From an optimization exercise on the open Yosys and OpenROAD flow, aimed at small area, a short achievable clock period and few clock cycles; shortcuts taken in it are not production practice.
The RTL was checked by simulation tests, not by an equivalence proof against the original design.
Some runs may be left out. An edit can pass the tests and still lose a function that they never use.

==> design.v <==
module Replicacao (
    input  wire       clk,
    input  wire       rst,
    input  wire       enable,          
    input  wire [7:0] pixel_in,        
    input  wire [2:0] escala,          
    output reg  [7:0]  pixel_out,      
    output reg  [3:0]  offset_x,       
    output reg  [3:0]  offset_y,       
    output reg         done            
);
    reg [3:0] cont_x, cont_y;
    reg [7:0] pixel_hold;
    reg estado;   
    always @(posedge clk or posedge rst) begin
        if (rst) begin
            estado <= 0;
            cont_x <= 0;
            cont_y <= 0;
            pixel_out <= 0;
            pixel_hold <= 0;
            offset_x <= 0;
            offset_y <= 0;
            done <= 0;
        end else begin
            if (estado == 0) begin   
                done <= 0;
                if (enable) begin
                    pixel_hold <= pixel_in;
                    pixel_out <= pixel_in;
                    cont_x <= 0;
                    cont_y <= 0;
                    offset_x <= 0;
                    offset_y <= 0;
                    estado <= 1;
                end
            end else begin   
                pixel_out <= pixel_hold;
                offset_x <= cont_x;
                offset_y <= cont_y;
                if (cont_x == escala-1 && cont_y == escala-1) begin
                    done <= 1;
                    estado <= 0;
                end else begin
                    done <= 0;
                    if (cont_x < escala-1)
                        cont_x <= cont_x + 1;
                    else begin
                        cont_x <= 0;
                        cont_y <= cont_y + 1;
                    end
                end
            end
        end
    end
endmodule
module Decimacao (
    input  wire       clk,
    input  wire       rst,
    input  wire       enable,
    input  wire [7:0] pixel_in,
    input  wire [9:0] x_orig,          
    input  wire [9:0] y_orig,          
    input  wire [2:0] escala,
    output reg  [7:0] pixel_out,
    output reg        should_write,    
    output reg        ready
);
    wire amostravel = ((x_orig % escala) == 0) && ((y_orig % escala) == 0);
    always @(posedge clk or posedge rst) begin
        if (rst) begin
            pixel_out <= 0;
            should_write <= 0;
            ready <= 1;
        end else begin
            if (enable) begin
                pixel_out <= pixel_in;
                should_write <= amostravel;   
                ready <= 1;   
            end else begin
                should_write <= 0;
                ready <= 1;
            end
        end
    end
endmodule
module VizinhoMaisProximo #(
    parameter LARGURA_ORIG = 320   
)(
    input  wire       clk,
    input  wire       rst,
    input  wire       enable,
    input  wire [7:0] pixel_in,
    input  wire [9:0] x_dest,
    input  wire [9:0] y_dest,
    input  wire [2:0] escala,
    output reg  [7:0]  pixel_out,
    output wire [9:0]  x_orig,
    output wire [9:0]  y_orig,
    output wire [16:0] rom_addr_calc,   
    output reg         ready
);
    assign x_orig = x_dest / escala;
    assign y_orig = y_dest / escala;
    wire [21:0] y_mult = {12'b0, y_orig} * LARGURA_ORIG;   
    assign rom_addr_calc = y_mult + {12'b0, x_orig};       
    always @(posedge clk or posedge rst) begin
        if (rst) begin
            pixel_out <= 0;
            ready <= 1;
        end else begin
            if (enable) begin
                pixel_out <= pixel_in;
                ready <= 1;
            end else begin
                ready <= 1;
            end
        end
    end
endmodule
module MediaDeBlocos (
    input  wire       clk,
    input  wire       rst,
    input  wire       enable,          
    input  wire       new_block,       
    input  wire [7:0] pixel_in,
    input  wire [12:0] tamanho_bloco,  
    output reg  [7:0] pixel_out,       
    output reg        block_done       
);
    reg [18:0] acumulador;
    reg [12:0] contador;
    reg        processing;   
    always @(posedge clk or posedge rst) begin
        if (rst) begin
            acumulador <= 0;
            contador <= 0;
            pixel_out <= 0;
            block_done <= 0;
            processing <= 0;
        end else begin
            if (new_block) begin
                acumulador <= 0;
                contador <= 0;
                block_done <= 0;
                processing <= 1;   
            end 
            else if (enable && processing) begin
                acumulador <= acumulador + pixel_in;
                contador <= contador + 1;
                if (contador == tamanho_bloco - 1) begin
                    pixel_out <= (acumulador + pixel_in) / tamanho_bloco;
                    block_done <= 1;
                    processing <= 0;   
                end else begin
                    block_done <= 0;
                end
            end 
            else if (block_done && !new_block) begin
                block_done <= 1;   
            end
            else begin
                block_done <= 0;
            end
        end
    end
endmodule
module ControladorRedimensionamento #(
    parameter LARGURA_ORIG = 320,      
    parameter ALTURA_ORIG   = 240,
    parameter MAX_LARGURA   = 640,
    parameter MAX_ALTURA   = 480
)(
    input  wire        clk,
    input  wire        rst,
    input  wire        start,
    input  wire [1:0]  algoritmo,
    input  wire [1:0]  zoom_select,
    input  wire [7:0]  pixel_in, 
	 input wire [7:0]   red_pixel,
    input  wire [8:0]  janela_x_inicio,    
    input  wire [7:0]  janela_y_inicio,    
    input  wire [10:0]  janela_largura,     
    input  wire [9:0]  janela_altura,      
    output reg  [16:0] rom_addr,       
    output reg  [16:0] ram_addr, 
    output reg  [7:0]  pixel_out,
    output reg         wren,
    output reg         done
);
    localparam IDLE    = 3'b000;
    localparam LOAD    = 3'b001;
    localparam WAIT    = 3'b010;
    localparam PROCESS = 3'b011;
    localparam WRITE   = 3'b100;
    localparam FINAL   = 3'b101;
    reg [2:0] estado, prox_estado;
    reg [2:0] escala_reg;
    reg [1:0] wait_counter;
    reg [9:0] x_orig, y_orig;
    reg [9:0] x_dest, y_dest;
    reg [4:0] local_x, local_y;
    wire [10:0] largura_ampliada = janela_largura * escala_reg;
    wire [10:0] altura_ampliada = janela_altura * escala_reg;
    wire precisa_cortar_x = (largura_ampliada > MAX_LARGURA);
    wire precisa_cortar_y = (altura_ampliada > MAX_ALTURA);
    wire [9:0] offset_corte_x = precisa_cortar_x ? ((largura_ampliada - MAX_LARGURA) >> 1) : 10'd0;
    wire [9:0] offset_corte_y = precisa_cortar_y ? ((altura_ampliada - MAX_ALTURA) >> 1) : 10'd0;
    wire [9:0] largura_final = precisa_cortar_x ? MAX_LARGURA : largura_ampliada[9:0];
    wire [9:0] altura_final = precisa_cortar_y ? MAX_ALTURA : altura_ampliada[9:0];
    wire [10:0] largura_dest = (algoritmo == 2'b00 || algoritmo == 2'b10) ? 
                               {1'b0, largura_final} :
                               (janela_largura / escala_reg);
    wire [10:0] altura_dest = (algoritmo == 2'b00 || algoritmo == 2'b10) ? 
                              {1'b0, altura_final} :
                              (janela_altura / escala_reg);
    wire [12:0] tamanho_bloco = escala_reg * escala_reg;
    reg alg_enable, new_block;
    wire [9:0] x_absoluto = janela_x_inicio + x_orig;
    wire [9:0] y_absoluto = janela_y_inicio + y_orig;
    wire [16:0] rom_addr_absoluto = y_absoluto * LARGURA_ORIG + x_absoluto;
    wire [7:0] rep_pixel;
    wire [3:0] rep_offset_x, rep_offset_y;
    wire rep_done;
    Replicacao rep_inst (
        .clk(clk), 
        .rst(rst),
        .enable(alg_enable && algoritmo == 2'b00),
        .pixel_in(pixel_in),
        .escala(escala_reg),
        .pixel_out(rep_pixel),
        .offset_x(rep_offset_x),
        .offset_y(rep_offset_y),
        .done(rep_done)
    );
    wire [7:0] dcm_pixel;
    wire dcm_should_write, dcm_ready;
    Decimacao dcm_inst (
        .clk(clk), 
        .rst(rst),
        .enable(alg_enable && algoritmo == 2'b01),
        .pixel_in(red_pixel),
        .x_orig(x_orig),
        .y_orig(y_orig),
        .escala(escala_reg),
        .pixel_out(dcm_pixel),
        .should_write(dcm_should_write),
        .ready(dcm_ready)
    );
    wire [7:0] vmp_pixel;
    wire [9:0] vmp_x_orig, vmp_y_orig;
    wire [16:0] vmp_rom_calc_relativo;
    wire vmp_ready;
    VizinhoMaisProximo #(LARGURA_ORIG) vmp_inst (
        .clk(clk), 
        .rst(rst),
        .enable(alg_enable && algoritmo == 2'b10),
        .pixel_in(pixel_in),
        .x_dest(x_dest),
        .y_dest(y_dest),
        .escala(escala_reg),
        .pixel_out(vmp_pixel),
        .x_orig(vmp_x_orig),
        .y_orig(vmp_y_orig),
        .rom_addr_calc(vmp_rom_calc_relativo),
        .ready(vmp_ready)
    );
    wire [9:0] vmp_x_absoluto = janela_x_inicio + vmp_x_orig;
    wire [9:0] vmp_y_absoluto = janela_y_inicio + vmp_y_orig;
    wire [16:0] vmp_rom_addr_absoluto = vmp_y_absoluto * LARGURA_ORIG + vmp_x_absoluto;
    wire [7:0] mdb_pixel;
    wire mdb_block_done;
    MediaDeBlocos mdb_inst (
        .clk(clk),
        .rst(rst),
        .enable(alg_enable && algoritmo == 2'b11),
        .new_block(new_block),
        .pixel_in(red_pixel),
        .tamanho_bloco(tamanho_bloco),
        .pixel_out(mdb_pixel),
        .block_done(mdb_block_done)
    );
    reg [9:0] x_ampliada;
    reg [9:0] y_ampliada;
    reg [9:0] x_ram;
    reg [9:0] y_ram;
    reg dentro_janela_x;
    reg dentro_janela_y;                                    
    reg dentro_janela;
    reg [9:0] x_ampliada_vmp;
    reg [9:0] y_ampliada_vmp;
    reg dentro_janela_x_vmp;
    reg dentro_janela_y_vmp;
    reg dentro_janela_vmp;
    reg [9:0] x_ram_vmp;
    reg [9:0] y_ram_vmp;
    always @(posedge clk or posedge rst) begin
        if (rst)
            escala_reg <= 1;
        else if (start) begin
            case (zoom_select)
                2'b00: escala_reg <= 1;
                2'b01: escala_reg <= 2;
                2'b10: escala_reg <= 4;
                2'b11: escala_reg <= 8;
            endcase
        end
    end
    always @(posedge clk or posedge rst) begin
        if (rst) begin
            estado <= IDLE;
            prox_estado <= IDLE;
            x_orig <= 0;
            y_orig <= 0;
            x_dest <= 0;
            y_dest <= 0;
            local_x <= 0;
            local_y <= 0;
            rom_addr <= 0;
            ram_addr <= 0;
            pixel_out <= 0;
            wren <= 0;
            alg_enable <= 0;
            new_block <= 0;
            wait_counter <= 0;
            done <= 0;
            x_ampliada <= 0;
            y_ampliada <= 0;
            x_ram <= 0;
            y_ram <= 0;
            dentro_janela_x <= 0;
            dentro_janela_y <= 0;
            dentro_janela <= 0;
            x_ampliada_vmp <= 0;
            y_ampliada_vmp <= 0;
            dentro_janela_x_vmp <= 0;
            dentro_janela_y_vmp <= 0;
            dentro_janela_vmp <= 0;
            x_ram_vmp <= 0;
            y_ram_vmp <= 0;
        end else begin
            estado <= prox_estado;
            case (estado)
                IDLE: begin
                    alg_enable <= 0;
                    new_block <= 0;
                    wren <= 0;
                    done <= 0;
                    if (start) begin
                        x_orig <= 0;
                        y_orig <= 0;
                        x_dest <= 0;
                        y_dest <= 0;
                        local_x <= 0;
                        local_y <= 0;
                        prox_estado <= LOAD;
                    end else
                        prox_estado <= IDLE;
                end
               LOAD: begin
                    wren <= 0;
                    alg_enable <= 0;
                    wait_counter <= 0;
                    case (algoritmo)
                        2'b00: begin  
                           rom_addr <= rom_addr_absoluto;  
                        end
                        2'b01: begin  
                          rom_addr <= 17'b0;  
                            ram_addr <= {2'b00, y_orig} * {2'b00, largura_final} + {11'b0, x_orig};
                        end
                        2'b10: begin  
                            rom_addr <= vmp_rom_addr_absoluto;  
                        end
                        2'b11: begin  
                            rom_addr <= 17'b0;
                            ram_addr <= ({2'b00, y_dest} * escala_reg + {6'b0, local_y}) * {2'b00, largura_final} + 
                                        ({2'b00, x_dest} * escala_reg + {6'b0, local_x});
                            if (local_x == 0 && local_y == 0)
                                new_block <= 1;
                            else
                                new_block <= 0;
                        end
                    endcase
                    prox_estado <= WAIT;
                end
                WAIT: begin
                    new_block <= 0;
                    if (wait_counter < 2) begin
                        wait_counter <= wait_counter + 1;
                        prox_estado <= WAIT;
                    end else begin
                        wait_counter <= 0;
                        prox_estado <= PROCESS;
                    end
                end
                PROCESS: begin
                    alg_enable <= 1;
                    prox_estado <= WRITE;
                end
                WRITE: begin
                    alg_enable <= 0;
                    case (algoritmo)
                        2'b00: begin   
                            x_ampliada <= x_orig * escala_reg + rep_offset_x;
                            y_ampliada <= y_orig * escala_reg + rep_offset_y;
                            dentro_janela_x <= (x_ampliada >= offset_corte_x) && 
                                               (x_ampliada < offset_corte_x + largura_final);
                            dentro_janela_y <= (y_ampliada >= offset_corte_y) && 
                                               (y_ampliada < offset_corte_y + altura_final);
                            dentro_janela <= dentro_janela_x && dentro_janela_y;
                            if (dentro_janela) begin
                                x_ram <= x_ampliada - offset_corte_x;
                                y_ram <= y_ampliada - offset_corte_y;
                                ram_addr <= ({11'b0, y_ram} * largura_dest) + {11'b0, x_ram};
                                pixel_out <= rep_pixel;
                                wren <= 1;
                            end else begin
                                wren <= 0;
                            end
                            if (rep_done) begin
                                if (x_orig == janela_largura - 1) begin
                                    x_orig <= 0;
                                    if (y_orig == janela_altura - 1)
                                        prox_estado <= FINAL;
                                    else begin
                                        y_orig <= y_orig + 1;
                                        prox_estado <= LOAD;
                                    end
                                end else begin
                                    x_orig <= x_orig + 1;
                                    prox_estado <= LOAD;
                                end 
                            end else begin
                                prox_estado <= WRITE;
                            end    
                        end
                        2'b01: begin   
                            if (dcm_ready) begin
                                if (dcm_should_write) begin
                                    ram_addr <= ({12'b0, y_orig} / escala_reg) * largura_dest 
																	+ ({12'b0, x_orig} / escala_reg);
                                    pixel_out <= dcm_pixel;
                                    wren <= 1;
                                end else
                                    wren <= 0;
                                if (x_orig == janela_largura - 1) begin
                                    x_orig <= 0;
                                    if (y_orig == janela_altura - 1)
                                        prox_estado <= FINAL;
                                    else begin
                                        y_orig <= y_orig + 1;
                                        prox_estado <= LOAD;
                                    end
                                end else begin
                                    x_orig <= x_orig + 1;
                                    prox_estado <= LOAD;
                                end
                            end else
                                prox_estado <= WRITE;
                        end
                        2'b10: begin   
                            if (vmp_ready) begin
                                x_ampliada_vmp <= x_dest;
                                y_ampliada_vmp <= y_dest;
                                dentro_janela_x_vmp <= (x_ampliada_vmp >= offset_corte_x) && 
                                                       (x_ampliada_vmp < offset_corte_x + largura_final);
                                dentro_janela_y_vmp <= (y_ampliada_vmp >= offset_corte_y) && 
                                                       (y_ampliada_vmp < offset_corte_y + altura_final);
                                dentro_janela_vmp <= dentro_janela_x_vmp && dentro_janela_y_vmp;
                                if (dentro_janela_vmp) begin
                                    x_ram_vmp <= x_ampliada_vmp - offset_corte_x;
                                    y_ram_vmp <= y_ampliada_vmp - offset_corte_y;
                                    ram_addr <= ({12'b0, y_ram_vmp} * largura_dest) 
														+ {12'b0, x_ram_vmp};
                                    pixel_out <= vmp_pixel;
                                    wren <= 1;
                                end else begin
                                    wren <= 0;
                                end
                                if (x_dest == largura_ampliada[9:0] - 1) begin
                                    x_dest <= 0;
                                    if (y_dest == altura_ampliada[9:0] - 1)
                                        prox_estado <= FINAL;
                                    else begin
                                        y_dest <= y_dest + 1;
                                        prox_estado <= LOAD;
                                    end
                                end else begin
                                    x_dest <= x_dest + 1;
                                    prox_estado <= LOAD;
                                end
                            end else
                                prox_estado <= WRITE;
                        end
                        2'b11: begin   
                            if (mdb_block_done) begin
                                 ram_addr <= ({12'b0, y_dest} * largura_dest) + {12'b0, x_dest};
                                pixel_out <= mdb_pixel;
                                wren <= 1;
                                local_x <= 0;
                                local_y <= 0;
                                if (x_dest == largura_dest - 1) begin
                                    x_dest <= 0;
                                    if (y_dest == altura_dest - 1)
                                        prox_estado <= FINAL;
                                    else begin
                                        y_dest <= y_dest + 1;
                                        prox_estado <= LOAD;
                                    end
                                end else begin
                                    x_dest <= x_dest + 1;
                                    prox_estado <= LOAD;
                                end
                            end else begin
                                wren <= 0;
                                if (local_x < escala_reg - 1) begin
                                    local_x <= local_x + 1;
                                end else begin
                                    local_x <= 0;
                                    local_y <= local_y + 1;
                                end
                                prox_estado <= LOAD;
                            end
                        end
                    endcase
                end
                FINAL: begin
                    wren <= 0;
                    done <= 1;
                    prox_estado <= IDLE;
                end
                default: prox_estado <= IDLE;
            endcase
        end
    end
endmodule
==> run.sh <==
#!/bin/bash
# synth_recipe.tcl (not shown) runs the flow's synth.tcl, then flattens the netlist and writes it again
# the make line also repeats each setting of config.mk as NAME=value (left out here)
make -C /OpenROAD-flow-scripts/flow DESIGN_CONFIG=/design/flow/config.mk WORK_HOME=/design/flow/orfs CLKGATE_MAP_FILE= SYNTH_SCRIPT=/design/flow/synth_recipe.tcl finish
==> config.mk <==
export PLATFORM = sky130hd
export DESIGN_NAME = ControladorRedimensionamento
export DESIGN_NICKNAME = ControladorRedimensionamento
export VERILOG_FILES = /design/flow/design.v
export SDC_FILE = /design/flow/constraint.sdc
export NUM_CORES = 4
export LEC_CHECK = 0
export CAP_MARGIN = 20
export CORE_MARGIN = 2
export CORE_UTILIZATION = 40
export SLEW_MARGIN = 20
==> constraint.sdc <==
create_clock -name core_clock -period 85.0 [get_ports {clk}]
set_input_delay 17.0000 -clock core_clock [delete_from_list [all_inputs] [get_ports {clk}]]
set_output_delay 17.0000 -clock core_clock [all_outputs]
set_load 0.01 [all_outputs]
==> metrics.cfg, run 1 <==
[outcome]
outcome = no timing/DRC/antenna violations

[timing]
finalCriticalPeriod_ps = 73960
max_slew_margin_pct = 18.83
timing.fmax_ghz = 0.01352

[cts]
insertion_delay_ps = 650
cts-hold-fix-buffers = 0
cts.sink_count = 286
cts_resized = 0
cts_made_buffers = 40
cts_tree = done

[routing]
vias_per_cell = 6.082
drtIter0Drc = 10261

[setup_path]
worstPathRequired_ps = 85540
cp_top_family = simple AND/OR/NAND/NOR gates
path_common_cell = ha_1
r2r_end = dcm_inst.should_write
cp.arrival_ps = 74500

[yosys]
synth_seq_cells = 286
yosysTopAreaCell = ha_1
ys_warn_count = 5

[layout]
drive_gt1_share_pct = 5.857
layout.nets = 16793
largest_reg_flops = 19
multi_input_area_mm2 = 0.09752

[min_path]
hold_path.class = register to register

[run]
cap_viol_max_count = 0

[floorplanning]
die_y_um = 530.2
ios = 105

Testbench counts for the RTL of run 1, summed over its fixed seeds: cycles 3,155,936.
-- run 1: worst max-delay path by stage --
stage / from / slack (ps) / endpoint / cells after the start
after floorplan: escala_reg[1] / 20080 / dcm_inst.should_write / 296
after global placement: escala_reg[1] / 14430 / dcm_inst.should_write / 256
after detailed placement: escala_reg[1] / 12760 / dcm_inst.should_write / 257
after CTS: escala_reg[1] / 12530 / dcm_inst.should_write / 255
after global routing: escala_reg[1] / 4840 / dcm_inst.should_write / 254
final: escala_reg[1] / 11040 / dcm_inst.should_write / 257
-- run 1: Yosys cell counts, types with 285 or more instances --
| library cell | number |
|---|---|
| clkbuf_1 | 453 |
| nor3_1 | 509 |
| dfrtp_1 | 285 |
| inv_1 | 1106 |
| fa_1 | 566 |
| xnor2_1 | 754 |
| nand2_1 | 1637 |
| o21ai_0 | 846 |
| xor2_1 | 333 |
| a21oi_1 | 903 |
| nor2_1 | 1320 |
| and2_1 | 358 |
| ha_1 | 1069 |
| nand3_1 | 447 |
-- run 1: cell type report --
class | count | area share, %
tap | 3705 | 3.933
multi-input combinational | 13315 | 82.73
clock inverter | 26 | 0.3365
antenna | 23 | 0.04883
clock buffer | 47 | 0.9139
timing repair buffer | 335 | 2.369
inverter | 1119 | 3.589
sequential | 286 | 6.082
-- run 1: through the flow --
step	utilization, %	hold slack [ps]	worst slack [ps]
6_report	42.71	348.6	11040
5_1_grt	42.70	359.7	4839
4_1_cts	42.68	349.2	12530
3_5_place_dp	42.15	335.6	12760
3_3_place_gp	42.14	332.1	14430
2_1_floorplan	-	331.2	20080
-- run 1: routing by layer --
| layer | track usage [%] | vias up | routed length, um |
|---|---|---|---|
| li1 | - | 55053 | - |
| met1 | 39.91 | 55206 | 188900 |
| met2 | 44.70 | 3910 | 181400 |
| met3 | 3.351 | 508 | 27280 |
| met4 | 8.004 | 2 | 12520 |
| met5 | 0 | - | 9 |
-- run 1: cells in the final DEF, fill, tap and decap left out, types with 65 or more instances in the layout --
master	n
mux2_2	139
o211ai_1	167
o21ai_0	845
or3_1	200
nand3_1	447
a31oi_1	157
a21o_1	207
o21bai_1	116
ha_1	1069
mux2i_1	135
fa_1	566
and3_1	196
nand2b_1	230
xnor2_1	753
o22ai_1	66
conb_1	66
xor2_1	332
nand2_1	1636
o21a_1	265
and2_1	358
clkdlybuf4s50_1	102
a21boi_0	65
inv_1	1103
or2_2	116
nand4_1	200
nor2b_1	184
nor4_1	182
o31ai_1	144
dfrtp_1	283
nor2_1	1317
buf_4	230
a211oi_1	142
a21oi_1	900
or4_1	84
nor3_1	501
-- run 1: kinds of logic after synthesis --
logic type / synth area share (%)
adders and majority gates: 22.43
buffers and inverters: 5.936
and+or+nand+nor: 27.46
muxes: 3.185
AOI/OAI and AO/OA: 25.89
DFF: 6.462
other: 0.003386
xor gates and xnor gates: 8.630
### Signal wires by layer, run 1

The bar under the picture is 200 um long.
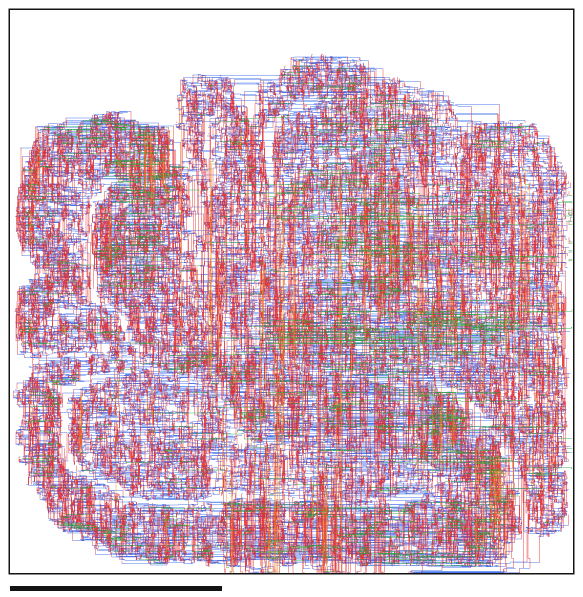
- metal 4: orange (wire length 12500 um)
- metal 3: green (wire length 27.3 mm)
- metal 5: purple (wire length 9.20 um)
- metal 2: red (wire length 181 mm)
- metal 1: blue (wire length 189 mm)
drt total wl: 410100 um
gr usage total: 28.20%
WL/cell: 21.75 um
detailed-route via count: 114.7k

### PDN straps and rails, run 1

Pins as bars on the die edge. Tap cells in gray.
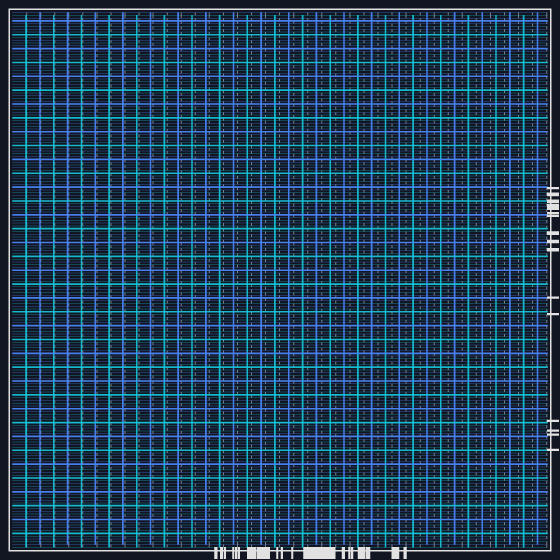
- VSS: cyan
- VDD: blue
- met5 straps: 38
- signal pins: 105

### Placed cells, one color a class, run 1

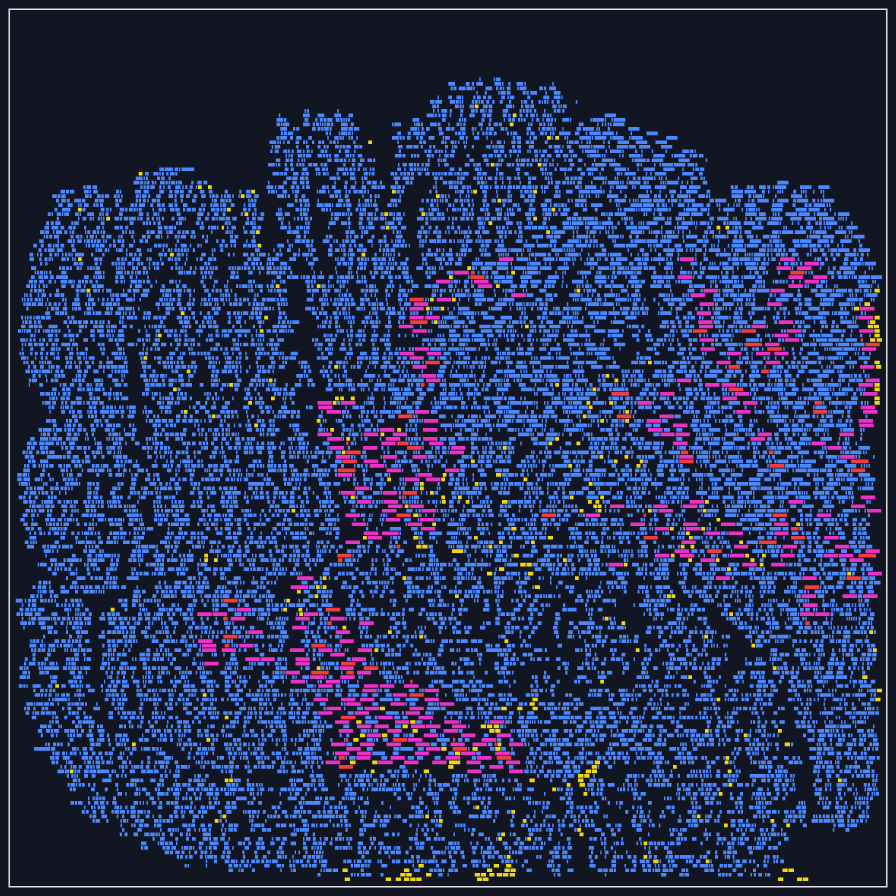
- combinational and other logic: blue (cells 14434)
- flops: magenta (cells 286)
- other buffers and delay cells: yellow (cells 335)
- clock drivers and dummy loads: red (cells 73)

### Path with the least slack, run 1

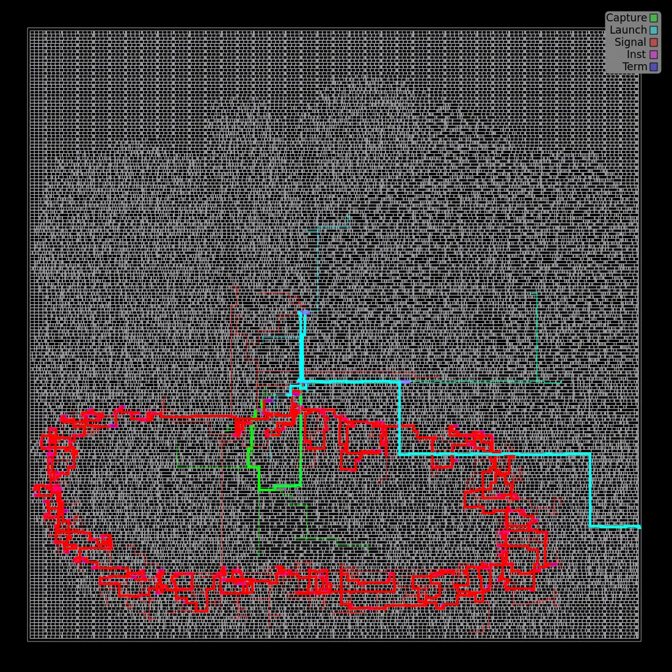

==> run 2: a larger rewrite; changed files in full <==
==> design.v <==
module ControladorRedimensionamento #(
    parameter LARGURA_ORIG = 320,
    parameter ALTURA_ORIG  = 240,
    parameter MAX_LARGURA  = 640,
    parameter MAX_ALTURA   = 480
)(
    input  wire        clk,
    input  wire        rst,
    input  wire        start,
    input  wire [1:0]  algoritmo,
    input  wire [1:0]  zoom_select,
    input  wire [7:0]  pixel_in,
    input  wire [7:0]  red_pixel,
    input  wire [8:0]  janela_x_inicio,
    input  wire [7:0]  janela_y_inicio,
    input  wire [10:0] janela_largura,
    input  wire [9:0]  janela_altura,
    output reg  [16:0] rom_addr,
    output reg  [16:0] ram_addr,
    output reg  [7:0]  pixel_out,
    output reg         wren,
    output reg         done
);
    reg        st_r;
    reg [1:0]  p_alg, p_k;
    reg [8:0]  p_jx, p_w;
    reg [7:0]  p_jy, p_h;
    reg [7:0]  rp;
    always @(posedge clk) begin
        p_alg <= algoritmo;
        p_k   <= zoom_select;
        p_jx  <= janela_x_inicio;
        p_jy  <= janela_y_inicio;
        p_w   <= janela_largura[8:0];
        p_h   <= janela_altura[7:0];
        rp    <= red_pixel;
    end
    always @(posedge clk or posedge rst)
        if (rst) st_r <= 1'b0;
        else     st_r <= start;
    wire [1:0] k = p_k;
    wire [10:0] lax = {2'b00, p_w} << k;
    wire [9:0]  lay = {2'b00, p_h} << k;
    wire        cropx = lax > 11'd640;
    wire        cropy = lay > 10'd480;
    wire [10:0] lax_m = lax - 11'd640;
    wire [9:0]  lay_m = lay - 10'd480;
    wire [9:0]  offx = cropx ? lax_m[10:1] : 10'd0;
    wire [9:0]  offy = cropy ? {1'b0, lay_m[9:1]} : 10'd0;
    wire [9:0]  lfx  = cropx ? 10'd640 : lax[9:0];
    wire [9:0]  lfy  = cropy ? 10'd480 : lay;
    wire [9:0]  limx = offx + lfx;
    wire [9:0]  limy = offy + lfy;
    localparam S_IDLE = 2'd0, S_NR = 2'd1, S_DRAIN = 2'd2, S_DA = 2'd3;
    reg [1:0] estado;
    wire is_nr  = ~p_alg[0];           
    wire is_rep = ~p_alg[1];           
    wire is_avg = p_alg[1];            
    reg [9:0] r_xa, r_ya, r_xr, r_yr;
    reg       r_dx, r_dy, r_dj;
    reg [9:0] n_xa, n_ya, n_xr, n_yr;
    reg       n_dx, n_dy, n_dj;
    wire [9:0] c_xa = is_rep ? r_xa : n_xa;
    wire [9:0] c_ya = is_rep ? r_ya : n_ya;
    wire [9:0] c_xr = is_rep ? r_xr : n_xr;
    wire [9:0] c_yr = is_rep ? r_yr : n_yr;
    wire       c_dx = is_rep ? r_dx : n_dx;
    wire       c_dy = is_rep ? r_dy : n_dy;
    wire       c_dj = is_rep ? r_dj : n_dj;
    wire       s_dx = (c_xa >= offx) && (c_xa < limx);
    wire       s_dy = (c_ya >= offy) && (c_ya < limy);
    wire       s_dj = c_dx & c_dy;
    wire [9:0] s_xr = c_dj ? c_xa - offx : c_xr;
    wire [9:0] s_yr = c_dj ? c_ya - offy : c_yr;
    reg [9:0] gX, gY;
    reg [3:0] gJ;
    wire       j_last = is_rep ? (gJ == ((k == 2'd2) ? 4'd8 : 4'd2)) : 1'b1;
    wire [9:0] xlim   = is_rep ? {1'b0, p_w} - 10'd1 : lax[9:0] - 10'd1;
    wire [9:0] ylim   = is_rep ? {2'b00, p_h} - 10'd1 : lay - 10'd1;
    wire       x_last = (gX == xlim);
    wire       y_last = (gY == ylim);
    wire       g_last = j_last & x_last & y_last;
    wire [3:0] nJ = j_last ? 4'd0 : gJ + 4'd1;
    wire [9:0] nX = j_last ? (x_last ? 10'd0 : gX + 10'd1) : gX;
    wire [9:0] nY = (j_last & x_last) ? gY + 10'd1 : gY;
    reg [1:0] ox, oy;
    always @* begin
        if (k == 2'd2) begin
            ox = (gJ == 4'd0) ? 2'd0 : (gJ[0] ? 2'd1 : 2'd3);
            oy = (gJ == 4'd0) ? 2'd0 : ((gJ - 4'd1) >> 1);
        end else begin
            ox = (gJ == 4'd0) ? 2'd0 : 2'd1;
            oy = (gJ == 4'd2) ? 2'd1 : 2'd0;
        end
    end
    wire [9:0] ax = is_rep ? ((gX << k) | {8'd0, ox}) : gX;
    wire [9:0] ay = is_rep ? ((gY << k) | {8'd0, oy}) : gY;
    wire       g_init = (estado == S_IDLE);
    wire [9:0] nXs = g_init ? 10'd0 : nX;
    wire [9:0] nYs = g_init ? 10'd0 : nY;
    wire [9:0] sx  = is_rep ? nXs : (nXs >> k);
    wire [9:0] sy  = is_rep ? nYs : (nYs >> k);
    wire [9:0] xabs = {1'b0, p_jx} + sx;
    wire [9:0] yabs = {2'b00, p_jy} + sy;
    wire [16:0] rom_next = {yabs, 8'd0} + {yabs, 6'd0} + {7'd0, xabs};
    reg [7:0] bX, bY, wX, wY;
    reg [1:0] lX, lY;
    reg       rdone;
    reg       t1v, t1f, t1l, t2v, t2f, t2l, t3v, t3f, t3l;
    reg [11:0] acc;
    wire [1:0] smax   = (k == 2'd2) ? 2'd3 : 2'd1;
    wire       lx_last = ~is_avg | (lX == smax);
    wire       ly_last = ~is_avg | (lY == smax);
    wire [8:0] wsub = p_w - (is_avg ? ({7'd0, smax} + 9'd1) : 9'd1);
    wire [7:0] hsub = p_h - (is_avg ? ({6'd0, smax} + 8'd1) : 8'd1);
    wire [7:0] bxlim = wsub[8:0] >> k;
    wire [7:0] bylim = hsub >> k;
    wire       bx_last = (bX == bxlim);
    wire       by_last = (bY == bylim);
    wire       wx_last = (wX == bxlim);
    wire       r_first = (lX == 2'd0) && (lY == 2'd0);
    wire       r_lastb = lx_last & ly_last;
    wire       r_final = r_lastb & bx_last & by_last;
    wire [7:0] ldw  = p_w >> k;
    wire [9:0] yrow = ({2'b00, bY} << k) | {8'd0, lY};
    wire [9:0] xcol = ({2'b00, bX} << k) | {8'd0, lX};
    wire       slow   = p_h[7];
    wire       w_dec  = t3v & t3l;
    wire       r_ok   = ~rdone & ~(slow & (t1l | t2l));
    wire       w_lastop = rdone & ~t1v & ~t2v;
    wire [11:0] sum   = (t3f ? 12'd0 : acc) + {4'd0, rp};
    wire [7:0]  avg   = (k == 2'd2) ? sum[11:4] : sum[9:2];
    wire       da_w  = (estado == S_DA) & w_dec;
    wire [9:0] mul_a = (estado == S_DA) ? (w_dec ? {2'b00, wY} : yrow) : c_yr;
    wire [9:0] mul_b = da_w ? {2'b00, ldw} : lfx;
    wire [9:0] mul_c = (estado == S_DA) ? (w_dec ? {2'b00, wX} : xcol) : c_xr;
    wire [19:0] prod  = mul_a * mul_b;
    wire [16:0] maddr = prod[16:0] + {7'd0, mul_c};
    reg [16:0] dA;
    reg        dW;
    always @(posedge clk or posedge rst) begin
        if (rst) begin
            estado <= S_IDLE;
            done <= 1'b0;
            wren <= 1'b0;
            dW <= 1'b0;
            r_xa <= 0; r_ya <= 0; r_xr <= 0; r_yr <= 0;
            r_dx <= 0; r_dy <= 0; r_dj <= 0;
            n_xa <= 0; n_ya <= 0; n_xr <= 0; n_yr <= 0;
            n_dx <= 0; n_dy <= 0; n_dj <= 0;
            t1v <= 0; t2v <= 0; t3v <= 0;
            t1l <= 0; t2l <= 0; t3l <= 0;
        end else begin
            done <= 1'b0;
            case (estado)
                S_IDLE: begin
                    wren <= 1'b0;
                    dW <= 1'b0;
                    t1v <= 0; t2v <= 0; t3v <= 0;
                    t1l <= 0; t2l <= 0; t3l <= 0;
                    if (st_r) begin
                        if (is_nr) begin
                            estado <= S_NR;
                        end else if (k == 2'd0) begin
                            done <= 1'b1;           
                        end else begin
                            estado <= S_DA;
                        end
                    end
                end
                S_NR: begin
                    dW <= c_dj;
                    dA <= maddr;
                    if (is_rep) begin
                        r_xa <= ax; r_ya <= ay;
                        r_dx <= s_dx; r_dy <= s_dy; r_dj <= s_dj;
                        r_xr <= s_xr; r_yr <= s_yr;
                    end else begin
                        n_xa <= ax; n_ya <= ay;
                        n_dx <= s_dx; n_dy <= s_dy; n_dj <= s_dj;
                        n_xr <= s_xr; n_yr <= s_yr;
                    end
                    wren <= dW;
                    if (g_last) estado <= S_DRAIN;
                end
                S_DRAIN: begin
                    dW <= 1'b0;
                    wren <= dW;
                    done <= 1'b1;
                    estado <= S_IDLE;
                end
                S_DA: begin
                    t2v <= t1v; t2l <= t1l;
                    t3v <= t2v; t3l <= t2l;
                    if (w_dec) begin
                        wren <= 1'b1;
                        t1v <= 1'b0; t1l <= 1'b0;
                        if (w_lastop) begin
                            done <= 1'b1;
                            estado <= S_IDLE;
                        end
                    end else if (r_ok) begin
                        wren <= 1'b0;
                        t1v <= 1'b1; t1l <= r_lastb;
                    end else begin
                        wren <= 1'b0;
                        t1v <= 1'b0; t1l <= 1'b0;
                    end
                end
            endcase
        end
    end
    always @(posedge clk) begin
        case (estado)
            S_IDLE: begin
                gX <= 10'd0; gY <= 10'd0; gJ <= 4'd0;
                rom_addr <= rom_next;
                bX <= 0; bY <= 0; lX <= 0; lY <= 0;
                wX <= 0; wY <= 0;
                rdone <= 1'b0;
            end
            S_NR: begin
                gX <= nX; gY <= nY; gJ <= nJ;
                rom_addr <= rom_next;
                ram_addr <= dA;
                pixel_out <= pixel_in;
            end
            S_DRAIN: begin
                ram_addr <= dA;
                pixel_out <= pixel_in;
            end
            S_DA: begin
                t2f <= t1f; t3f <= t2f;
                if (t3v) acc <= sum;
                if (w_dec) begin
                    ram_addr <= maddr;
                    pixel_out <= is_avg ? avg : rp;
                    if (wx_last) begin wX <= 0; wY <= wY + 8'd1; end
                    else wX <= wX + 8'd1;
                end else if (r_ok) begin
                    ram_addr <= maddr;
                    t1f <= r_first;
                    if (r_final) rdone <= 1'b1;
                    if (!lx_last) lX <= lX + 2'd1;
                    else begin
                        lX <= 2'd0;
                        if (!ly_last) lY <= lY + 2'd1;
                        else begin
                            lY <= 2'd0;
                            if (bx_last) begin bX <= 0; bY <= bY + 8'd1; end
                            else bX <= bX + 8'd1;
                        end
                    end
                end
            end
        endcase
    end
endmodule
### Path with the least slack, run 2

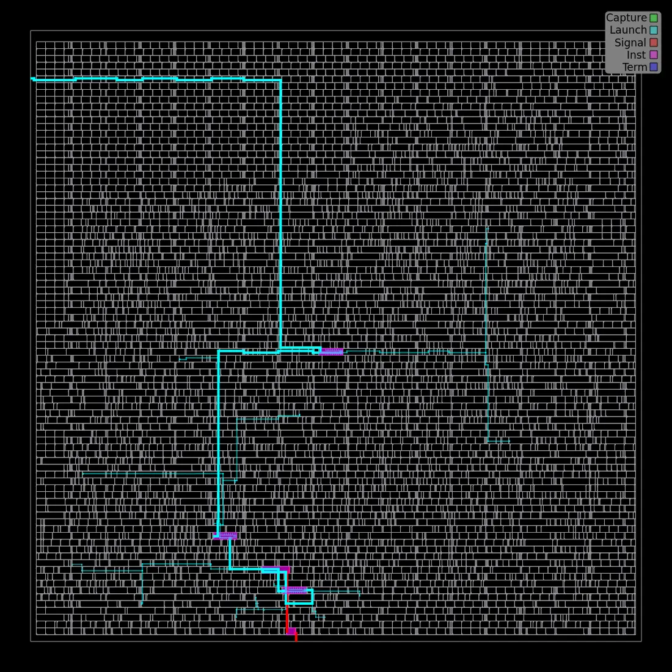
final core occ: 45.60%
Post-Layout Cell Count: 3305
setup tns final: 0 ps

### Placed cells, one color a class, run 2

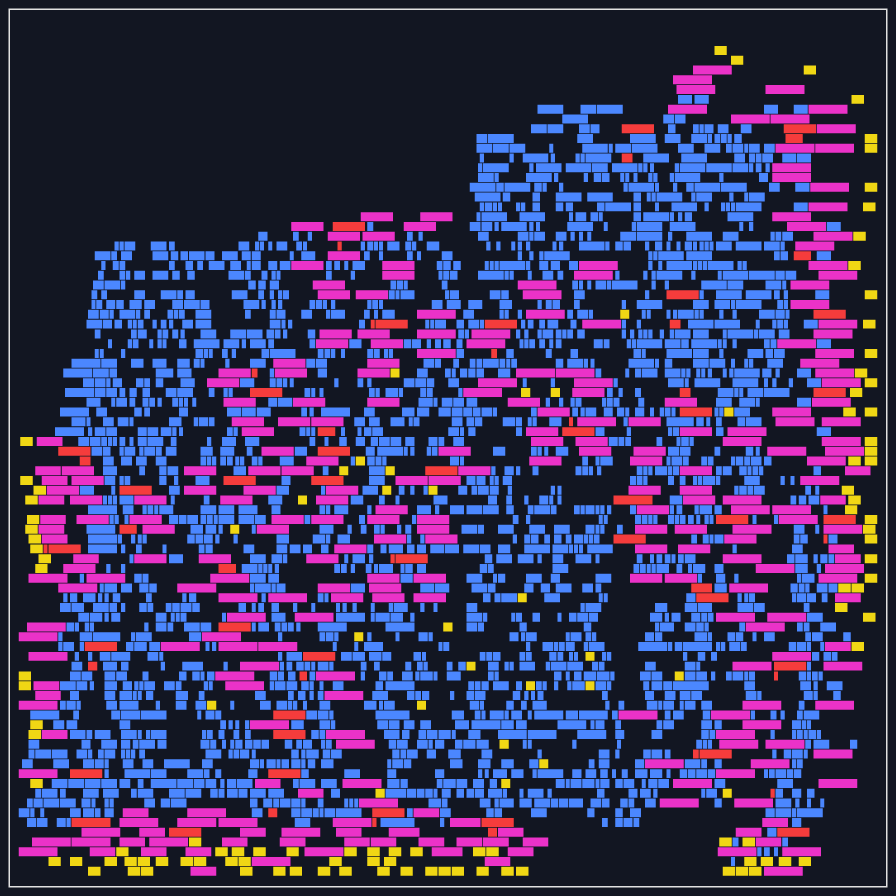
- flops: magenta (cells 279)
- clock drivers and dummy loads: red (cells 64)
- other buffers and delay cells: yellow (cells 127)
- combinational and other logic: blue (cells 2079)
core area: 0.05660 mm^2
fraction of area in registers: 28.82%
post-route cell area: 0.02581 mm^2

==> metrics.cfg, run 2 <==
[timing]
hold_ws_ps = 419.4
max_slew_margin_pct = 30.73
finalCriticalPeriod_ps = 18420
timing.fmax_ghz = 0.05428

[floorplanning]
ios = 105
die_y_um = 243.8
rows = 87

[global_routing]
grt.total_usage_pct = 21.10

[setup_path]
worstPathRequired_ps = 68000
cp.arrival_ps = 1420
cp_top_family = buffers and inverters
r2r_end = rom_addr[16]

[cts]
cts_resized = 0
cts_tree = done
cts_made_buffers = 35

[outcome]
outcome = no timing/DRC/antenna violations

[routing]
drt-total-wl_um = 62430
wire_per_inst_um = 18.89
drtIter0Drc = 1195
num_vias = 18253

[layout]
antenna_cells = 0
mostFrequentLayoutCells = 305 x nand2_1, 192 x nor2_1, 179 x inv_1, 163 x ha_1, 142 x o21ai_0
layout.nets = 2829

[placed_design]
placed_area_mm2 = 0.02464
dp_slack_ps = 66260

[yosys]
yosysTopAreaCell = edfxtp_1
ys_warn_count = 1
ys_top_cells_by_count = 307 x nand2_1, 192 x nor2_1, 181 x inv_1
yosysMostFrequentCell = nand2_1
synth_seq_cells = 279

[min_path]
hold_path.class = register to register

[run]
cap_viol_max_count = 0

Testbench counts for the RTL of run 2, summed over its fixed seeds: cycles 327,894.
## run 2: cell count changes after synthesis, moves of 269 or more
cell and delta:
fa_1 -484, xnor2_1 -641, inv_1 -925, nand2_1 -1330
xor2_1 -269, ha_1 -905, nor3_1 -481, nor2_1 -1128
and2_1 -334, o21ai_0 -703, clkbuf_1 -372, nand3_1 -388
a21oi_1 -784
## run 2: final cells by class
type                            count  area [um^2]  area share (%)
Clock buffer                       49        999.7           3.873
Clock inverter                     15        158.9          0.6156
Inverter                          183        689.4           2.671
Multi-Input combinational cell   1896        14380           55.70
Sequential cell                   279         7438           28.82
Tap cell                          756        945.9           3.665
Timing Repair Buffer              127         1204           4.663
## run 2: worst max path at each step
stage                 from          end  slack (ps)  cells past startpoint
6_report       rom_addr[0]  rom_addr[0]       66580                      1
5_1_grt        rom_addr[0]  rom_addr[0]       66520                      1
2_1_floorplan          rst           dW       65440                      1
3_3_place_gp           rst         done       66280                      3
3_5_place_dp           rst         done       66260                      3
4_1_cts        rom_addr[0]  rom_addr[0]       66540                      1
## run 2: cells by family (layout without fill, tap and decap cells)
family | after synthesis | after routing | share of synthesized area, %
xor gates and xnor gates | 179 | 179 | 6.933
muxes | 163 | 163 | 8.646
adders and majority gates | 246 | 246 | 16.05
buffers and inverters | 315 | 374 | 5.427
and+or+nand+nor | 792 | 792 | 15.97
other | 2 | 2 | 0.03264
AOI/OAI and AO/OA | 514 | 514 | 14.67
DFF | 279 | 279 | 32.28
## run 2: layer usage
| layer | track usage (%) | vias to the layer above | wire [um] |
|---|---|---|---|
| met5 | 0 | - | 0 |
| met4 | 6.008 | 0 | 1530 |
| met3 | 2.445 | 90 | 3059 |
| met2 | 35.49 | 468 | 29380 |
| met1 | 28.56 | 8938 | 28460 |
| li1 | - | 8757 | - |
--- run 3 (changed files replaced; the others as in run 2) ---
==> design.v <==
module rc_add #(parameter N = 8) (
    input  wire [N-1:0] a,
    input  wire [N-1:0] b,
    input  wire         ci,
    output wire [N-1:0] s,
    output wire         co
);
    wire [N:0] c;
    assign c[0] = ci;
    genvar i;
    generate for (i = 0; i < N; i = i + 1) begin : g
        assign s[i]   = a[i] ^ b[i] ^ c[i];
        assign c[i+1] = (a[i] & b[i]) | (a[i] & c[i]) | (b[i] & c[i]);
    end endgenerate
    assign co = c[N];
endmodule
module rc_inc #(parameter N = 8) (
    input  wire [N-1:0] a,
    input  wire         ci,
    output wire [N-1:0] s,
    output wire         co
);
    wire [N:0] c;
    assign c[0] = ci;
    genvar i;
    generate for (i = 0; i < N; i = i + 1) begin : g
        assign s[i]   = a[i] ^ c[i];
        assign c[i+1] = a[i] & c[i];
    end endgenerate
    assign co = c[N];
endmodule
module rc_ge #(parameter N = 8) (
    input  wire [N-1:0] a,
    input  wire [N-1:0] b,
    output wire         ge
);
    wire [N:0] c;
    assign c[0] = 1'b1;
    genvar i;
    generate for (i = 0; i < N; i = i + 1) begin : g
        assign c[i+1] = (a[i] & ~b[i]) | (a[i] & c[i]) | (~b[i] & c[i]);
    end endgenerate
    assign ge = c[N];
endmodule
module mul_acc (
    input  wire [9:0]  a,
    input  wire [9:0]  b,
    input  wire [9:0]  c,
    output wire [16:0] y
);
    wire [16:0] acc [0:10];
    assign acc[0] = {7'd0, c};
    genvar i;
    generate for (i = 0; i < 10; i = i + 1) begin : row
        wire [16:0] pp = {7'd0, a & {10{b[i]}}} << i;
        wire        co;
        rc_add #(17) u_add (.a(acc[i]), .b(pp), .ci(1'b0), .s(acc[i+1]), .co(co));
    end endgenerate
    assign y = acc[10];
endmodule
module ControladorRedimensionamento #(
    parameter LARGURA_ORIG = 320,
    parameter ALTURA_ORIG  = 240,
    parameter MAX_LARGURA  = 640,
    parameter MAX_ALTURA   = 480
)(
    input  wire        clk,
    input  wire        rst,
    input  wire        start,
    input  wire [1:0]  algoritmo,
    input  wire [1:0]  zoom_select,
    input  wire [7:0]  pixel_in,
    input  wire [7:0]  red_pixel,
    input  wire [8:0]  janela_x_inicio,
    input  wire [7:0]  janela_y_inicio,
    input  wire [10:0] janela_largura,
    input  wire [9:0]  janela_altura,
    output reg  [16:0] rom_addr,
    output reg  [16:0] ram_addr,
    output reg  [7:0]  pixel_out,
    output reg         wren,
    output reg         done
);
    reg        st_r;
    reg [1:0]  p_alg, p_k;
    reg [8:0]  p_jx, p_w;
    reg [7:0]  p_jy, p_h;
    reg [7:0]  rp;
    always @(posedge clk) begin
        p_alg <= algoritmo;
        p_k   <= zoom_select;
        p_jx  <= janela_x_inicio;
        p_jy  <= janela_y_inicio;
        p_w   <= janela_largura[8:0];
        p_h   <= janela_altura[7:0];
        rp    <= red_pixel;
    end
    always @(posedge clk or posedge rst)
        if (rst) st_r <= 1'b0;
        else     st_r <= start;
    wire k2 = p_k[1];                  
    wire k1 = ~p_k[1] & p_k[0];        
    wire [10:0] lax = k2 ? {p_w, 2'b00} : k1 ? {1'b0, p_w, 1'b0} : {2'b00, p_w};
    wire [9:0]  lay = k2 ? {p_h, 2'b00} : k1 ? {1'b0, p_h, 1'b0} : {2'b00, p_h};
    wire        cropx = lax[10] | (lax[9] & (lax[8] | (lax[7] & (|lax[6:0]))));
    wire        cropy = lay[9] | ((&lay[8:5]) & (|lay[4:0]));
    wire [3:0]  uxm, uxp;
    wire [4:0]  uym;
    wire [5:0]  uyp;
    wire        nc0, nc1, nc2, nc3;
    rc_add #(4) u_uxm (.a(lax[10:7]), .b(4'b1011),  .ci(1'b0), .s(uxm), .co(nc0));
    rc_add #(4) u_uxp (.a(lax[10:7]), .b(4'b0101),  .ci(1'b0), .s(uxp), .co(nc1));
    rc_add #(5) u_uym (.a(lay[9:5]),  .b(5'b10001), .ci(1'b0), .s(uym), .co(nc2));
    rc_add #(6) u_uyp (.a({1'b0, lay[9:5]}), .b(6'b001111), .ci(1'b0), .s(uyp), .co(nc3));
    wire [9:0]  offx = cropx ? {uxm, lax[6:1]} : 10'd0;
    wire [9:0]  limx = cropx ? {uxp, lax[6:1]} : lax[9:0];
    wire [9:0]  lfx  = cropx ? 10'd640 : lax[9:0];
    wire [9:0]  offy = cropy ? {1'b0, uym, lay[4:1]} : 10'd0;
    wire [9:0]  limy = cropy ? {uyp, lay[4:1]} : lay;
    localparam S_IDLE = 2'd0, S_NR = 2'd1, S_DRAIN = 2'd2, S_DA = 2'd3;
    reg [1:0] estado;
    wire in_da = (estado == S_DA);
    wire is_nr  = ~p_alg[0];           
    wire is_rep = ~p_alg[1];           
    wire is_avg = p_alg[1];            
    reg [9:0] r_xa, r_ya, r_xr, r_yr;
    reg       r_dx, r_dy, r_dj;
    reg [9:0] n_xa, n_ya, n_xr, n_yr;
    reg       n_dx, n_dy, n_dj;
    wire [9:0] c_xa = is_rep ? r_xa : n_xa;
    wire [9:0] c_ya = is_rep ? r_ya : n_ya;
    wire [9:0] c_xr = is_rep ? r_xr : n_xr;
    wire [9:0] c_yr = is_rep ? r_yr : n_yr;
    wire       c_dx = is_rep ? r_dx : n_dx;
    wire       c_dy = is_rep ? r_dy : n_dy;
    wire       c_dj = is_rep ? r_dj : n_dj;
    wire [9:0] xa_off, ya_off;
    wire       ge_x, ge_y, lim_x, lim_y;
    rc_add #(10) u_xoff (.a(c_xa), .b(~offx), .ci(1'b1), .s(xa_off), .co(ge_x));
    rc_add #(10) u_yoff (.a(c_ya), .b(~offy), .ci(1'b1), .s(ya_off), .co(ge_y));
    rc_ge  #(10) u_xlim (.a(c_xa), .b(limx), .ge(lim_x));
    rc_ge  #(10) u_ylim (.a(c_ya), .b(limy), .ge(lim_y));
    wire       s_dx = ge_x & ~lim_x;
    wire       s_dy = ge_y & ~lim_y;
    wire       s_dj = c_dx & c_dy;
    wire [9:0] s_xr = c_dj ? xa_off : c_xr;
    wire [9:0] s_yr = c_dj ? ya_off : c_yr;
    reg [9:0] gX, gY;
    reg [3:0] gJ;
    wire [9:0] gX1, gY1;
    wire [3:0] gJ1;
    wire       nc4, nc5, nc6;
    rc_inc #(10) u_gx1 (.a(gX), .ci(1'b1), .s(gX1), .co(nc4));
    rc_inc #(10) u_gy1 (.a(gY), .ci(1'b1), .s(gY1), .co(nc5));
    rc_inc #(4)  u_gj1 (.a(gJ), .ci(1'b1), .s(gJ1), .co(nc6));
    wire       j_last = ~is_rep | (k2 ? (gJ == 4'd8) : (gJ == 4'd2));
    wire [9:0] xend   = is_rep ? {1'b0, p_w} : lax[9:0];
    wire [9:0] yend   = is_rep ? {2'b00, p_h} : lay;
    wire       x_last = (gX1 == xend);
    wire       y_last = (gY1 == yend);
    wire       g_last = j_last & x_last & y_last;
    wire [3:0] nJ = j_last ? 4'd0 : gJ1;
    wire [9:0] nX = j_last ? (x_last ? 10'd0 : gX1) : gX;
    wire [9:0] nY = (j_last & x_last) ? gY1 : gY;
    wire       j0 = (gJ == 4'd0);
    wire [1:0] ox = j0 ? 2'd0 : (k2 ? (gJ[0] ? 2'd1 : 2'd3) : 2'd1);
    wire [3:0] jm1 = gJ - 4'd1;
    wire [1:0] oy = j0 ? 2'd0 : (k2 ? jm1[2:1] : {1'b0, gJ[1]});
    wire [9:0] gXs = k2 ? {gX[7:0], 2'b00} : {gX[8:0], 1'b0};
    wire [9:0] gYs = k2 ? {gY[7:0], 2'b00} : {gY[8:0], 1'b0};
    wire [9:0] ax = is_rep ? {gXs[9:2], gXs[1:0] | ox} : gX;
    wire [9:0] ay = is_rep ? {gYs[9:2], gYs[1:0] | oy} : gY;
    wire       g_init = (estado == S_IDLE);
    wire [9:0] nXs = g_init ? 10'd0 : nX;
    wire [9:0] nYs = g_init ? 10'd0 : nY;
    wire [8:0] sx = is_rep ? nXs[8:0] : k2 ? {1'b0, nXs[9:2]} : k1 ? nXs[9:1] : nXs[8:0];
    wire [7:0] sy = is_rep ? nYs[7:0] : k2 ? nYs[9:2] : k1 ? nYs[8:1] : nYs[7:0];
    wire [8:0] xabs_l, yabs_l, tt_l, rh;
    wire       xabs_h, yabs_h, tt_h, nc7;
    rc_add #(9) u_xabs (.a(p_jx), .b(sx), .ci(1'b0), .s(xabs_l), .co(xabs_h));
    rc_add #(8) u_yabs (.a(p_jy), .b(sy), .ci(1'b0), .s(yabs_l[7:0]), .co(yabs_l[8]));
    wire [9:0] xabs = {xabs_h, xabs_l};
    wire [8:0] yabs = yabs_l;
    rc_add #(9) u_tt (.a(yabs), .b({5'd0, xabs[9:6]}), .ci(1'b0), .s(tt_l), .co(tt_h));
    rc_add #(9) u_rh (.a(yabs), .b({tt_h, tt_l[8:2]}), .ci(1'b0), .s(rh), .co(nc7));
    wire [16:0] rom_next = {rh, tt_l[1:0], xabs[5:0]};
    reg [16:0] dA;                     
    reg        dW;
    reg        rdone;
    reg        t1v, t1f, t1l, t2v, t2f, t2l, t3v, t3f, t3l;
    reg [11:0] acc;
    wire [7:0] wX = dA[7:0];
    wire [7:0] wY = dA[15:8];
    wire [1:0] lX = gJ[1:0];
    wire [1:0] lY = gJ[3:2];
    wire       lx_last = ~is_avg | (k2 ? (lX == 2'd3) : (lX == 2'd1));
    wire       ly_last = ~is_avg | (k2 ? (lY == 2'd3) : (lY == 2'd1));
    wire [1:0] rnd = is_avg ? 2'd0 : (k2 ? 2'd3 : 2'd1);
    wire [8:0] wr_l; wire wr_h;
    wire [7:0] hr_l; wire hr_h;
    rc_add #(9) u_wr (.a(p_w), .b({7'd0, rnd}), .ci(1'b0), .s(wr_l), .co(wr_h));
    rc_add #(8) u_hr (.a(p_h), .b({6'd0, rnd}), .ci(1'b0), .s(hr_l), .co(hr_h));
    wire [8:0] nbx = k2 ? {1'b0, wr_h, wr_l[8:2]} : {wr_h, wr_l[8:1]};
    wire [8:0] nby = k2 ? {2'b00, hr_h, hr_l[7:2]} : {1'b0, hr_h, hr_l[7:1]};
    wire       bx_last = (gX1[8:0] == nbx);
    wire       by_last = (gY1[8:0] == nby);
    wire [8:0] wX1; wire [7:0] wY1; wire nc8, nc9;
    rc_inc #(8) u_wx1 (.a(wX), .ci(1'b1), .s(wX1[7:0]), .co(wX1[8]));
    rc_inc #(8) u_wy1 (.a(wY), .ci(1'b1), .s(wY1), .co(nc9));
    wire       wx_last = (wX1 == nbx);
    wire       r_first = (gJ == 4'd0);
    wire       r_lastb = lx_last & ly_last;
    wire       r_final = r_lastb & bx_last & by_last;
    wire [7:0] ldw  = k2 ? {2'b00, p_w[8:2]} : {1'b0, p_w[8:1]};
    wire [9:0] yrow = k2 ? {gY[7:0], lY} : {gY[8:0], lY[0]};
    wire [9:0] xcol = k2 ? {gX[7:0], lX} : {gX[8:0], lX[0]};
    wire       slow   = p_h[7];
    wire       w_dec  = t3v & t3l;
    wire       r_ok   = ~rdone & ~(slow & (t1l | t2l));
    wire       w_lastop = rdone & ~t1v & ~t2v;
    wire [11:0] sum;
    wire        nc10;
    rc_add #(12) u_sum (.a(t3f ? 12'd0 : acc), .b({4'd0, rp}), .ci(1'b0), .s(sum), .co(nc10));
    wire [7:0]  avg = k2 ? sum[11:4] : sum[9:2];
    wire       da_w  = in_da & w_dec;
    wire [9:0] mul_a = in_da ? (w_dec ? {2'b00, wY} : yrow) : c_yr;
    wire [9:0] mul_b = da_w ? {2'b00, ldw} : lfx;
    wire [9:0] mul_c = in_da ? (w_dec ? {2'b00, wX} : xcol) : c_xr;
    wire [16:0] maddr;
    mul_acc u_mul (.a(mul_a), .b(mul_b), .c(mul_c), .y(maddr));
    always @(posedge clk or posedge rst) begin
        if (rst) begin
            estado <= S_IDLE;
            done <= 1'b0;
            wren <= 1'b0;
            r_xa <= 0; r_ya <= 0; r_xr <= 0; r_yr <= 0;
            r_dx <= 0; r_dy <= 0; r_dj <= 0;
            n_xa <= 0; n_ya <= 0; n_xr <= 0; n_yr <= 0;
            n_dx <= 0; n_dy <= 0; n_dj <= 0;
        end else begin
            done <= 1'b0;
            case (estado)
                S_IDLE: begin
                    wren <= 1'b0;
                    if (st_r) begin
                        if (is_nr)
                            estado <= S_NR;
                        else if (p_k == 2'd0)
                            done <= 1'b1;           
                        else
                            estado <= S_DA;
                    end
                end
                S_NR: begin
                    if (is_rep) begin
                        r_xa <= ax; r_ya <= ay;
                        r_dx <= s_dx; r_dy <= s_dy; r_dj <= s_dj;
                        r_xr <= s_xr; r_yr <= s_yr;
                    end else begin
                        n_xa <= ax; n_ya <= ay;
                        n_dx <= s_dx; n_dy <= s_dy; n_dj <= s_dj;
                        n_xr <= s_xr; n_yr <= s_yr;
                    end
                    wren <= dW;
                    if (g_last) estado <= S_DRAIN;
                end
                S_DRAIN: begin
                    wren <= dW;
                    done <= 1'b1;
                    estado <= S_IDLE;
                end
                S_DA: begin
                    wren <= w_dec;
                    if (w_dec & w_lastop) begin
                        done <= 1'b1;
                        estado <= S_IDLE;
                    end
                end
            endcase
        end
    end
    always @(posedge clk) begin
        rom_addr  <= rom_next;
        ram_addr  <= in_da ? maddr : dA;
        pixel_out <= in_da ? (is_avg ? avg : rp) : pixel_in;
        t2v <= t1v; t2l <= t1l; t2f <= t1f;
        t3v <= t2v; t3l <= t2l; t3f <= t2f;
        t1f <= r_first;
        t1v <= 1'b0; t1l <= 1'b0;
        dW  <= 1'b0;
        case (estado)
            S_IDLE: begin
                gX <= 10'd0; gY <= 10'd0; gJ <= 4'd0;
                dA <= 17'd0;
                rdone <= 1'b0;
                t2v <= 1'b0; t3v <= 1'b0;
            end
            S_NR: begin
                gX <= nX; gY <= nY; gJ <= nJ;
                dA <= maddr;
                dW <= c_dj;
            end
            S_DA: begin
                if (t3v) acc <= sum;
                if (w_dec) begin
                    if (wx_last) dA[15:0] <= {wY1, 8'd0};
                    else         dA[7:0]  <= wX1[7:0];
                end else if (r_ok) begin
                    t1v <= 1'b1; t1l <= r_lastb;
                    if (r_final) rdone <= 1'b1;
                    if (!lx_last) gJ[1:0] <= lX + 2'd1;
                    else begin
                        gJ[1:0] <= 2'd0;
                        if (!ly_last) gJ[3:2] <= lY + 2'd1;
                        else begin
                            gJ[3:2] <= 2'd0;
                            if (bx_last) begin gX <= 10'd0; gY <= gY1; end
                            else gX <= gX1;
                        end
                    end
                end
            end
            default: ;
        endcase
    end
endmodule
==> config.mk <==
export PLATFORM = sky130hd
export DESIGN_NAME = ControladorRedimensionamento
export DESIGN_NICKNAME = ControladorRedimensionamento
export VERILOG_FILES = /design/flow/design.v
export SDC_FILE = /design/flow/constraint.sdc
export NUM_CORES = 4
export LEC_CHECK = 0
export ABC_AREA = 1
export CAP_MARGIN = 20
export CORE_MARGIN = 2
export CORE_UTILIZATION = 40
export SLEW_MARGIN = 20
### Signal wires by layer, run 3

The bar under the picture is 50 um long.
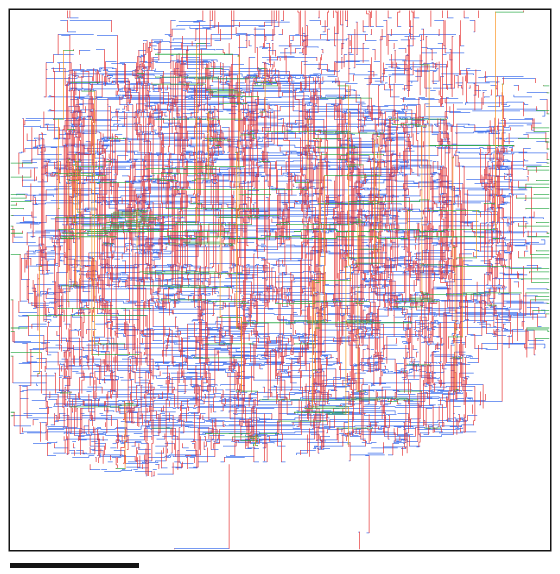
- metal 2: red (wire length 21.8 mm)
- metal 1: blue (wire length 21.0 mm)
- metal 4: orange (wire length 1770 um)
- metal 3: green (wire length 2880 um)
detailed-route via count: 13.77k
gr usage total: 21.87%

### Clock wires, drivers and flops, run 3

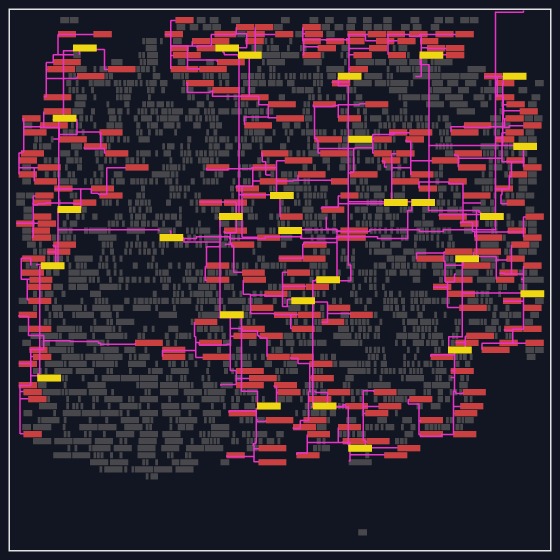
- clock wires: magenta (length 3440 um)
- flip-flops: red (count 243)
- clock drivers: yellow (count 28)
- flops lie: spread over the die
- routed clock nets: 29
Clock Latency Late Sink: 580 ps

==> metrics.cfg, run 3 <==
[cts]
cts-hold-fix-buffers = 0
cts.sink_count = 243
cts_made_buffers = 28
cts_tree = done

[setup_path]
cp_top_family = buffers and inverters
worstPathRequired_ps = 68000
r2r_end = dA[16]
cp.depth = 1
worstSetupStartpoint = done
setup.worst_path.end = done
cp.arrival_ps = 1530

[routing]
drtIter0Drc = 1076
vias_per_cell = 5.250
wire_per_inst_um = 18.11
drt-total-wl_um = 47490

[floorplanning]
ios = 105
die_y_um = 209.2
core_mm2 = 0.04176
rows = 75

[min_path]
hold_path.class = register to register

[timing]
setup_slack_ps = 66470
timing.fmax_ghz = 0.05397
hold_ws_ps = 338.7
finalCriticalPeriod_ps = 18530

[yosys]
yosysTopAreaCell = fa_1
synth_xor_area_share_pct = 2.703
synth_seq_cells = 243
ys_top_cells_by_count = 433 x nand2_1, 252 x inv_1, 190 x o21ai_0
synth-compound-area-share_pct = 11.24
synth-simple-area-share_pct = 17.90
ys_warn_count = 3
synth_top_family_by_area = adder cells
synth_adder_area_share_pct = 22.50
async_flop_share_pct = 37.45
synthMuxAreaShare_pct = 2.807

[placed_design]
dp_slack_ps = 66230
placed_area_mm2 = 0.01837

[layout]
final_common_cell = nand2_1
fin_area_mm2 = 0.01938
drive_gt1_share_pct = 6.577
mostFrequentLayoutCells = 432 x nand2_1, 250 x inv_1, 190 x o21ai_0, 178 x nor2_1, 135 x fa_1

[global_routing]
top_usage_layer = met2
grt_use_met2_pct = 35.60
gr-usage-met1_pct = 29.66
met3_usage_pct = 3.321

[run]
cap_viol_max_count = 0

[outcome]
outcome = no timing/DRC/antenna violations

Testbench counts for the RTL of run 3, summed over its fixed seeds: cycles 327,894.
-- run 3: logic make-up (layout without fill, tap and decap cells) --
group	after synthesis	in the layout
fa+ha+maj	222	222
flops	243	243
xor+xnor	52	52
compound gates	339	339
other cells	0	1
buf+inv	353	444
simple gates	738	738
mux	45	45
-- run 3: final cells by class --
class / instances / area, um^2
inverter: 270 / 1015
tap: 539 / 674.4
clock buffer: 35 / 832.0
timing repair buffer: 122 / 1166
multi-input combinational: 1396 / 9646
antenna: 1 / 2.502
fill: 4043 / 22380
sequential: 243 / 5866
clock inverter: 17 / 181.4
-- run 3: through the flow --
step | util [%] | std cells
6_report | 46.42 | 2623
3_5_place_dp | 43.98 | 2570
5_1_grt | 46.41 | 2622
4_1_cts | 46.41 | 2622
2_1_floorplan | - | 1992
3_3_place_gp | 43.98 | 2570
-- run 3: worst min path at each step --
stage                     startpoint   to  slack [ps]  cells past startpoint
after floorplan                  t1f  t2f         310                      0
after global placement           t2f  t3f         320                      0
after detailed placement         t2f  t3f         320                      0
after CTS                        t2f  t3f         340                      0
after global routing             t2f  t3f         350                      0
final                            t2f  t3f         340                      0
-- run 3: routing by layer --
layer | up-vias | share of wire (%) | wire [um]
met5 | - | 0 | 0
met4 | 0 | 3.7 | 1771
met3 | 93 | 6.1 | 2877
met2 | 434 | 46 | 21810
met1 | 6686 | 44 | 21030
li1 | 6557 | - | -
==> run 3 -> run 4 <==
--- a/design.v
+++ b/design.v
@@ -126,5 +126,5 @@
     reg [9:0] r_xa, r_ya, r_xr, r_yr;
-    reg       r_dx, r_dy, r_dj;
+    reg       r_dxy, r_dj;
     reg [9:0] n_xa, n_ya, n_xr, n_yr;
-    reg       n_dx, n_dy, n_dj;
+    reg       n_dxy, n_dj;
     wire [9:0] c_xa = is_rep ? r_xa : n_xa;
@@ -133,4 +133,3 @@
     wire [9:0] c_yr = is_rep ? r_yr : n_yr;
-    wire       c_dx = is_rep ? r_dx : n_dx;
-    wire       c_dy = is_rep ? r_dy : n_dy;
+    wire       c_dxy = is_rep ? r_dxy : n_dxy;
     wire       c_dj = is_rep ? r_dj : n_dj;
@@ -142,5 +141,4 @@
     rc_ge  #(10) u_ylim (.a(c_ya), .b(limy), .ge(lim_y));
-    wire       s_dx = ge_x & ~lim_x;
-    wire       s_dy = ge_y & ~lim_y;
-    wire       s_dj = c_dx & c_dy;
+    wire       s_dxy = ge_x & ~lim_x & ge_y & ~lim_y;    
+    wire       s_dj  = c_dxy;
     wire [9:0] s_xr = c_dj ? xa_off : c_xr;
@@ -155,3 +153,3 @@
     rc_inc #(4)  u_gj1 (.a(gJ), .ci(1'b1), .s(gJ1), .co(nc6));
-    wire       j_last = ~is_rep | (k2 ? (gJ == 4'd8) : (gJ == 4'd2));
+    wire       j_last = (estado != S_IDLE) & (~is_rep | (k2 ? (gJ == 4'd8) : (gJ == 4'd2)));
     wire [9:0] xend   = is_rep ? {1'b0, p_w} : lax[9:0];
@@ -172,5 +170,4 @@
     wire [9:0] ay = is_rep ? {gYs[9:2], gYs[1:0] | oy} : gY;
-    wire       g_init = (estado == S_IDLE);
-    wire [9:0] nXs = g_init ? 10'd0 : nX;
-    wire [9:0] nYs = g_init ? 10'd0 : nY;
+    wire [9:0] nXs = nX;
+    wire [9:0] nYs = nY;
     wire [8:0] sx = is_rep ? nXs[8:0] : k2 ? {1'b0, nXs[9:2]} : k1 ? nXs[9:1] : nXs[8:0];
@@ -187,6 +184,11 @@
     reg [16:0] dA;                     
-    reg        dW;
-    reg        rdone;
-    reg        t1v, t1f, t1l, t2v, t2f, t2l, t3v, t3f, t3l;
-    reg [11:0] acc;
+    reg        dW;                     
+    reg        t3l;
+    wire [11:0] acc   = rom_addr[11:0];
+    wire        rdone = rom_addr[12];
+    wire        t1v   = rom_addr[13];
+    wire        t1l   = rom_addr[14];
+    wire        t2v   = rom_addr[15];
+    wire        t2l   = rom_addr[16];
+    wire        t3v   = dW;
     wire [7:0] wX = dA[7:0];
@@ -197,16 +199,13 @@
     wire       ly_last = ~is_avg | (k2 ? (lY == 2'd3) : (lY == 2'd1));
-    wire [1:0] rnd = is_avg ? 2'd0 : (k2 ? 2'd3 : 2'd1);
-    wire [8:0] wr_l; wire wr_h;
-    wire [7:0] hr_l; wire hr_h;
-    rc_add #(9) u_wr (.a(p_w), .b({7'd0, rnd}), .ci(1'b0), .s(wr_l), .co(wr_h));
-    rc_add #(8) u_hr (.a(p_h), .b({6'd0, rnd}), .ci(1'b0), .s(hr_l), .co(hr_h));
-    wire [8:0] nbx = k2 ? {1'b0, wr_h, wr_l[8:2]} : {wr_h, wr_l[8:1]};
-    wire [8:0] nby = k2 ? {2'b00, hr_h, hr_l[7:2]} : {1'b0, hr_h, hr_l[7:1]};
-    wire       bx_last = (gX1[8:0] == nbx);
-    wire       by_last = (gY1[8:0] == nby);
-    wire [8:0] wX1; wire [7:0] wY1; wire nc8, nc9;
+    wire [1:0]  sm  = is_avg ? (k2 ? 2'd3 : 2'd1) : 2'd0;
+    wire [10:0] qx  = k2 ? {gX1[8:0], sm} : {1'b0, gX1[8:0], sm[0]};
+    wire [10:0] qy  = k2 ? {gY1[8:0], sm} : {1'b0, gY1[8:0], sm[0]};
+    wire [8:0]  wX1; wire [7:0] wY1; wire nc9;
     rc_inc #(8) u_wx1 (.a(wX), .ci(1'b1), .s(wX1[7:0]), .co(wX1[8]));
     rc_inc #(8) u_wy1 (.a(wY), .ci(1'b1), .s(wY1), .co(nc9));
-    wire       wx_last = (wX1 == nbx);
-    wire       r_first = (gJ == 4'd0);
+    wire [10:0] qw  = k2 ? {wX1, sm} : {1'b0, wX1, sm[0]};
+    wire        bx_last, by_last, wx_last;
+    rc_ge #(11) u_bxl (.a(qx), .b({2'b00, p_w}), .ge(bx_last));
+    rc_ge #(11) u_byl (.a(qy), .b({3'b000, p_h}), .ge(by_last));
+    rc_ge #(11) u_wxl (.a(qw), .b({2'b00, p_w}), .ge(wx_last));
     wire       r_lastb = lx_last & ly_last;
@@ -222,3 +221,3 @@
     wire        nc10;
-    rc_add #(12) u_sum (.a(t3f ? 12'd0 : acc), .b({4'd0, rp}), .ci(1'b0), .s(sum), .co(nc10));
+    rc_add #(12) u_sum (.a(acc), .b({4'd0, rp}), .ci(1'b0), .s(sum), .co(nc10));
     wire [7:0]  avg = k2 ? sum[11:4] : sum[9:2];
@@ -236,5 +235,5 @@
             r_xa <= 0; r_ya <= 0; r_xr <= 0; r_yr <= 0;
-            r_dx <= 0; r_dy <= 0; r_dj <= 0;
+            r_dxy <= 0; r_dj <= 0;
             n_xa <= 0; n_ya <= 0; n_xr <= 0; n_yr <= 0;
-            n_dx <= 0; n_dy <= 0; n_dj <= 0;
+            n_dxy <= 0; n_dj <= 0;
         end else begin
@@ -256,3 +255,3 @@
                         r_xa <= ax; r_ya <= ay;
-                        r_dx <= s_dx; r_dy <= s_dy; r_dj <= s_dj;
+                        r_dxy <= s_dxy; r_dj <= s_dj;
                         r_xr <= s_xr; r_yr <= s_yr;
@@ -260,3 +259,3 @@
                         n_xa <= ax; n_ya <= ay;
-                        n_dx <= s_dx; n_dy <= s_dy; n_dj <= s_dj;
+                        n_dxy <= s_dxy; n_dj <= s_dj;
                         n_xr <= s_xr; n_yr <= s_yr;
@@ -281,11 +280,21 @@
     end
+    reg [11:0] acc_n;
+    reg        rdone_n, t1v_n, t1l_n;
+    always @* begin
+        acc_n   = t3v ? (t3l ? 12'd0 : sum) : acc;
+        rdone_n = rdone;
+        t1v_n   = 1'b0;
+        t1l_n   = 1'b0;
+        if (!w_dec && r_ok) begin
+            t1v_n = 1'b1;
+            t1l_n = r_lastb;
+            if (r_final) rdone_n = 1'b1;
+        end
+    end
     always @(posedge clk) begin
-        rom_addr  <= rom_next;
         ram_addr  <= in_da ? maddr : dA;
         pixel_out <= in_da ? (is_avg ? avg : rp) : pixel_in;
-        t2v <= t1v; t2l <= t1l; t2f <= t1f;
-        t3v <= t2v; t3l <= t2l; t3f <= t2f;
-        t1f <= r_first;
-        t1v <= 1'b0; t1l <= 1'b0;
         dW  <= 1'b0;
+        t3l <= 1'b0;
+        rom_addr <= rom_next;
         case (estado)
@@ -294,4 +303,3 @@
                 dA <= 17'd0;
-                rdone <= 1'b0;
-                t2v <= 1'b0; t3v <= 1'b0;
+                if (!is_nr) rom_addr <= 17'd0;
             end
@@ -303,3 +311,5 @@
             S_DA: begin
-                if (t3v) acc <= sum;
+                rom_addr <= {t1l, t1v, t1l_n, t1v_n, rdone_n, acc_n};
+                dW  <= t2v;
+                t3l <= t2l;
                 if (w_dec) begin
@@ -308,4 +318,2 @@
                 end else if (r_ok) begin
-                    t1v <= 1'b1; t1l <= r_lastb;
-                    if (r_final) rdone <= 1'b1;
                     if (!lx_last) gJ[1:0] <= lX + 2'd1;
--- a/config.mk
+++ b/config.mk
@@ -11,2 +11,5 @@
 export CORE_UTILIZATION = 40
+export CTS_BUF_LIST = sky130_fd_sc_hd__clkbuf_16
+export CTS_CLUSTER_DIAMETER = 100
+export CTS_CLUSTER_SIZE = 20
 export SLEW_MARGIN = 20
### Signal wires by layer, run 4

The bar under the picture is 50 um long.
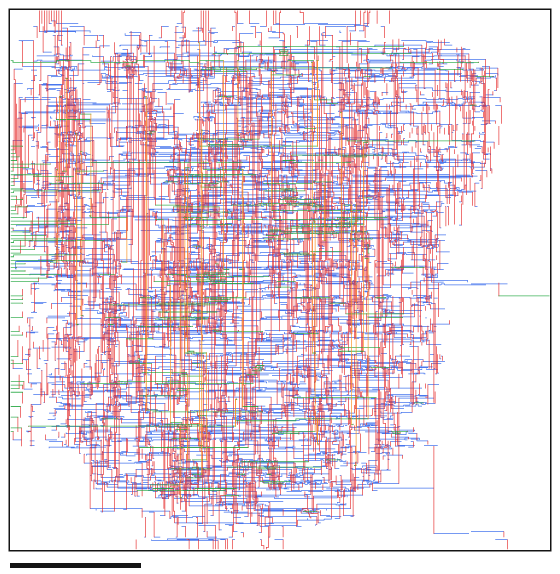
- metal 1: blue (wire length 20.2 mm)
- metal 3: green (wire length 3040 um)
- metal 4: orange (wire length 1900 um)
- metal 2: red (wire length 21.9 mm)

### PDN straps and rails, run 4

Pins as bars on the die edge. Tap cells in gray.
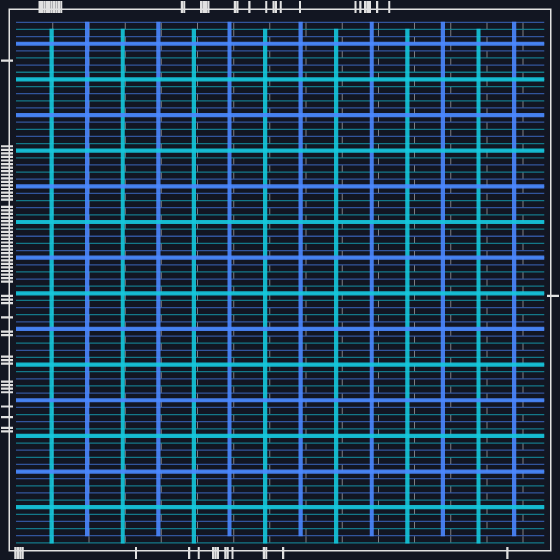
- VDD: blue
- VSS: cyan
- rows: 73
- met1 rails: 74
core area: 0.04001 mm^2
Die W: 206.0 um
chip height: 206.0 um

==> metrics.cfg, run 4 <==
[layout]
drive_gt1_share_pct = 7.229
final_common_cell = nand2_1
mostFrequentLayoutCells = 429 x nand2_1, 242 x inv_1, 201 x o21ai_0, 157 x nor2_1, 133 x fa_1

[cts]
insertion_delay_ps = 510
cts_made_buffers = 15
cts-hold-fix-buffers = 0

[yosys]
synth_seq_cells = 220

[placed_design]
dp.cells = 2492

[setup_path]
worstSetupStartpoint = rom_addr[6]
worstPathRequired_ps = 68000
r2r_end = dA[16]
cp.arrival_ps = 1490

[routing]
num_vias = 13337
vias_per_cell = 5.299
drt-total-wl_um = 47030

[floorplanning]
rows = 73
ios = 105

[timing]
timing.fmax_ghz = 0.05408
max_slew_margin_pct = 26.68
fin_tns_setup_ps = 0
finalCriticalPeriod_ps = 18490

[min_path]
min_to = ram_addr[16]
worstHoldPathCells = 2

[outcome]
outcome = no timing/DRC/antenna violations

Testbench counts for the RTL of run 4, summed over its fixed seeds: cycles 327,894.
[run 4: changes by cell type in the layout (fill, tap and decap cells not counted), moves of 13 or more]
cell       delta
o22ai_1      +37
dfxtp_1      -21
nor2_1       -21
nand3_1      -20
clkbuf_16    -17
xor2_1       -17
ha_1         -13
[run 4: worst max-delay path by stage]
stage,to,slack [ps]
global route,rom_addr[5],66460
global placement,done,66370
floorplan,done,65690
CTS,rom_addr[5],66480
finish,rom_addr[6],66510
detailed placement,done,66360
[run 4: final cells by class]
class                   instances  area, um^2
clock buffers                  15       375.4
flip-flops and latches        220        5398
repair buffers                117        1129
inverters                     254       963.4
multi-input cells            1376        9562
clock inverters                10       53.80
well taps                     525       656.9
fillers                      3960       21870
[run 4: routing by layer]
layer / vias up / global-route usage [%] / wire length (um)
met5: - / 0 / 0
met4: 0 / 8.852 / 1897
met3: 80 / 3.280 / 3041
met2: 462 / 38.06 / 21920
met1: 6440 / 30.88 / 20180
li1: 6355 / - / -
[run 4: kinds of logic after synthesis]
| group | Yosys count | share of synthesized area (%) |
|---|---|---|
| muxes | 48 | 3.090 |
| adders and majority gates | 207 | 21.99 |
| AOI/OAI and AO/OA | 384 | 13.34 |
| and+or+nand+nor | 700 | 18.00 |
| buffers and inverters | 332 | 8.472 |
| xor gates and xnor gates | 37 | 2.078 |
| DFF | 220 | 33.03 |
[run 4: through the flow]
| step | setup slack (ps) | instance area, um^2 | utilization, % | hold slack, ps |
|---|---|---|---|---|
| 5_1_grt | 66460 | 18140 | 45.34 | 499.0 |
| 3_5_place_dp | 66360 | 17710 | 44.26 | 458.1 |
| 3_3_place_gp | 66370 | 17700 | 44.25 | 444.7 |
| 4_1_cts | 66480 | 18140 | 45.34 | 479.8 |
| 6_report | 66510 | 18140 | 45.34 | 468.7 |
| 2_1_floorplan | 65690 | 16320 | - | 426.3 |
==> run 4 -> run 5 <==
==> flow/run.sh (new file) <==
#!/bin/bash
# Layout flow: the standard ORFS flow (standard.sh, all steps), except
# that the buffers buffer_ports puts on every input and output port are
# sky130_fd_sc_hd__buf_1 cells. The make output goes to standard_flow.log;
# ORFS keeps each step's own log under orfs/logs/.
set -euo pipefail
cd "$(dirname "${BASH_SOURCE[0]}")/.."
export BUFFER_PORTS_ARGS="-buffer_cell sky130_fd_sc_hd__buf_1"
bash standard.sh > standard_flow.log 2>&1
==> standard.sh (new file) <==
#!/bin/bash
# synth_recipe.tcl (not shown) runs the flow's synth.tcl, then flattens the netlist and writes it again
# the make line also repeats each setting of config.mk as NAME=value (left out here)
make -C /OpenROAD-flow-scripts/flow DESIGN_CONFIG=/design/flow/config.mk WORK_HOME=/design/flow/orfs CLKGATE_MAP_FILE= SYNTH_SCRIPT=/design/flow/synth_recipe.tcl "${@:-finish}"
removed: run.sh
==> metrics.cfg, run 5 <==
[outcome]
outcome = no timing/DRC/antenna violations

[cts]
insertion_delay_ps = 510
cts_made_buffers = 15
cts-hold-fix-buffers = 0
cts_resized = 0
cts.sink_count = 220
cts_tree = done

[min_path]
hold_start = dA[16]
hold_path.class = register to register

[placed_design]
numPortBuffers = 100
dp.cells = 2493
dp_slack_ps = 66740

[layout]
mostFrequentLayoutCells = 429 x nand2_1, 243 x inv_1, 201 x o21ai_0, 157 x nor2_1, 133 x fa_1
layout.nets = 2254
drive_gt1_share_pct = 7.272
antenna_cells = 0
fillers = 4089

[yosys]
async_flop_share_pct = 40.45
syn_area_per_cell_um2 = 8.464
yosysTopAreaCell = fa_1
yosysMostFrequentCell = nand2_1
synth_seq_cells = 220
ys_warn_count = 3
ys_top_cells_by_count = 430 x nand2_1, 237 x inv_1, 201 x o21ai_0

[setup_path]
start_kind = register
worstPathRequired_ps = 68000
cp.arrival_ps = 1120
worstSetupStartpoint = rom_addr[3]

[run]
cap_viol_max_count = 0

[timing]
hold_ws_ps = 464.6
max_slew_margin_pct = 26.33
fin_tns_setup_ps = 0
skew_ps = 28.97

[routing]
drtIter0Drc = 1003

[floorplanning]
rows = 73
dieArea_mm2 = 0.04243
core_mm2 = 0.04001
ios = 105
die_y_um = 206.0
die_w_um = 206.0

-- run 5: cell counts after synthesis --
No cell type changed its count.
-- run 5: worst paths after layout --
kind | to | slack, ps | cells after the start
setup reg to reg | dA[16] | 69900 | 38
hold reg to reg | ram_addr[16] | 460 | 2
min in group asynchronous | r_yr[5] | 16500 | 2
max in group asynchronous | estado[0] | 67330 | 3
hold / removal | ram_addr[16] | 460 | 2
setup / recovery | rom_addr[3] | 66880 | 1
-- run 5: cell families (layout without fill, tap and decap cells) --
| kind of cell | Yosys count | count (layout) | synth area share [%] |
|---|---|---|---|
| xor+xnor | 37 | 37 | 2.078 |
| buf+inv | 332 | 398 | 8.472 |
| mux | 48 | 48 | 3.090 |
| compound gates | 384 | 384 | 13.34 |
| simple gates | 700 | 700 | 18.00 |
| fa+ha+maj | 207 | 207 | 21.99 |
| flops | 220 | 220 | 33.03 |
-- run 5: area by class of cell --
type | count | area (um^2) | share of cell area [%]
repair buffers | 119 | 518.0 | 2.956
clock inverters | 10 | 55.05 | 0.3142
flip-flops and latches | 220 | 5398 | 30.81
clock buffers | 15 | 375.4 | 2.142
multi-input cells | 1376 | 9555 | 54.53
well taps | 525 | 656.9 | 3.749
inverters | 254 | 963.4 | 5.498
-- run 5: metrics by stage --
stage               area (um^2)  util [%]
floorplan                 16320         -
global placement          17080     42.70
detailed placement        17080     42.70
CTS                       17510     43.78
global route              17520     43.80
finish                    17520     43.80
-- run 5: routing by layer --
| metal | vias up | routed length [um] | track usage [%] |
|---|---|---|---|
| met5 | - | 0 | 0 |
| met4 | 0 | 1441 | 6.964 |
| met3 | 69 | 2151 | 2.160 |
| met2 | 352 | 22360 | 38.93 |
| met1 | 6425 | 20440 | 30.09 |
| li1 | 6347 | - | - |
### Path with the least slack, run 5

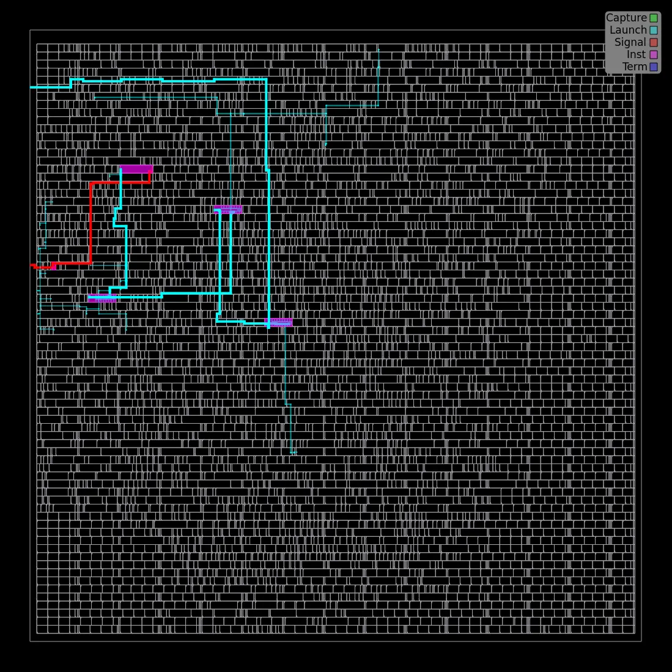
PnR worst setup slack: 66880 ps
min Tclk post-route: 18120 ps
final core occ: 43.80%
Post-Layout Cell Count: 2519

### Signal wires by layer, run 5

The bar under the picture is 50 um long.
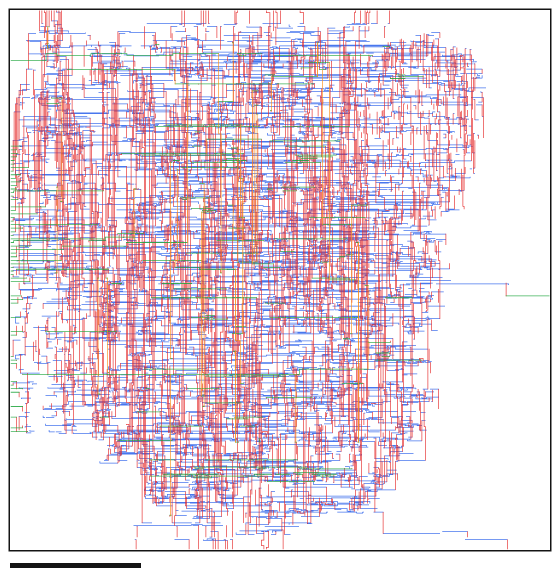
- metal 4: orange (wire length 1440 um)
- metal 3: green (wire length 2150 um)
- metal 2: red (wire length 22.4 mm)
- metal 1: blue (wire length 20.4 mm)
drt total wl: 46390 um
gr usage total: 22.61%
WL/cell: 18.42 um
detailed-route via count: 13.19k

### Placed cells, one color a class, run 5

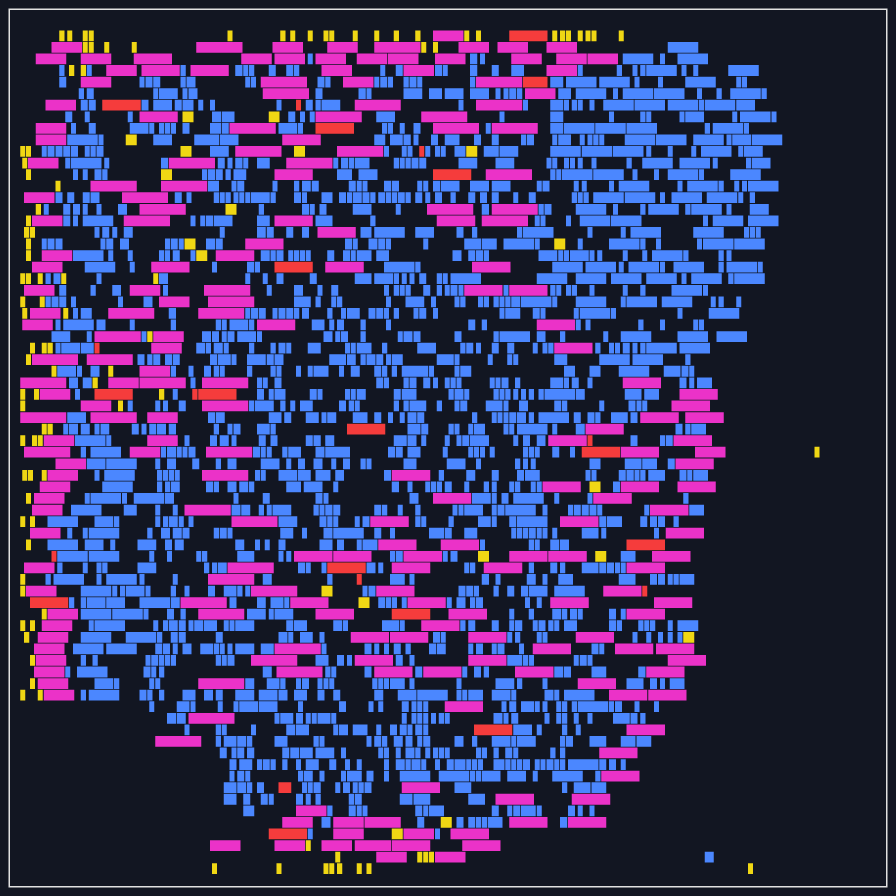

--- run 6 (changed files replaced; the others as in run 5) ---
==> design.v <==
module rc_add #(parameter N = 8) (
    input  wire [N-1:0] a,
    input  wire [N-1:0] b,
    input  wire         ci,
    output wire [N-1:0] s,
    output wire         co
);
    wire [N:0] c;
    assign c[0] = ci;
    genvar i;
    generate for (i = 0; i < N; i = i + 1) begin : g
        assign s[i]   = a[i] ^ b[i] ^ c[i];
        assign c[i+1] = (a[i] & b[i]) | (a[i] & c[i]) | (b[i] & c[i]);
    end endgenerate
    assign co = c[N];
endmodule
module rc_inc #(parameter N = 8) (
    input  wire [N-1:0] a,
    input  wire         ci,
    output wire [N-1:0] s,
    output wire         co
);
    wire [N:0] c;
    assign c[0] = ci;
    genvar i;
    generate for (i = 0; i < N; i = i + 1) begin : g
        assign s[i]   = a[i] ^ c[i];
        assign c[i+1] = a[i] & c[i];
    end endgenerate
    assign co = c[N];
endmodule
module rc_ge #(parameter N = 8) (
    input  wire [N-1:0] a,
    input  wire [N-1:0] b,
    output wire         ge
);
    wire [N:0] c;
    assign c[0] = 1'b1;
    genvar i;
    generate for (i = 0; i < N; i = i + 1) begin : g
        assign c[i+1] = (a[i] & ~b[i]) | (a[i] & c[i]) | (~b[i] & c[i]);
    end endgenerate
    assign ge = c[N];
endmodule
module mul_acc (
    input  wire [9:0]  a,
    input  wire [9:0]  b,
    input  wire [9:0]  c,
    output wire [16:0] y
);
    wire [16:0] acc [0:10];
    assign acc[0] = {7'd0, c};
    genvar i;
    generate for (i = 0; i < 10; i = i + 1) begin : row
        wire [16:0] pp = {7'd0, a & {10{b[i]}}} << i;
        wire        co;
        rc_add #(17) u_add (.a(acc[i]), .b(pp), .ci(1'b0), .s(acc[i+1]), .co(co));
    end endgenerate
    assign y = acc[10];
endmodule
module ControladorRedimensionamento #(
    parameter LARGURA_ORIG = 320,
    parameter ALTURA_ORIG  = 240,
    parameter MAX_LARGURA  = 640,
    parameter MAX_ALTURA   = 480
)(
    input  wire        clk,
    input  wire        rst,
    input  wire        start,
    input  wire [1:0]  algoritmo,
    input  wire [1:0]  zoom_select,
    input  wire [7:0]  pixel_in,
    input  wire [7:0]  red_pixel,
    input  wire [8:0]  janela_x_inicio,
    input  wire [7:0]  janela_y_inicio,
    input  wire [10:0] janela_largura,
    input  wire [9:0]  janela_altura,
    output reg  [16:0] rom_addr,
    output reg  [16:0] ram_addr,
    output reg  [7:0]  pixel_out,
    output reg         wren,
    output reg         done
);
    reg        st_r;
    reg [1:0]  p_alg, p_k;
    reg [8:0]  p_jx, p_w;
    reg [7:0]  p_jy, p_h;
    reg [7:0]  rp;
    always @(posedge clk) begin
        p_alg <= algoritmo;
        p_k   <= zoom_select;
        p_jx  <= janela_x_inicio;
        p_jy  <= janela_y_inicio;
        p_w   <= janela_largura[8:0];
        p_h   <= janela_altura[7:0];
        rp    <= red_pixel;
    end
    always @(posedge clk or posedge rst)
        if (rst) st_r <= 1'b0;
        else     st_r <= start;
    wire k2 = p_k[1];                  
    wire k1 = ~p_k[1] & p_k[0];        
    wire [10:0] lax = k2 ? {p_w, 2'b00} : k1 ? {1'b0, p_w, 1'b0} : {2'b00, p_w};
    wire [9:0]  lay = k2 ? {p_h, 2'b00} : k1 ? {1'b0, p_h, 1'b0} : {2'b00, p_h};
    wire        cropx = lax[10] | (lax[9] & (lax[8] | (lax[7] & (|lax[6:0]))));
    wire        cropy = lay[9] | ((&lay[8:5]) & (|lay[4:0]));
    wire [3:0]  uxm;
    wire [4:0]  uym;
    wire        nc0, nc2;
    rc_add #(4) u_uxm (.a(lax[10:7]), .b(4'b1011),  .ci(1'b0), .s(uxm), .co(nc0));
    rc_add #(5) u_uym (.a(lay[9:5]),  .b(5'b10001), .ci(1'b0), .s(uym), .co(nc2));
    wire [9:0]  offx = cropx ? {uxm, lax[6:1]} : 10'd0;
    wire [9:0]  lfx  = cropx ? 10'd640 : lax[9:0];
    wire [9:0]  offy = cropy ? {1'b0, uym, lay[4:1]} : 10'd0;
    wire [9:0]  lfy  = cropy ? 10'd480 : lay;
    localparam S_IDLE = 2'd0, S_NR = 2'd1, S_DRAIN = 2'd2, S_DA = 2'd3;
    reg [1:0] estado;
    wire in_da = (estado == S_DA);
    wire is_nr  = ~p_alg[0];           
    wire is_rep = ~p_alg[1];           
    wire is_avg = p_alg[1];            
    reg [9:0] r_xa, r_ya, r_xr, r_yr;
    reg       r_dxy, r_dj;
    reg [9:0] n_xa, n_ya, n_xr, n_yr;
    reg       n_dxy, n_dj;
    wire [9:0] c_xa = is_rep ? r_xa : n_xa;
    wire [9:0] c_ya = is_rep ? r_ya : n_ya;
    wire [9:0] c_xr = is_rep ? r_xr : n_xr;
    wire [9:0] c_yr = is_rep ? r_yr : n_yr;
    wire       c_dxy = is_rep ? r_dxy : n_dxy;
    wire       c_dj = is_rep ? r_dj : n_dj;
    wire [9:0] xa_off, ya_off;
    wire       ge_x, ge_y, lim_x, lim_y;
    rc_add #(10) u_xoff (.a(c_xa), .b(~offx), .ci(1'b1), .s(xa_off), .co(ge_x));
    rc_add #(10) u_yoff (.a(c_ya), .b(~offy), .ci(1'b1), .s(ya_off), .co(ge_y));
    rc_ge  #(10) u_xlim (.a(xa_off), .b(lfx), .ge(lim_x));
    rc_ge  #(10) u_ylim (.a(ya_off), .b(lfy), .ge(lim_y));
    wire       s_dxy = ge_x & ~lim_x & ge_y & ~lim_y;    
    wire       s_dj  = c_dxy;
    wire [9:0] s_xr = c_dj ? xa_off : c_xr;
    wire [9:0] s_yr = c_dj ? ya_off : c_yr;
    reg [8:0] gX;
    reg [7:0] gY;
    reg [3:0] gJ;
    wire [8:0] gX1;
    wire [7:0] gY1;
    wire [3:0] gJ1;
    wire       gX1c, gY1c, nc6;
    rc_inc #(9) u_gx1 (.a(gX), .ci(1'b1), .s(gX1), .co(gX1c));
    rc_inc #(8) u_gy1 (.a(gY), .ci(1'b1), .s(gY1), .co(gY1c));
    rc_inc #(4) u_gj1 (.a(gJ), .ci(1'b1), .s(gJ1), .co(nc6));
    wire [1:0] smax   = k2 ? 2'd3 : {1'b0, k1};
    wire       i_last = (estado != S_IDLE) &
                        (is_rep ? (k2 ? (gJ == 4'd8) : (gJ == 4'd2)) : (gJ[1:0] == smax));
    wire       r_last = is_rep | (gJ[3:2] == smax);
    wire       x_last = (gX1 == p_w);
    wire       y_last = (gY1 == p_h);
    wire       g_last = i_last & x_last & r_last & y_last;
    wire [1:0] sy1 = gJ[3:2] + 2'd1;
    wire [3:0] nJ = ~i_last ? gJ1 :
                    is_rep  ? 4'd0 :
                    ~x_last ? {gJ[3:2], 2'b00} :        
                    r_last  ? 4'd0 :                    
                              {sy1, 2'b00};             
    wire [8:0] nX = i_last ? (x_last ? 9'd0 : gX1) : gX;
    wire [7:0] nY = (i_last & x_last & r_last) ? gY1 : gY;
    wire       j0 = (gJ == 4'd0);
    wire [3:0] jm1 = gJ - 4'd1;
    wire [1:0] ox = is_rep ? (j0 ? 2'd0 : (k2 ? (gJ[0] ? 2'd1 : 2'd3) : 2'd1)) : gJ[1:0];
    wire [1:0] oy = is_rep ? (j0 ? 2'd0 : (k2 ? jm1[2:1] : {1'b0, gJ[1]})) : gJ[3:2];
    wire [9:0] gXs = k2 ? {gX[7:0], 2'b00} : k1 ? {gX, 1'b0} : {1'b0, gX};
    wire [9:0] gYs = k2 ? {gY, 2'b00} : k1 ? {1'b0, gY, 1'b0} : {2'b00, gY};
    wire [9:0] ax = {gXs[9:2], gXs[1:0] | ox};
    wire [9:0] ay = {gYs[9:2], gYs[1:0] | oy};
    wire [8:0] xabs_l, yabs_l, tt_l, rh;
    wire       xabs_h, yabs_h, tt_h, nc7;
    rc_add #(9) u_xabs (.a(p_jx), .b(nX), .ci(1'b0), .s(xabs_l), .co(xabs_h));
    rc_add #(8) u_yabs (.a(p_jy), .b(nY), .ci(1'b0), .s(yabs_l[7:0]), .co(yabs_l[8]));
    wire [9:0] xabs = {xabs_h, xabs_l};
    wire [8:0] yabs = yabs_l;
    rc_add #(9) u_tt (.a(yabs), .b({5'd0, xabs[9:6]}), .ci(1'b0), .s(tt_l), .co(tt_h));
    rc_add #(9) u_rh (.a(yabs), .b({tt_h, tt_l[8:2]}), .ci(1'b0), .s(rh), .co(nc7));
    wire [16:0] rom_next = {rh, tt_l[1:0], xabs[5:0]};
    reg [16:0] dA;                     
    reg        dW;                     
    reg        t3l, t1e, t2e, t3e;
    wire [11:0] acc   = rom_addr[11:0];
    wire        rdone = rom_addr[12];
    wire        t1v   = rom_addr[13];
    wire        t1l   = rom_addr[14];
    wire        t2v   = rom_addr[15];
    wire        t2l   = rom_addr[16];
    wire        t3v   = dW;
    wire [1:0] lX = gJ[1:0];
    wire [1:0] lY = gJ[3:2];
    wire       lx_last = ~is_avg | (k2 ? (lX == 2'd3) : (lX == 2'd1));
    wire       ly_last = ~is_avg | (k2 ? (lY == 2'd3) : (lY == 2'd1));
    wire [1:0]  sm  = is_avg ? (k2 ? 2'd3 : 2'd1) : 2'd0;
    wire [10:0] qx  = k2 ? {gX1[8:0], sm} : {1'b0, gX1[8:0], sm[0]};
    wire [10:0] qy  = k2 ? {1'b0, gY1c, gY1, sm} : {2'b00, gY1c, gY1, sm[0]};
    wire        bx_last, by_last;
    rc_ge #(11) u_bxl (.a(qx), .b({2'b00, p_w}), .ge(bx_last));
    rc_ge #(11) u_byl (.a(qy), .b({3'b000, p_h}), .ge(by_last));
    wire        w_ragged = k2 ? (|p_w[1:0]) : p_w[0];
    wire        w_hold   = t3e & ~is_avg & w_ragged;
    wire [16:0] wA1;
    wire        nc9;
    rc_inc #(17) u_wa1 (.a(dA), .ci(~w_hold), .s(wA1), .co(nc9));
    wire       r_lastb = lx_last & ly_last;
    wire       r_final = r_lastb & bx_last & by_last;
    wire [9:0] yrow = k2 ? {gY, lY} : {1'b0, gY, lY[0]};
    wire [9:0] xcol = k2 ? {gX[7:0], lX} : {gX[8:0], lX[0]};
    wire       slow   = p_h[7];
    wire       w_dec  = t3v & t3l;
    wire       r_ok   = ~rdone & ~(slow & (t1l | t2l));
    wire       w_lastop = rdone & ~t1v & ~t2v;
    wire [11:0] sum;
    wire        nc10;
    rc_add #(12) u_sum (.a(acc), .b({4'd0, rp}), .ci(1'b0), .s(sum), .co(nc10));
    wire [7:0]  avg = k2 ? sum[11:4] : sum[9:2];
    wire [9:0] mul_a = in_da ? yrow : c_yr;
    wire [9:0] mul_c = in_da ? xcol : c_xr;
    wire [16:0] maddr;
    mul_acc u_mul (.a(mul_a), .b(lfx), .c(mul_c), .y(maddr));
    always @(posedge clk or posedge rst) begin
        if (rst) begin
            estado <= S_IDLE;
            done <= 1'b0;
            wren <= 1'b0;
            r_xa <= 0; r_ya <= 0; r_xr <= 0; r_yr <= 0;
            r_dxy <= 0; r_dj <= 0;
            n_xa <= 0; n_ya <= 0; n_xr <= 0; n_yr <= 0;
            n_dxy <= 0; n_dj <= 0;
        end else begin
            done <= 1'b0;
            case (estado)
                S_IDLE: begin
                    wren <= 1'b0;
                    if (st_r) begin
                        if (is_nr)
                            estado <= S_NR;
                        else if (p_k == 2'd0)
                            done <= 1'b1;           
                        else
                            estado <= S_DA;
                    end
                end
                S_NR: begin
                    if (is_rep) begin
                        r_xa <= ax; r_ya <= ay;
                        r_dxy <= s_dxy; r_dj <= s_dj;
                        r_xr <= s_xr; r_yr <= s_yr;
                    end else begin
                        n_xa <= ax; n_ya <= ay;
                        n_dxy <= s_dxy; n_dj <= s_dj;
                        n_xr <= s_xr; n_yr <= s_yr;
                    end
                    wren <= dW;
                    if (g_last) estado <= S_DRAIN;
                end
                S_DRAIN: begin
                    wren <= dW;
                    done <= 1'b1;
                    estado <= S_IDLE;
                end
                S_DA: begin
                    wren <= w_dec;
                    if (w_dec & w_lastop) begin
                        done <= 1'b1;
                        estado <= S_IDLE;
                    end
                end
            endcase
        end
    end
    reg [11:0] acc_n;
    reg        rdone_n, t1v_n, t1l_n;
    always @* begin
        acc_n   = t3v ? (t3l ? 12'd0 : sum) : acc;
        rdone_n = rdone;
        t1v_n   = 1'b0;
        t1l_n   = 1'b0;
        if (!w_dec && r_ok) begin
            t1v_n = 1'b1;
            t1l_n = r_lastb;
            if (r_final) rdone_n = 1'b1;
        end
    end
    always @(posedge clk) begin
        ram_addr  <= (in_da & ~w_dec) ? maddr : dA;
        pixel_out <= in_da ? (is_avg ? avg : rp) : pixel_in;
        dW  <= 1'b0;
        t3l <= 1'b0;
        t1e <= bx_last;
        t2e <= t1e;
        t3e <= t2e;
        rom_addr <= rom_next;
        case (estado)
            S_IDLE: begin
                gX <= 9'd0; gY <= 8'd0; gJ <= 4'd0;
                dA <= 17'd0;
                if (!is_nr) rom_addr <= 17'd0;
            end
            S_NR: begin
                gX <= nX; gY <= nY; gJ <= nJ;
                dA <= maddr;
                dW <= c_dj;
            end
            S_DA: begin
                rom_addr <= {t1l, t1v, t1l_n, t1v_n, rdone_n, acc_n};
                dW  <= t2v;
                t3l <= t2l;
                if (w_dec) begin
                    dA <= wA1;
                end else if (r_ok) begin
                    if (!lx_last) gJ[1:0] <= lX + 2'd1;
                    else begin
                        gJ[1:0] <= 2'd0;
                        if (!ly_last) gJ[3:2] <= lY + 2'd1;
                        else begin
                            gJ[3:2] <= 2'd0;
                            if (bx_last) begin gX <= 9'd0; gY <= gY1; end
                            else gX <= gX1;
                        end
                    end
                end
            end
            default: ;
        endcase
    end
endmodule
### Placed cells, one color a class, run 6

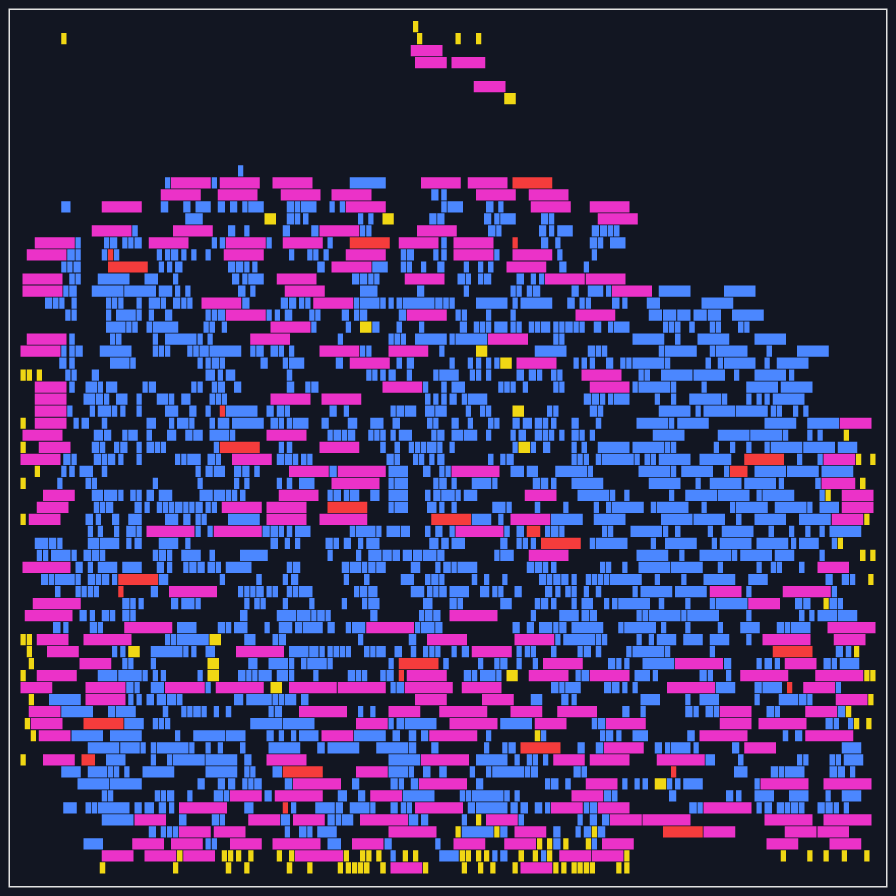
- clock drivers and dummy loads: red (cells 26)
- other buffers and delay cells: yellow (cells 115)
- flops: magenta (cells 220)
- combinational and other logic: blue (cells 1470)
final core occ: 43.58%
fraction of area in registers: 32.90%
num rows: 71
core area: 0.03740 mm^2

==> metrics.cfg, run 6 <==
[yosys]
yosysMostFrequentCell = nand2_1
ys_warn_count = 3
async_flop_share_pct = 40.45
yosysTopAreaCell = fa_1
synth_seq_cells = 220

[layout]
final_common_cell = nand2_1
fillers = 3792
layout.nets = 2085
mostFrequentLayoutCells = 429 x nand2_1, 214 x inv_1, 209 x o21ai_0, 155 x nor2_1, 133 x fa_1

[routing]
num_vias = 12137
wire_per_inst_um = 17.30
drtIter0Drc = 1057

[setup_path]
ff2ff_path_depth = 35
cp_top_family = flip-flops

[timing]
skew_ps = 17.64
timing.fmax_ghz = 0.05530
max_slew_margin_pct = 25.43

[floorplanning]
dieArea_mm2 = 0.03930

[placed_design]
dp.cells = 2315

[run]
cap_viol_max_count = 0

[cts]
cts_resized = 0
insertion_delay_ps = 510
cts-hold-fix-buffers = 0
cts.sink_count = 220

[outcome]
outcome = no timing/DRC/antenna violations

Testbench counts for the RTL of run 6, summed over its fixed seeds: cycles 327,894.
### PDN straps and rails, run 6

Pins as bars on the die edge. Tap cells in gray.
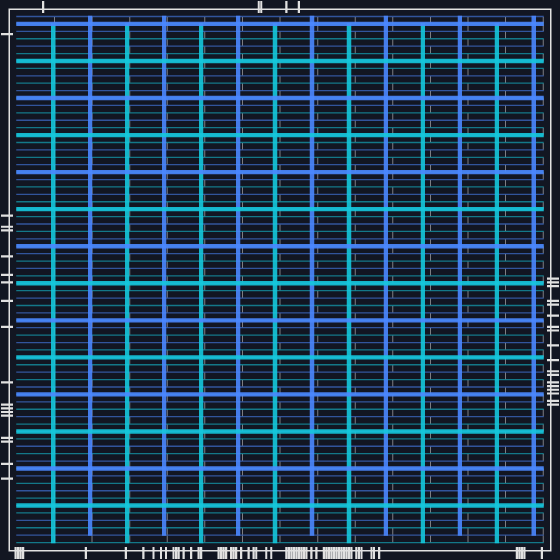
- VDD: blue
- VSS: cyan
- tap cells: 511
- met1 rails: 72
Die W: 198.2 um
chip height: 198.2 um

==> run 6: cell types whose count changed in the layout (fill, tap and decap cells not counted), moves of 9 or more <==
cell,previous run,this run
nand2_2,15,3
mux2_2,19,2
inv_1,243,214
o22ai_1,56,19
a21oi_1,53,42
xor2_1,26,17
o21ai_2,14,0
==> run 6: per-stage QoR <==
| step | worst slack, ps | hold WS, ps | util (%) |
|---|---|---|---|
| 2_1_floorplan | 65690 | 309.6 | - |
| 3_3_place_gp | 66730 | 310.6 | 42.40 |
| 3_5_place_dp | 66690 | 314.4 | 42.40 |
| 4_1_cts | 66880 | 334.2 | 43.56 |
| 5_1_grt | 66860 | 340.2 | 43.58 |
| 6_report | 66920 | 332.9 | 43.58 |
==> run 6: kinds of logic after synthesis <==
| group | Yosys count | share of synthesized area, % |
|---|---|---|
| DFF | 220 | 35.52 |
| muxes | 23 | 1.542 |
| and+or+nand+nor | 664 | 17.69 |
| adders and majority gates | 202 | 23.36 |
| AOI/OAI and AO/OA | 333 | 12.30 |
| xor gates and xnor gates | 28 | 1.625 |
| buffers and inverters | 301 | 7.960 |
==> run 6: worst max-delay path by stage <==
stage | depth (start not counted) | start | end
2_1_floorplan | 1 | rst | done
3_3_place_gp | 3 | rst | n_xr[0]
3_5_place_dp | 3 | rst | n_xr[0]
4_1_cts | 1 | rom_addr[1] | rom_addr[1]
5_1_grt | 1 | rom_addr[1] | rom_addr[1]
6_report | 1 | rom_addr[1] | rom_addr[1]
==> run 6: area by class of cell <==
type | count | area [um^2] | share of cell area, %
Timing Repair Buffer | 115 | 488.0 | 2.994
Tap cell | 511 | 639.4 | 3.923
Multi-Input combinational cell | 1250 | 8547 | 52.44
Sequential cell | 220 | 5363 | 32.90
Clock buffer | 15 | 375.4 | 2.303
Clock inverter | 11 | 58.81 | 0.3608
Inverter | 220 | 828.3 | 5.082
==> run 6: routing by layer <==
| metal | vias to the layer above | wire, um | global-route usage (%) |
|---|---|---|---|
| met5 | - | 0 | 0 |
| met2 | 312 | 19650 | 36.53 |
| met1 | 5977 | 17900 | 28.90 |
| li1 | 5801 | - | - |
| met3 | 47 | 1905 | 2.112 |
| met4 | 0 | 1057 | 5.904 |
==> run 6 -> run 7 <==
--- a/design.v
+++ b/design.v
@@ -121,12 +121,14 @@
     wire is_avg = p_alg[1];            
-    reg [9:0] r_xa, r_ya, r_xr, r_yr;
-    reg       r_dxy, r_dj;
-    reg [9:0] n_xa, n_ya, n_xr, n_yr;
-    reg       n_dxy, n_dj;
-    wire [9:0] c_xa = is_rep ? r_xa : n_xa;
-    wire [9:0] c_ya = is_rep ? r_ya : n_ya;
-    wire [9:0] c_xr = is_rep ? r_xr : n_xr;
-    wire [9:0] c_yr = is_rep ? r_yr : n_yr;
-    wire       c_dxy = is_rep ? r_dxy : n_dxy;
-    wire       c_dj = is_rep ? r_dj : n_dj;
+    reg [9:0] a_xa, a_ya, a_xr, a_yr;
+    reg       a_dxy, a_dj;
+    reg [9:0] b_xa, b_ya, b_xr, b_yr;
+    reg       b_dxy, b_dj;
+    reg       a_nn, b_v;
+    wire [9:0] c_xa = a_xa;
+    wire [9:0] c_ya = a_ya;
+    wire [9:0] c_xr = a_xr;
+    wire [9:0] c_yr = a_yr;
+    wire       c_dxy = a_dxy;
+    wire       c_dj = a_dj;
+    wire       swap = (estado == S_IDLE) & st_r & is_nr & (a_nn == is_rep);
     wire [9:0] xa_off, ya_off;
@@ -229,6 +231,6 @@
             wren <= 1'b0;
-            r_xa <= 0; r_ya <= 0; r_xr <= 0; r_yr <= 0;
-            r_dxy <= 0; r_dj <= 0;
-            n_xa <= 0; n_ya <= 0; n_xr <= 0; n_yr <= 0;
-            n_dxy <= 0; n_dj <= 0;
+            a_xa <= 0; a_ya <= 0; a_xr <= 0; a_yr <= 0;
+            a_dxy <= 0; a_dj <= 0;
+            a_nn <= 1'b0;
+            b_v <= 1'b0;
         end else begin
@@ -238,2 +240,9 @@
                     wren <= 1'b0;
+                    if (swap) begin
+                        a_xa <= b_xa & {10{b_v}}; a_ya <= b_ya & {10{b_v}};
+                        a_xr <= b_xr & {10{b_v}}; a_yr <= b_yr & {10{b_v}};
+                        a_dxy <= b_dxy & b_v; a_dj <= b_dj & b_v;
+                        a_nn <= ~a_nn;
+                        b_v <= 1'b1;
+                    end
                     if (st_r) begin
@@ -248,11 +257,5 @@
                 S_NR: begin
-                    if (is_rep) begin
-                        r_xa <= ax; r_ya <= ay;
-                        r_dxy <= s_dxy; r_dj <= s_dj;
-                        r_xr <= s_xr; r_yr <= s_yr;
-                    end else begin
-                        n_xa <= ax; n_ya <= ay;
-                        n_dxy <= s_dxy; n_dj <= s_dj;
-                        n_xr <= s_xr; n_yr <= s_yr;
-                    end
+                    a_xa <= ax; a_ya <= ay;
+                    a_dxy <= s_dxy; a_dj <= s_dj;
+                    a_xr <= s_xr; a_yr <= s_yr;
                     wren <= dW;
@@ -289,2 +292,6 @@
     always @(posedge clk) begin
+        if (swap) begin
+            b_xa <= a_xa; b_ya <= a_ya; b_xr <= a_xr; b_yr <= a_yr;
+            b_dxy <= a_dxy; b_dj <= a_dj;
+        end
         ram_addr  <= (in_da & ~w_dec) ? maddr : dA;
==> metrics.cfg, run 7 <==
[setup_path]
ff2ff_path_depth = 36
start_kind = register
r2r_end = dA[16]
worstPathRequired_ps = 68000

[yosys]
synth_seq_cells = 222
yosysTopAreaCell = edfxtp_1
syn_area_per_cell_um2 = 9.120
ys_top_cells_by_count = 269 x nand2_1, 201 x inv_1, 188 x nor2_1
yosysMostFrequentCell = nand2_1

[timing]
max_slew_margin_pct = 26.70
finalCriticalPeriod_ps = 18100
fin_tns_setup_ps = 0

[layout]
fin_area_mm2 = 0.01583
antenna_cells = 0
mostFrequentLayoutCells = 269 x nand2_1, 208 x inv_1, 187 x nor2_1, 133 x fa_1, 120 x o21ai_0
final_common_cell = nand2_1
finish.utilization_pct = 43.65
drive_gt1_share_pct = 4.665

[min_path]
hold_start = t2e
min_to = t3e
hold_path.class = register to register

[run]
cap_viol_max_count = 0

[outcome]
outcome = no timing/DRC/antenna violations

[placed_design]
numPortBuffers = 100

[cts]
cts.sink_count = 222
cts_tree = done
cts-hold-fix-buffers = 0
cts_made_buffers = 15

[floorplanning]
core_mm2 = 0.03626
dieArea_mm2 = 0.03809
die_w_um = 195.2
rows = 70
die_y_um = 195.2

Testbench counts for the RTL of run 7, summed over its fixed seeds: cycles 327,894.
[run 7: cell type report]
cell class	count	area [um^2]	share of cell area, %
multi-input combinational	1096	7889	49.84
sequential	222	5622	35.52
inverter	214	805.8	5.091
tap	468	585.6	3.700
timing repair buffer	115	495.5	3.130
clock buffer	15	375.4	2.372
clock inverter	10	55.05	0.3478
[run 7: metrics by stage]
step	std cells	hold WS [ps]	worst slack, ps
2_1_floorplan	1603	309.6	66830
3_3_place_gp	2114	312.8	67190
3_5_place_dp	2114	314.3	67170
4_1_cts	2139	334.4	66880
5_1_grt	2140	341.3	66860
6_report	2140	331.0	66900
[run 7: cells by family after synthesis]
group	after synthesis	share of synthesized area (%)
xor+xnor	29	1.737
compound gates	314	12.17
simple gates	547	15.44
flops	222	38.45
fa+ha+maj	206	24.40
buf+inv	285	7.805
[run 7: worst max-delay path by stage]
stage / cells after the start / slack [ps] / end
floorplan: 1 / 66830 / a_dj
global placement: 3 / 67190 / a_nn
detailed placement: 3 / 67170 / a_nn
CTS: 1 / 66880 / rom_addr[1]
global route: 1 / 66860 / rom_addr[1]
finish: 1 / 66900 / rom_addr[1]
[run 7: layer usage]
layer  global-route usage (%)  share of wire, %
met1                    27.74                44
met2                    34.64                47
met3                    2.694               6.9
met4                    5.146               2.1
met5                        0                 0
### PDN straps and rails, run 7

Pins as bars on the die edge. Tap cells in gray.
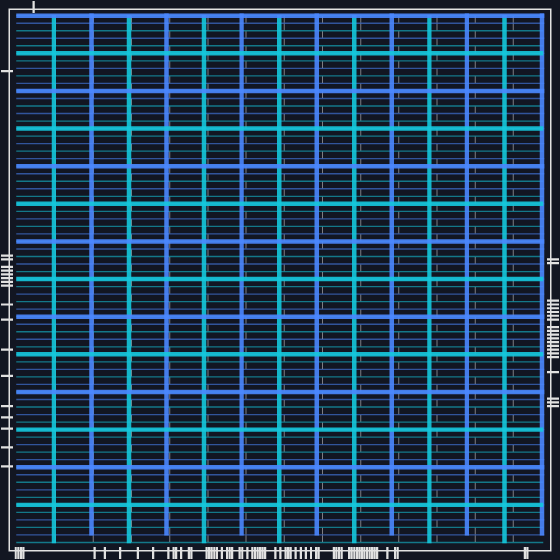
- VDD: blue
- VSS: cyan
- tap cells: 468
- met5 straps: 14
- met1 rails: 71
- signal pins: 105

### Signal wires by layer, run 7

The bar under the picture is 50 um long.
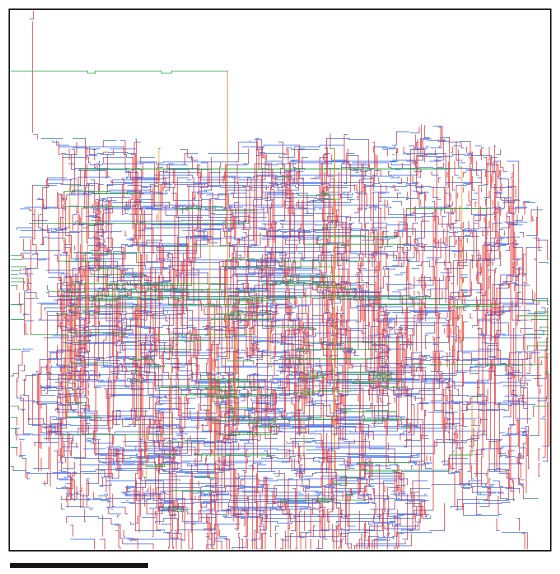
- metal 2: red (wire length 18100 um)
- metal 1: blue (wire length 16700 um)
- metal 3: green (wire length 2620 um)
- metal 4: orange (wire length 805 um)
drt total wl: 38260 um
detailed-route via count: 11.26k
WL/cell: 17.88 um
gr usage total: 20.42%

==> run 7 -> run 8 <==
--- a/design.v
+++ b/design.v
@@ -126,2 +126,3 @@
     reg       a_nn, b_v;
+    reg       fresh;                   
     wire [9:0] c_xa = a_xa;
@@ -133,2 +134,3 @@
     wire       swap = (estado == S_IDLE) & st_r & is_nr & (a_nn == is_rep);
+    wire       a_ld = (estado == S_IDLE) & (swap | fresh);    
     wire [9:0] xa_off, ya_off;
@@ -231,4 +233,3 @@
             wren <= 1'b0;
-            a_xa <= 0; a_ya <= 0; a_xr <= 0; a_yr <= 0;
-            a_dxy <= 0; a_dj <= 0;
+            fresh <= 1'b1;
             a_nn <= 1'b0;
@@ -240,6 +241,4 @@
                     wren <= 1'b0;
+                    fresh <= 1'b0;
                     if (swap) begin
-                        a_xa <= b_xa & {10{b_v}}; a_ya <= b_ya & {10{b_v}};
-                        a_xr <= b_xr & {10{b_v}}; a_yr <= b_yr & {10{b_v}};
-                        a_dxy <= b_dxy & b_v; a_dj <= b_dj & b_v;
                         a_nn <= ~a_nn;
@@ -257,5 +256,2 @@
                 S_NR: begin
-                    a_xa <= ax; a_ya <= ay;
-                    a_dxy <= s_dxy; a_dj <= s_dj;
-                    a_xr <= s_xr; a_yr <= s_yr;
                     wren <= dW;
@@ -296,2 +292,11 @@
         end
+        if (a_ld) begin
+            a_xa <= b_xa & {10{b_v}}; a_ya <= b_ya & {10{b_v}};
+            a_xr <= b_xr & {10{b_v}}; a_yr <= b_yr & {10{b_v}};
+            a_dxy <= b_dxy & b_v; a_dj <= b_dj & b_v;
+        end else if (estado == S_NR) begin
+            a_xa <= ax; a_ya <= ay;
+            a_dxy <= s_dxy; a_dj <= s_dj;
+            a_xr <= s_xr; a_yr <= s_yr;
+        end
         ram_addr  <= (in_da & ~w_dec) ? maddr : dA;
### Path with the least slack, run 8

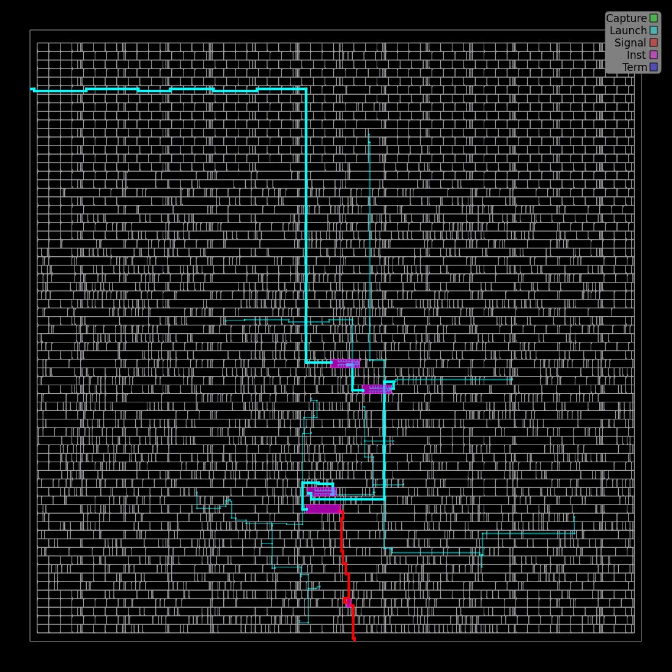
final core occ: 44.09%
PnR worst setup slack: 66880 ps
min Tclk post-route: 18120 ps
Post-Layout Cell Count: 2074

### Placed cells, one color a class, run 8

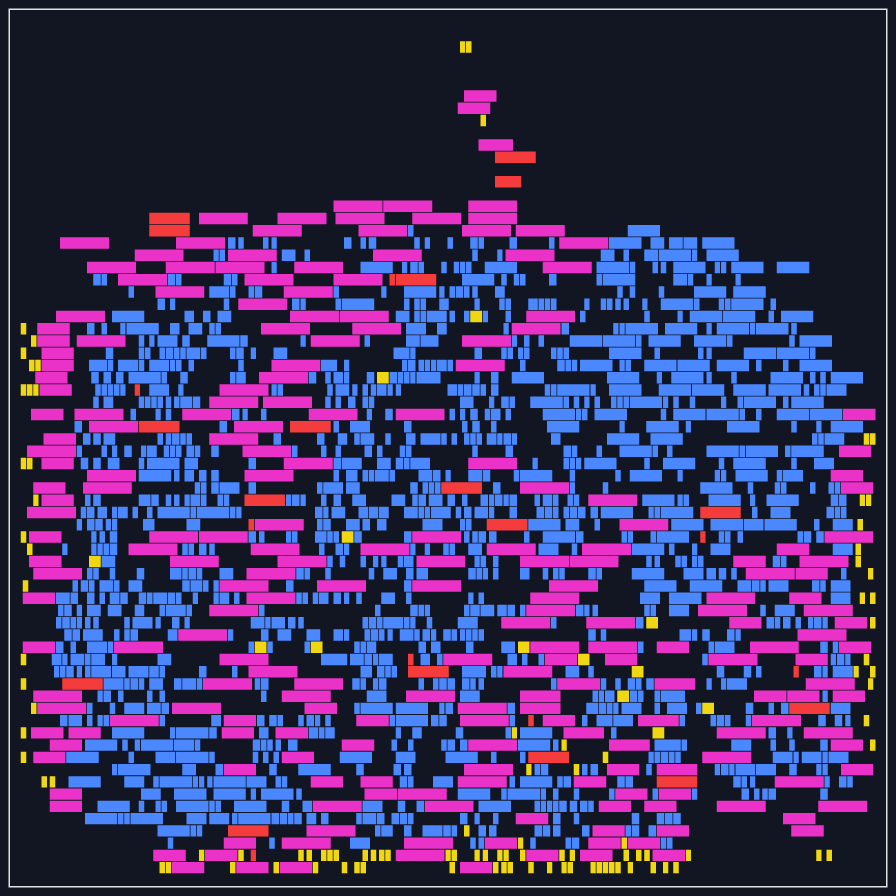
- other buffers and delay cells: yellow (cells 113)
- clock drivers and dummy loads: red (cells 25)
- combinational and other logic: blue (cells 1252)
- flops: magenta (cells 223)

==> metrics.cfg, run 8 <==
[outcome]
outcome = no timing/DRC/antenna violations

[timing]
max_slew_margin_pct = 28.15
timing.fmax_ghz = 0.05520
fin_tns_setup_ps = 0
hold_ws_ps = 336.6

[setup_path]
rrSetupSlack_ps = 70360
cp_top_family = flip-flops
critPathSlowestCell = edfxtp_1
cp_cell_sequence = buf_1
worstSetupStartpoint = rom_addr[1]
cp.arrival_ps = 1120
worstPathRequired_ps = 68000
start_kind = register

[floorplanning]
die_y_um = 194.5
rows = 69
dieArea_mm2 = 0.03784
core_mm2 = 0.03566
ios = 105

[cts]
cts_resized = 0
cts-hold-fix-buffers = 0
cts.sink_count = 223
cts_made_buffers = 15
cts_tree = done
insertion_delay_ps = 500

[routing]
drt-total-wl_um = 38300
drtIter0Drc = 878
wire_per_inst_um = 18.46
vias_per_cell = 5.279
num_vias = 10949

[yosys]
ys_top_cells_by_count = 281 x nand2_1, 195 x inv_1, 180 x nor2_1
yosysTopAreaCell = edfxtp_1
synth_seq_cells = 223
syn_area_per_cell_um2 = 9.442
ys_warn_count = 3
async_flop_share_pct = 3.587
yosysSeqAreaShare_pct = 40.33
yosysMostFrequentCell = nand2_1

[min_path]
hold_path.class = register to register
hold_start = t2e

[layout]
final_common_cell = nand2_1
mostFrequentLayoutCells = 281 x nand2_1, 202 x inv_1, 179 x nor2_1, 136 x o21ai_0, 135 x edfxtp_1
layout.nets = 1868
drive_gt1_share_pct = 4.464
antenna_cells = 0

[placed_design]
numPortBuffers = 100

[global_routing]
antenna_found_initial = 0
grt.total_usage_pct = 20.49

Testbench counts for the RTL of run 8, summed over its fixed seeds: cycles 327,894.
## run 8: worst register-to-register path: cells and delay by family, from the launching register on
family / cells / cell delay, ps
xor+xnor: 3 / 700
buf+inv: 3 / 1130
compound gates: 2 / 660
flops: 1 / 690
simple gates: 3 / 510
fa+ha+maj: 24 / 10830
## run 8: kinds of logic (layout without fill, tap and decap cells)
logic type               count (synthesis)  in the layout  share of synthesized area [%]
adder cells (fa/ha/maj)                202            202                          24.28
buffers and inverters                  269            344                          7.548
AO/OA/AOI/OAI                          275            275                          10.93
XOR/XNOR                                32             32                          1.930
AND/OR/NAND/NOR                        537            537                          14.98
flip-flops                             223            223                          40.33
## run 8: worst paths after layout
path / cells after the start / to
max: 1 / rom_addr[1]
min: 0 / t3e
max reg2reg: 35 / dA[16]
min reg2reg: 0 / t3e
max in group asynchronous: 2 / fresh
min in group asynchronous: 2 / b_v
## run 8: area by class of cell
cell class | count | area, um^2 | share of cell area, %
clock buffer | 16 | 400.4 | 2.547
clock inverter | 9 | 46.29 | 0.2945
inverter | 206 | 778.2 | 4.950
multi-input combinational | 1046 | 7589 | 48.27
sequential | 223 | 5858 | 37.26
tap | 461 | 576.8 | 3.669
timing repair buffer | 113 | 473.0 | 3.008
## run 8: metal layers
metal	up-vias	wire length, um	GRT usage, %
li1	5154	-	-
met1	5327	16460	27.94
met2	418	17890	34.05
met3	50	3089	3.470
met4	0	857	5.100
met5	-	0	0
## run 8: per-stage QoR
stage	area, um^2	setup WS [ps]	utilization (%)	cells
final	15720	66880	44.09	2074
after global routing	15720	66860	44.09	2074
after CTS	15720	66870	44.08	2074
after detailed placement	15270	67420	42.83	2049
after global placement	15270	67430	42.83	2049
after floorplan	14520	67500	-	1538

[port drivers added, routing unchanged]
In the flow no input, the clock included, has a driving cell. The finished layouts below were timed again as built, in two steps. Step 1 sets driving cells, clkbuf_16 on the clock port and buf_2 on the other inputs (assumed; they add their load-dependent delay and slew). Step 2 also shifts input and output timing later by t, the mid clock arrival at the registers, as if the neighbouring blocks saw the same clock. Slacks: ideal / step 1 / step 2; pairs: ideal / step 1.
run	t (ns)	slack for setup (ns)	worst hold slack (ns)	worst setup path after step 2	clock arrival spread, ns
run 1	0.708	11.042 / 11.042 / 11.042	0.349 / 0.349 / 0.349	register to register	0.043 / 0.044
run 2	0.600	66.577 / 66.520 / 66.322	0.419 / 0.419 / 0.419	input, reset recovery	0.026 / 0.026
run 3	0.621	66.470 / 66.415 / 66.330	0.339 / 0.339 / 0.339	input, reset recovery	0.021 / 0.022
run 4	0.546	66.508 / 66.456 / 66.454	0.469 / 0.469 / 0.469	input, reset recovery	0.029 / 0.029
run 5	0.545	66.881 / 66.830 / 66.811	0.465 / 0.465 / 0.465	input, reset recovery	0.030 / 0.030
run 6	0.551	66.918 / 66.866 / 66.804	0.333 / 0.333 / 0.333	input, reset recovery	0.018 / 0.018
run 7	0.540	66.904 / 66.853 / 67.234	0.331 / 0.331 / 0.331	input, reset recovery	0.027 / 0.027
run 8	0.542	66.883 / 66.833 / 67.376	0.337 / 0.337 / 0.337	register to output	0.025 / 0.025
After both steps every run listed still meets setup and hold. The setup slack of run 2, which loses most, moves by -0.057 ns with the drivers and by -0.255 ns with both steps. The worst setup slack also covers recovery checks on asynchronous resets.
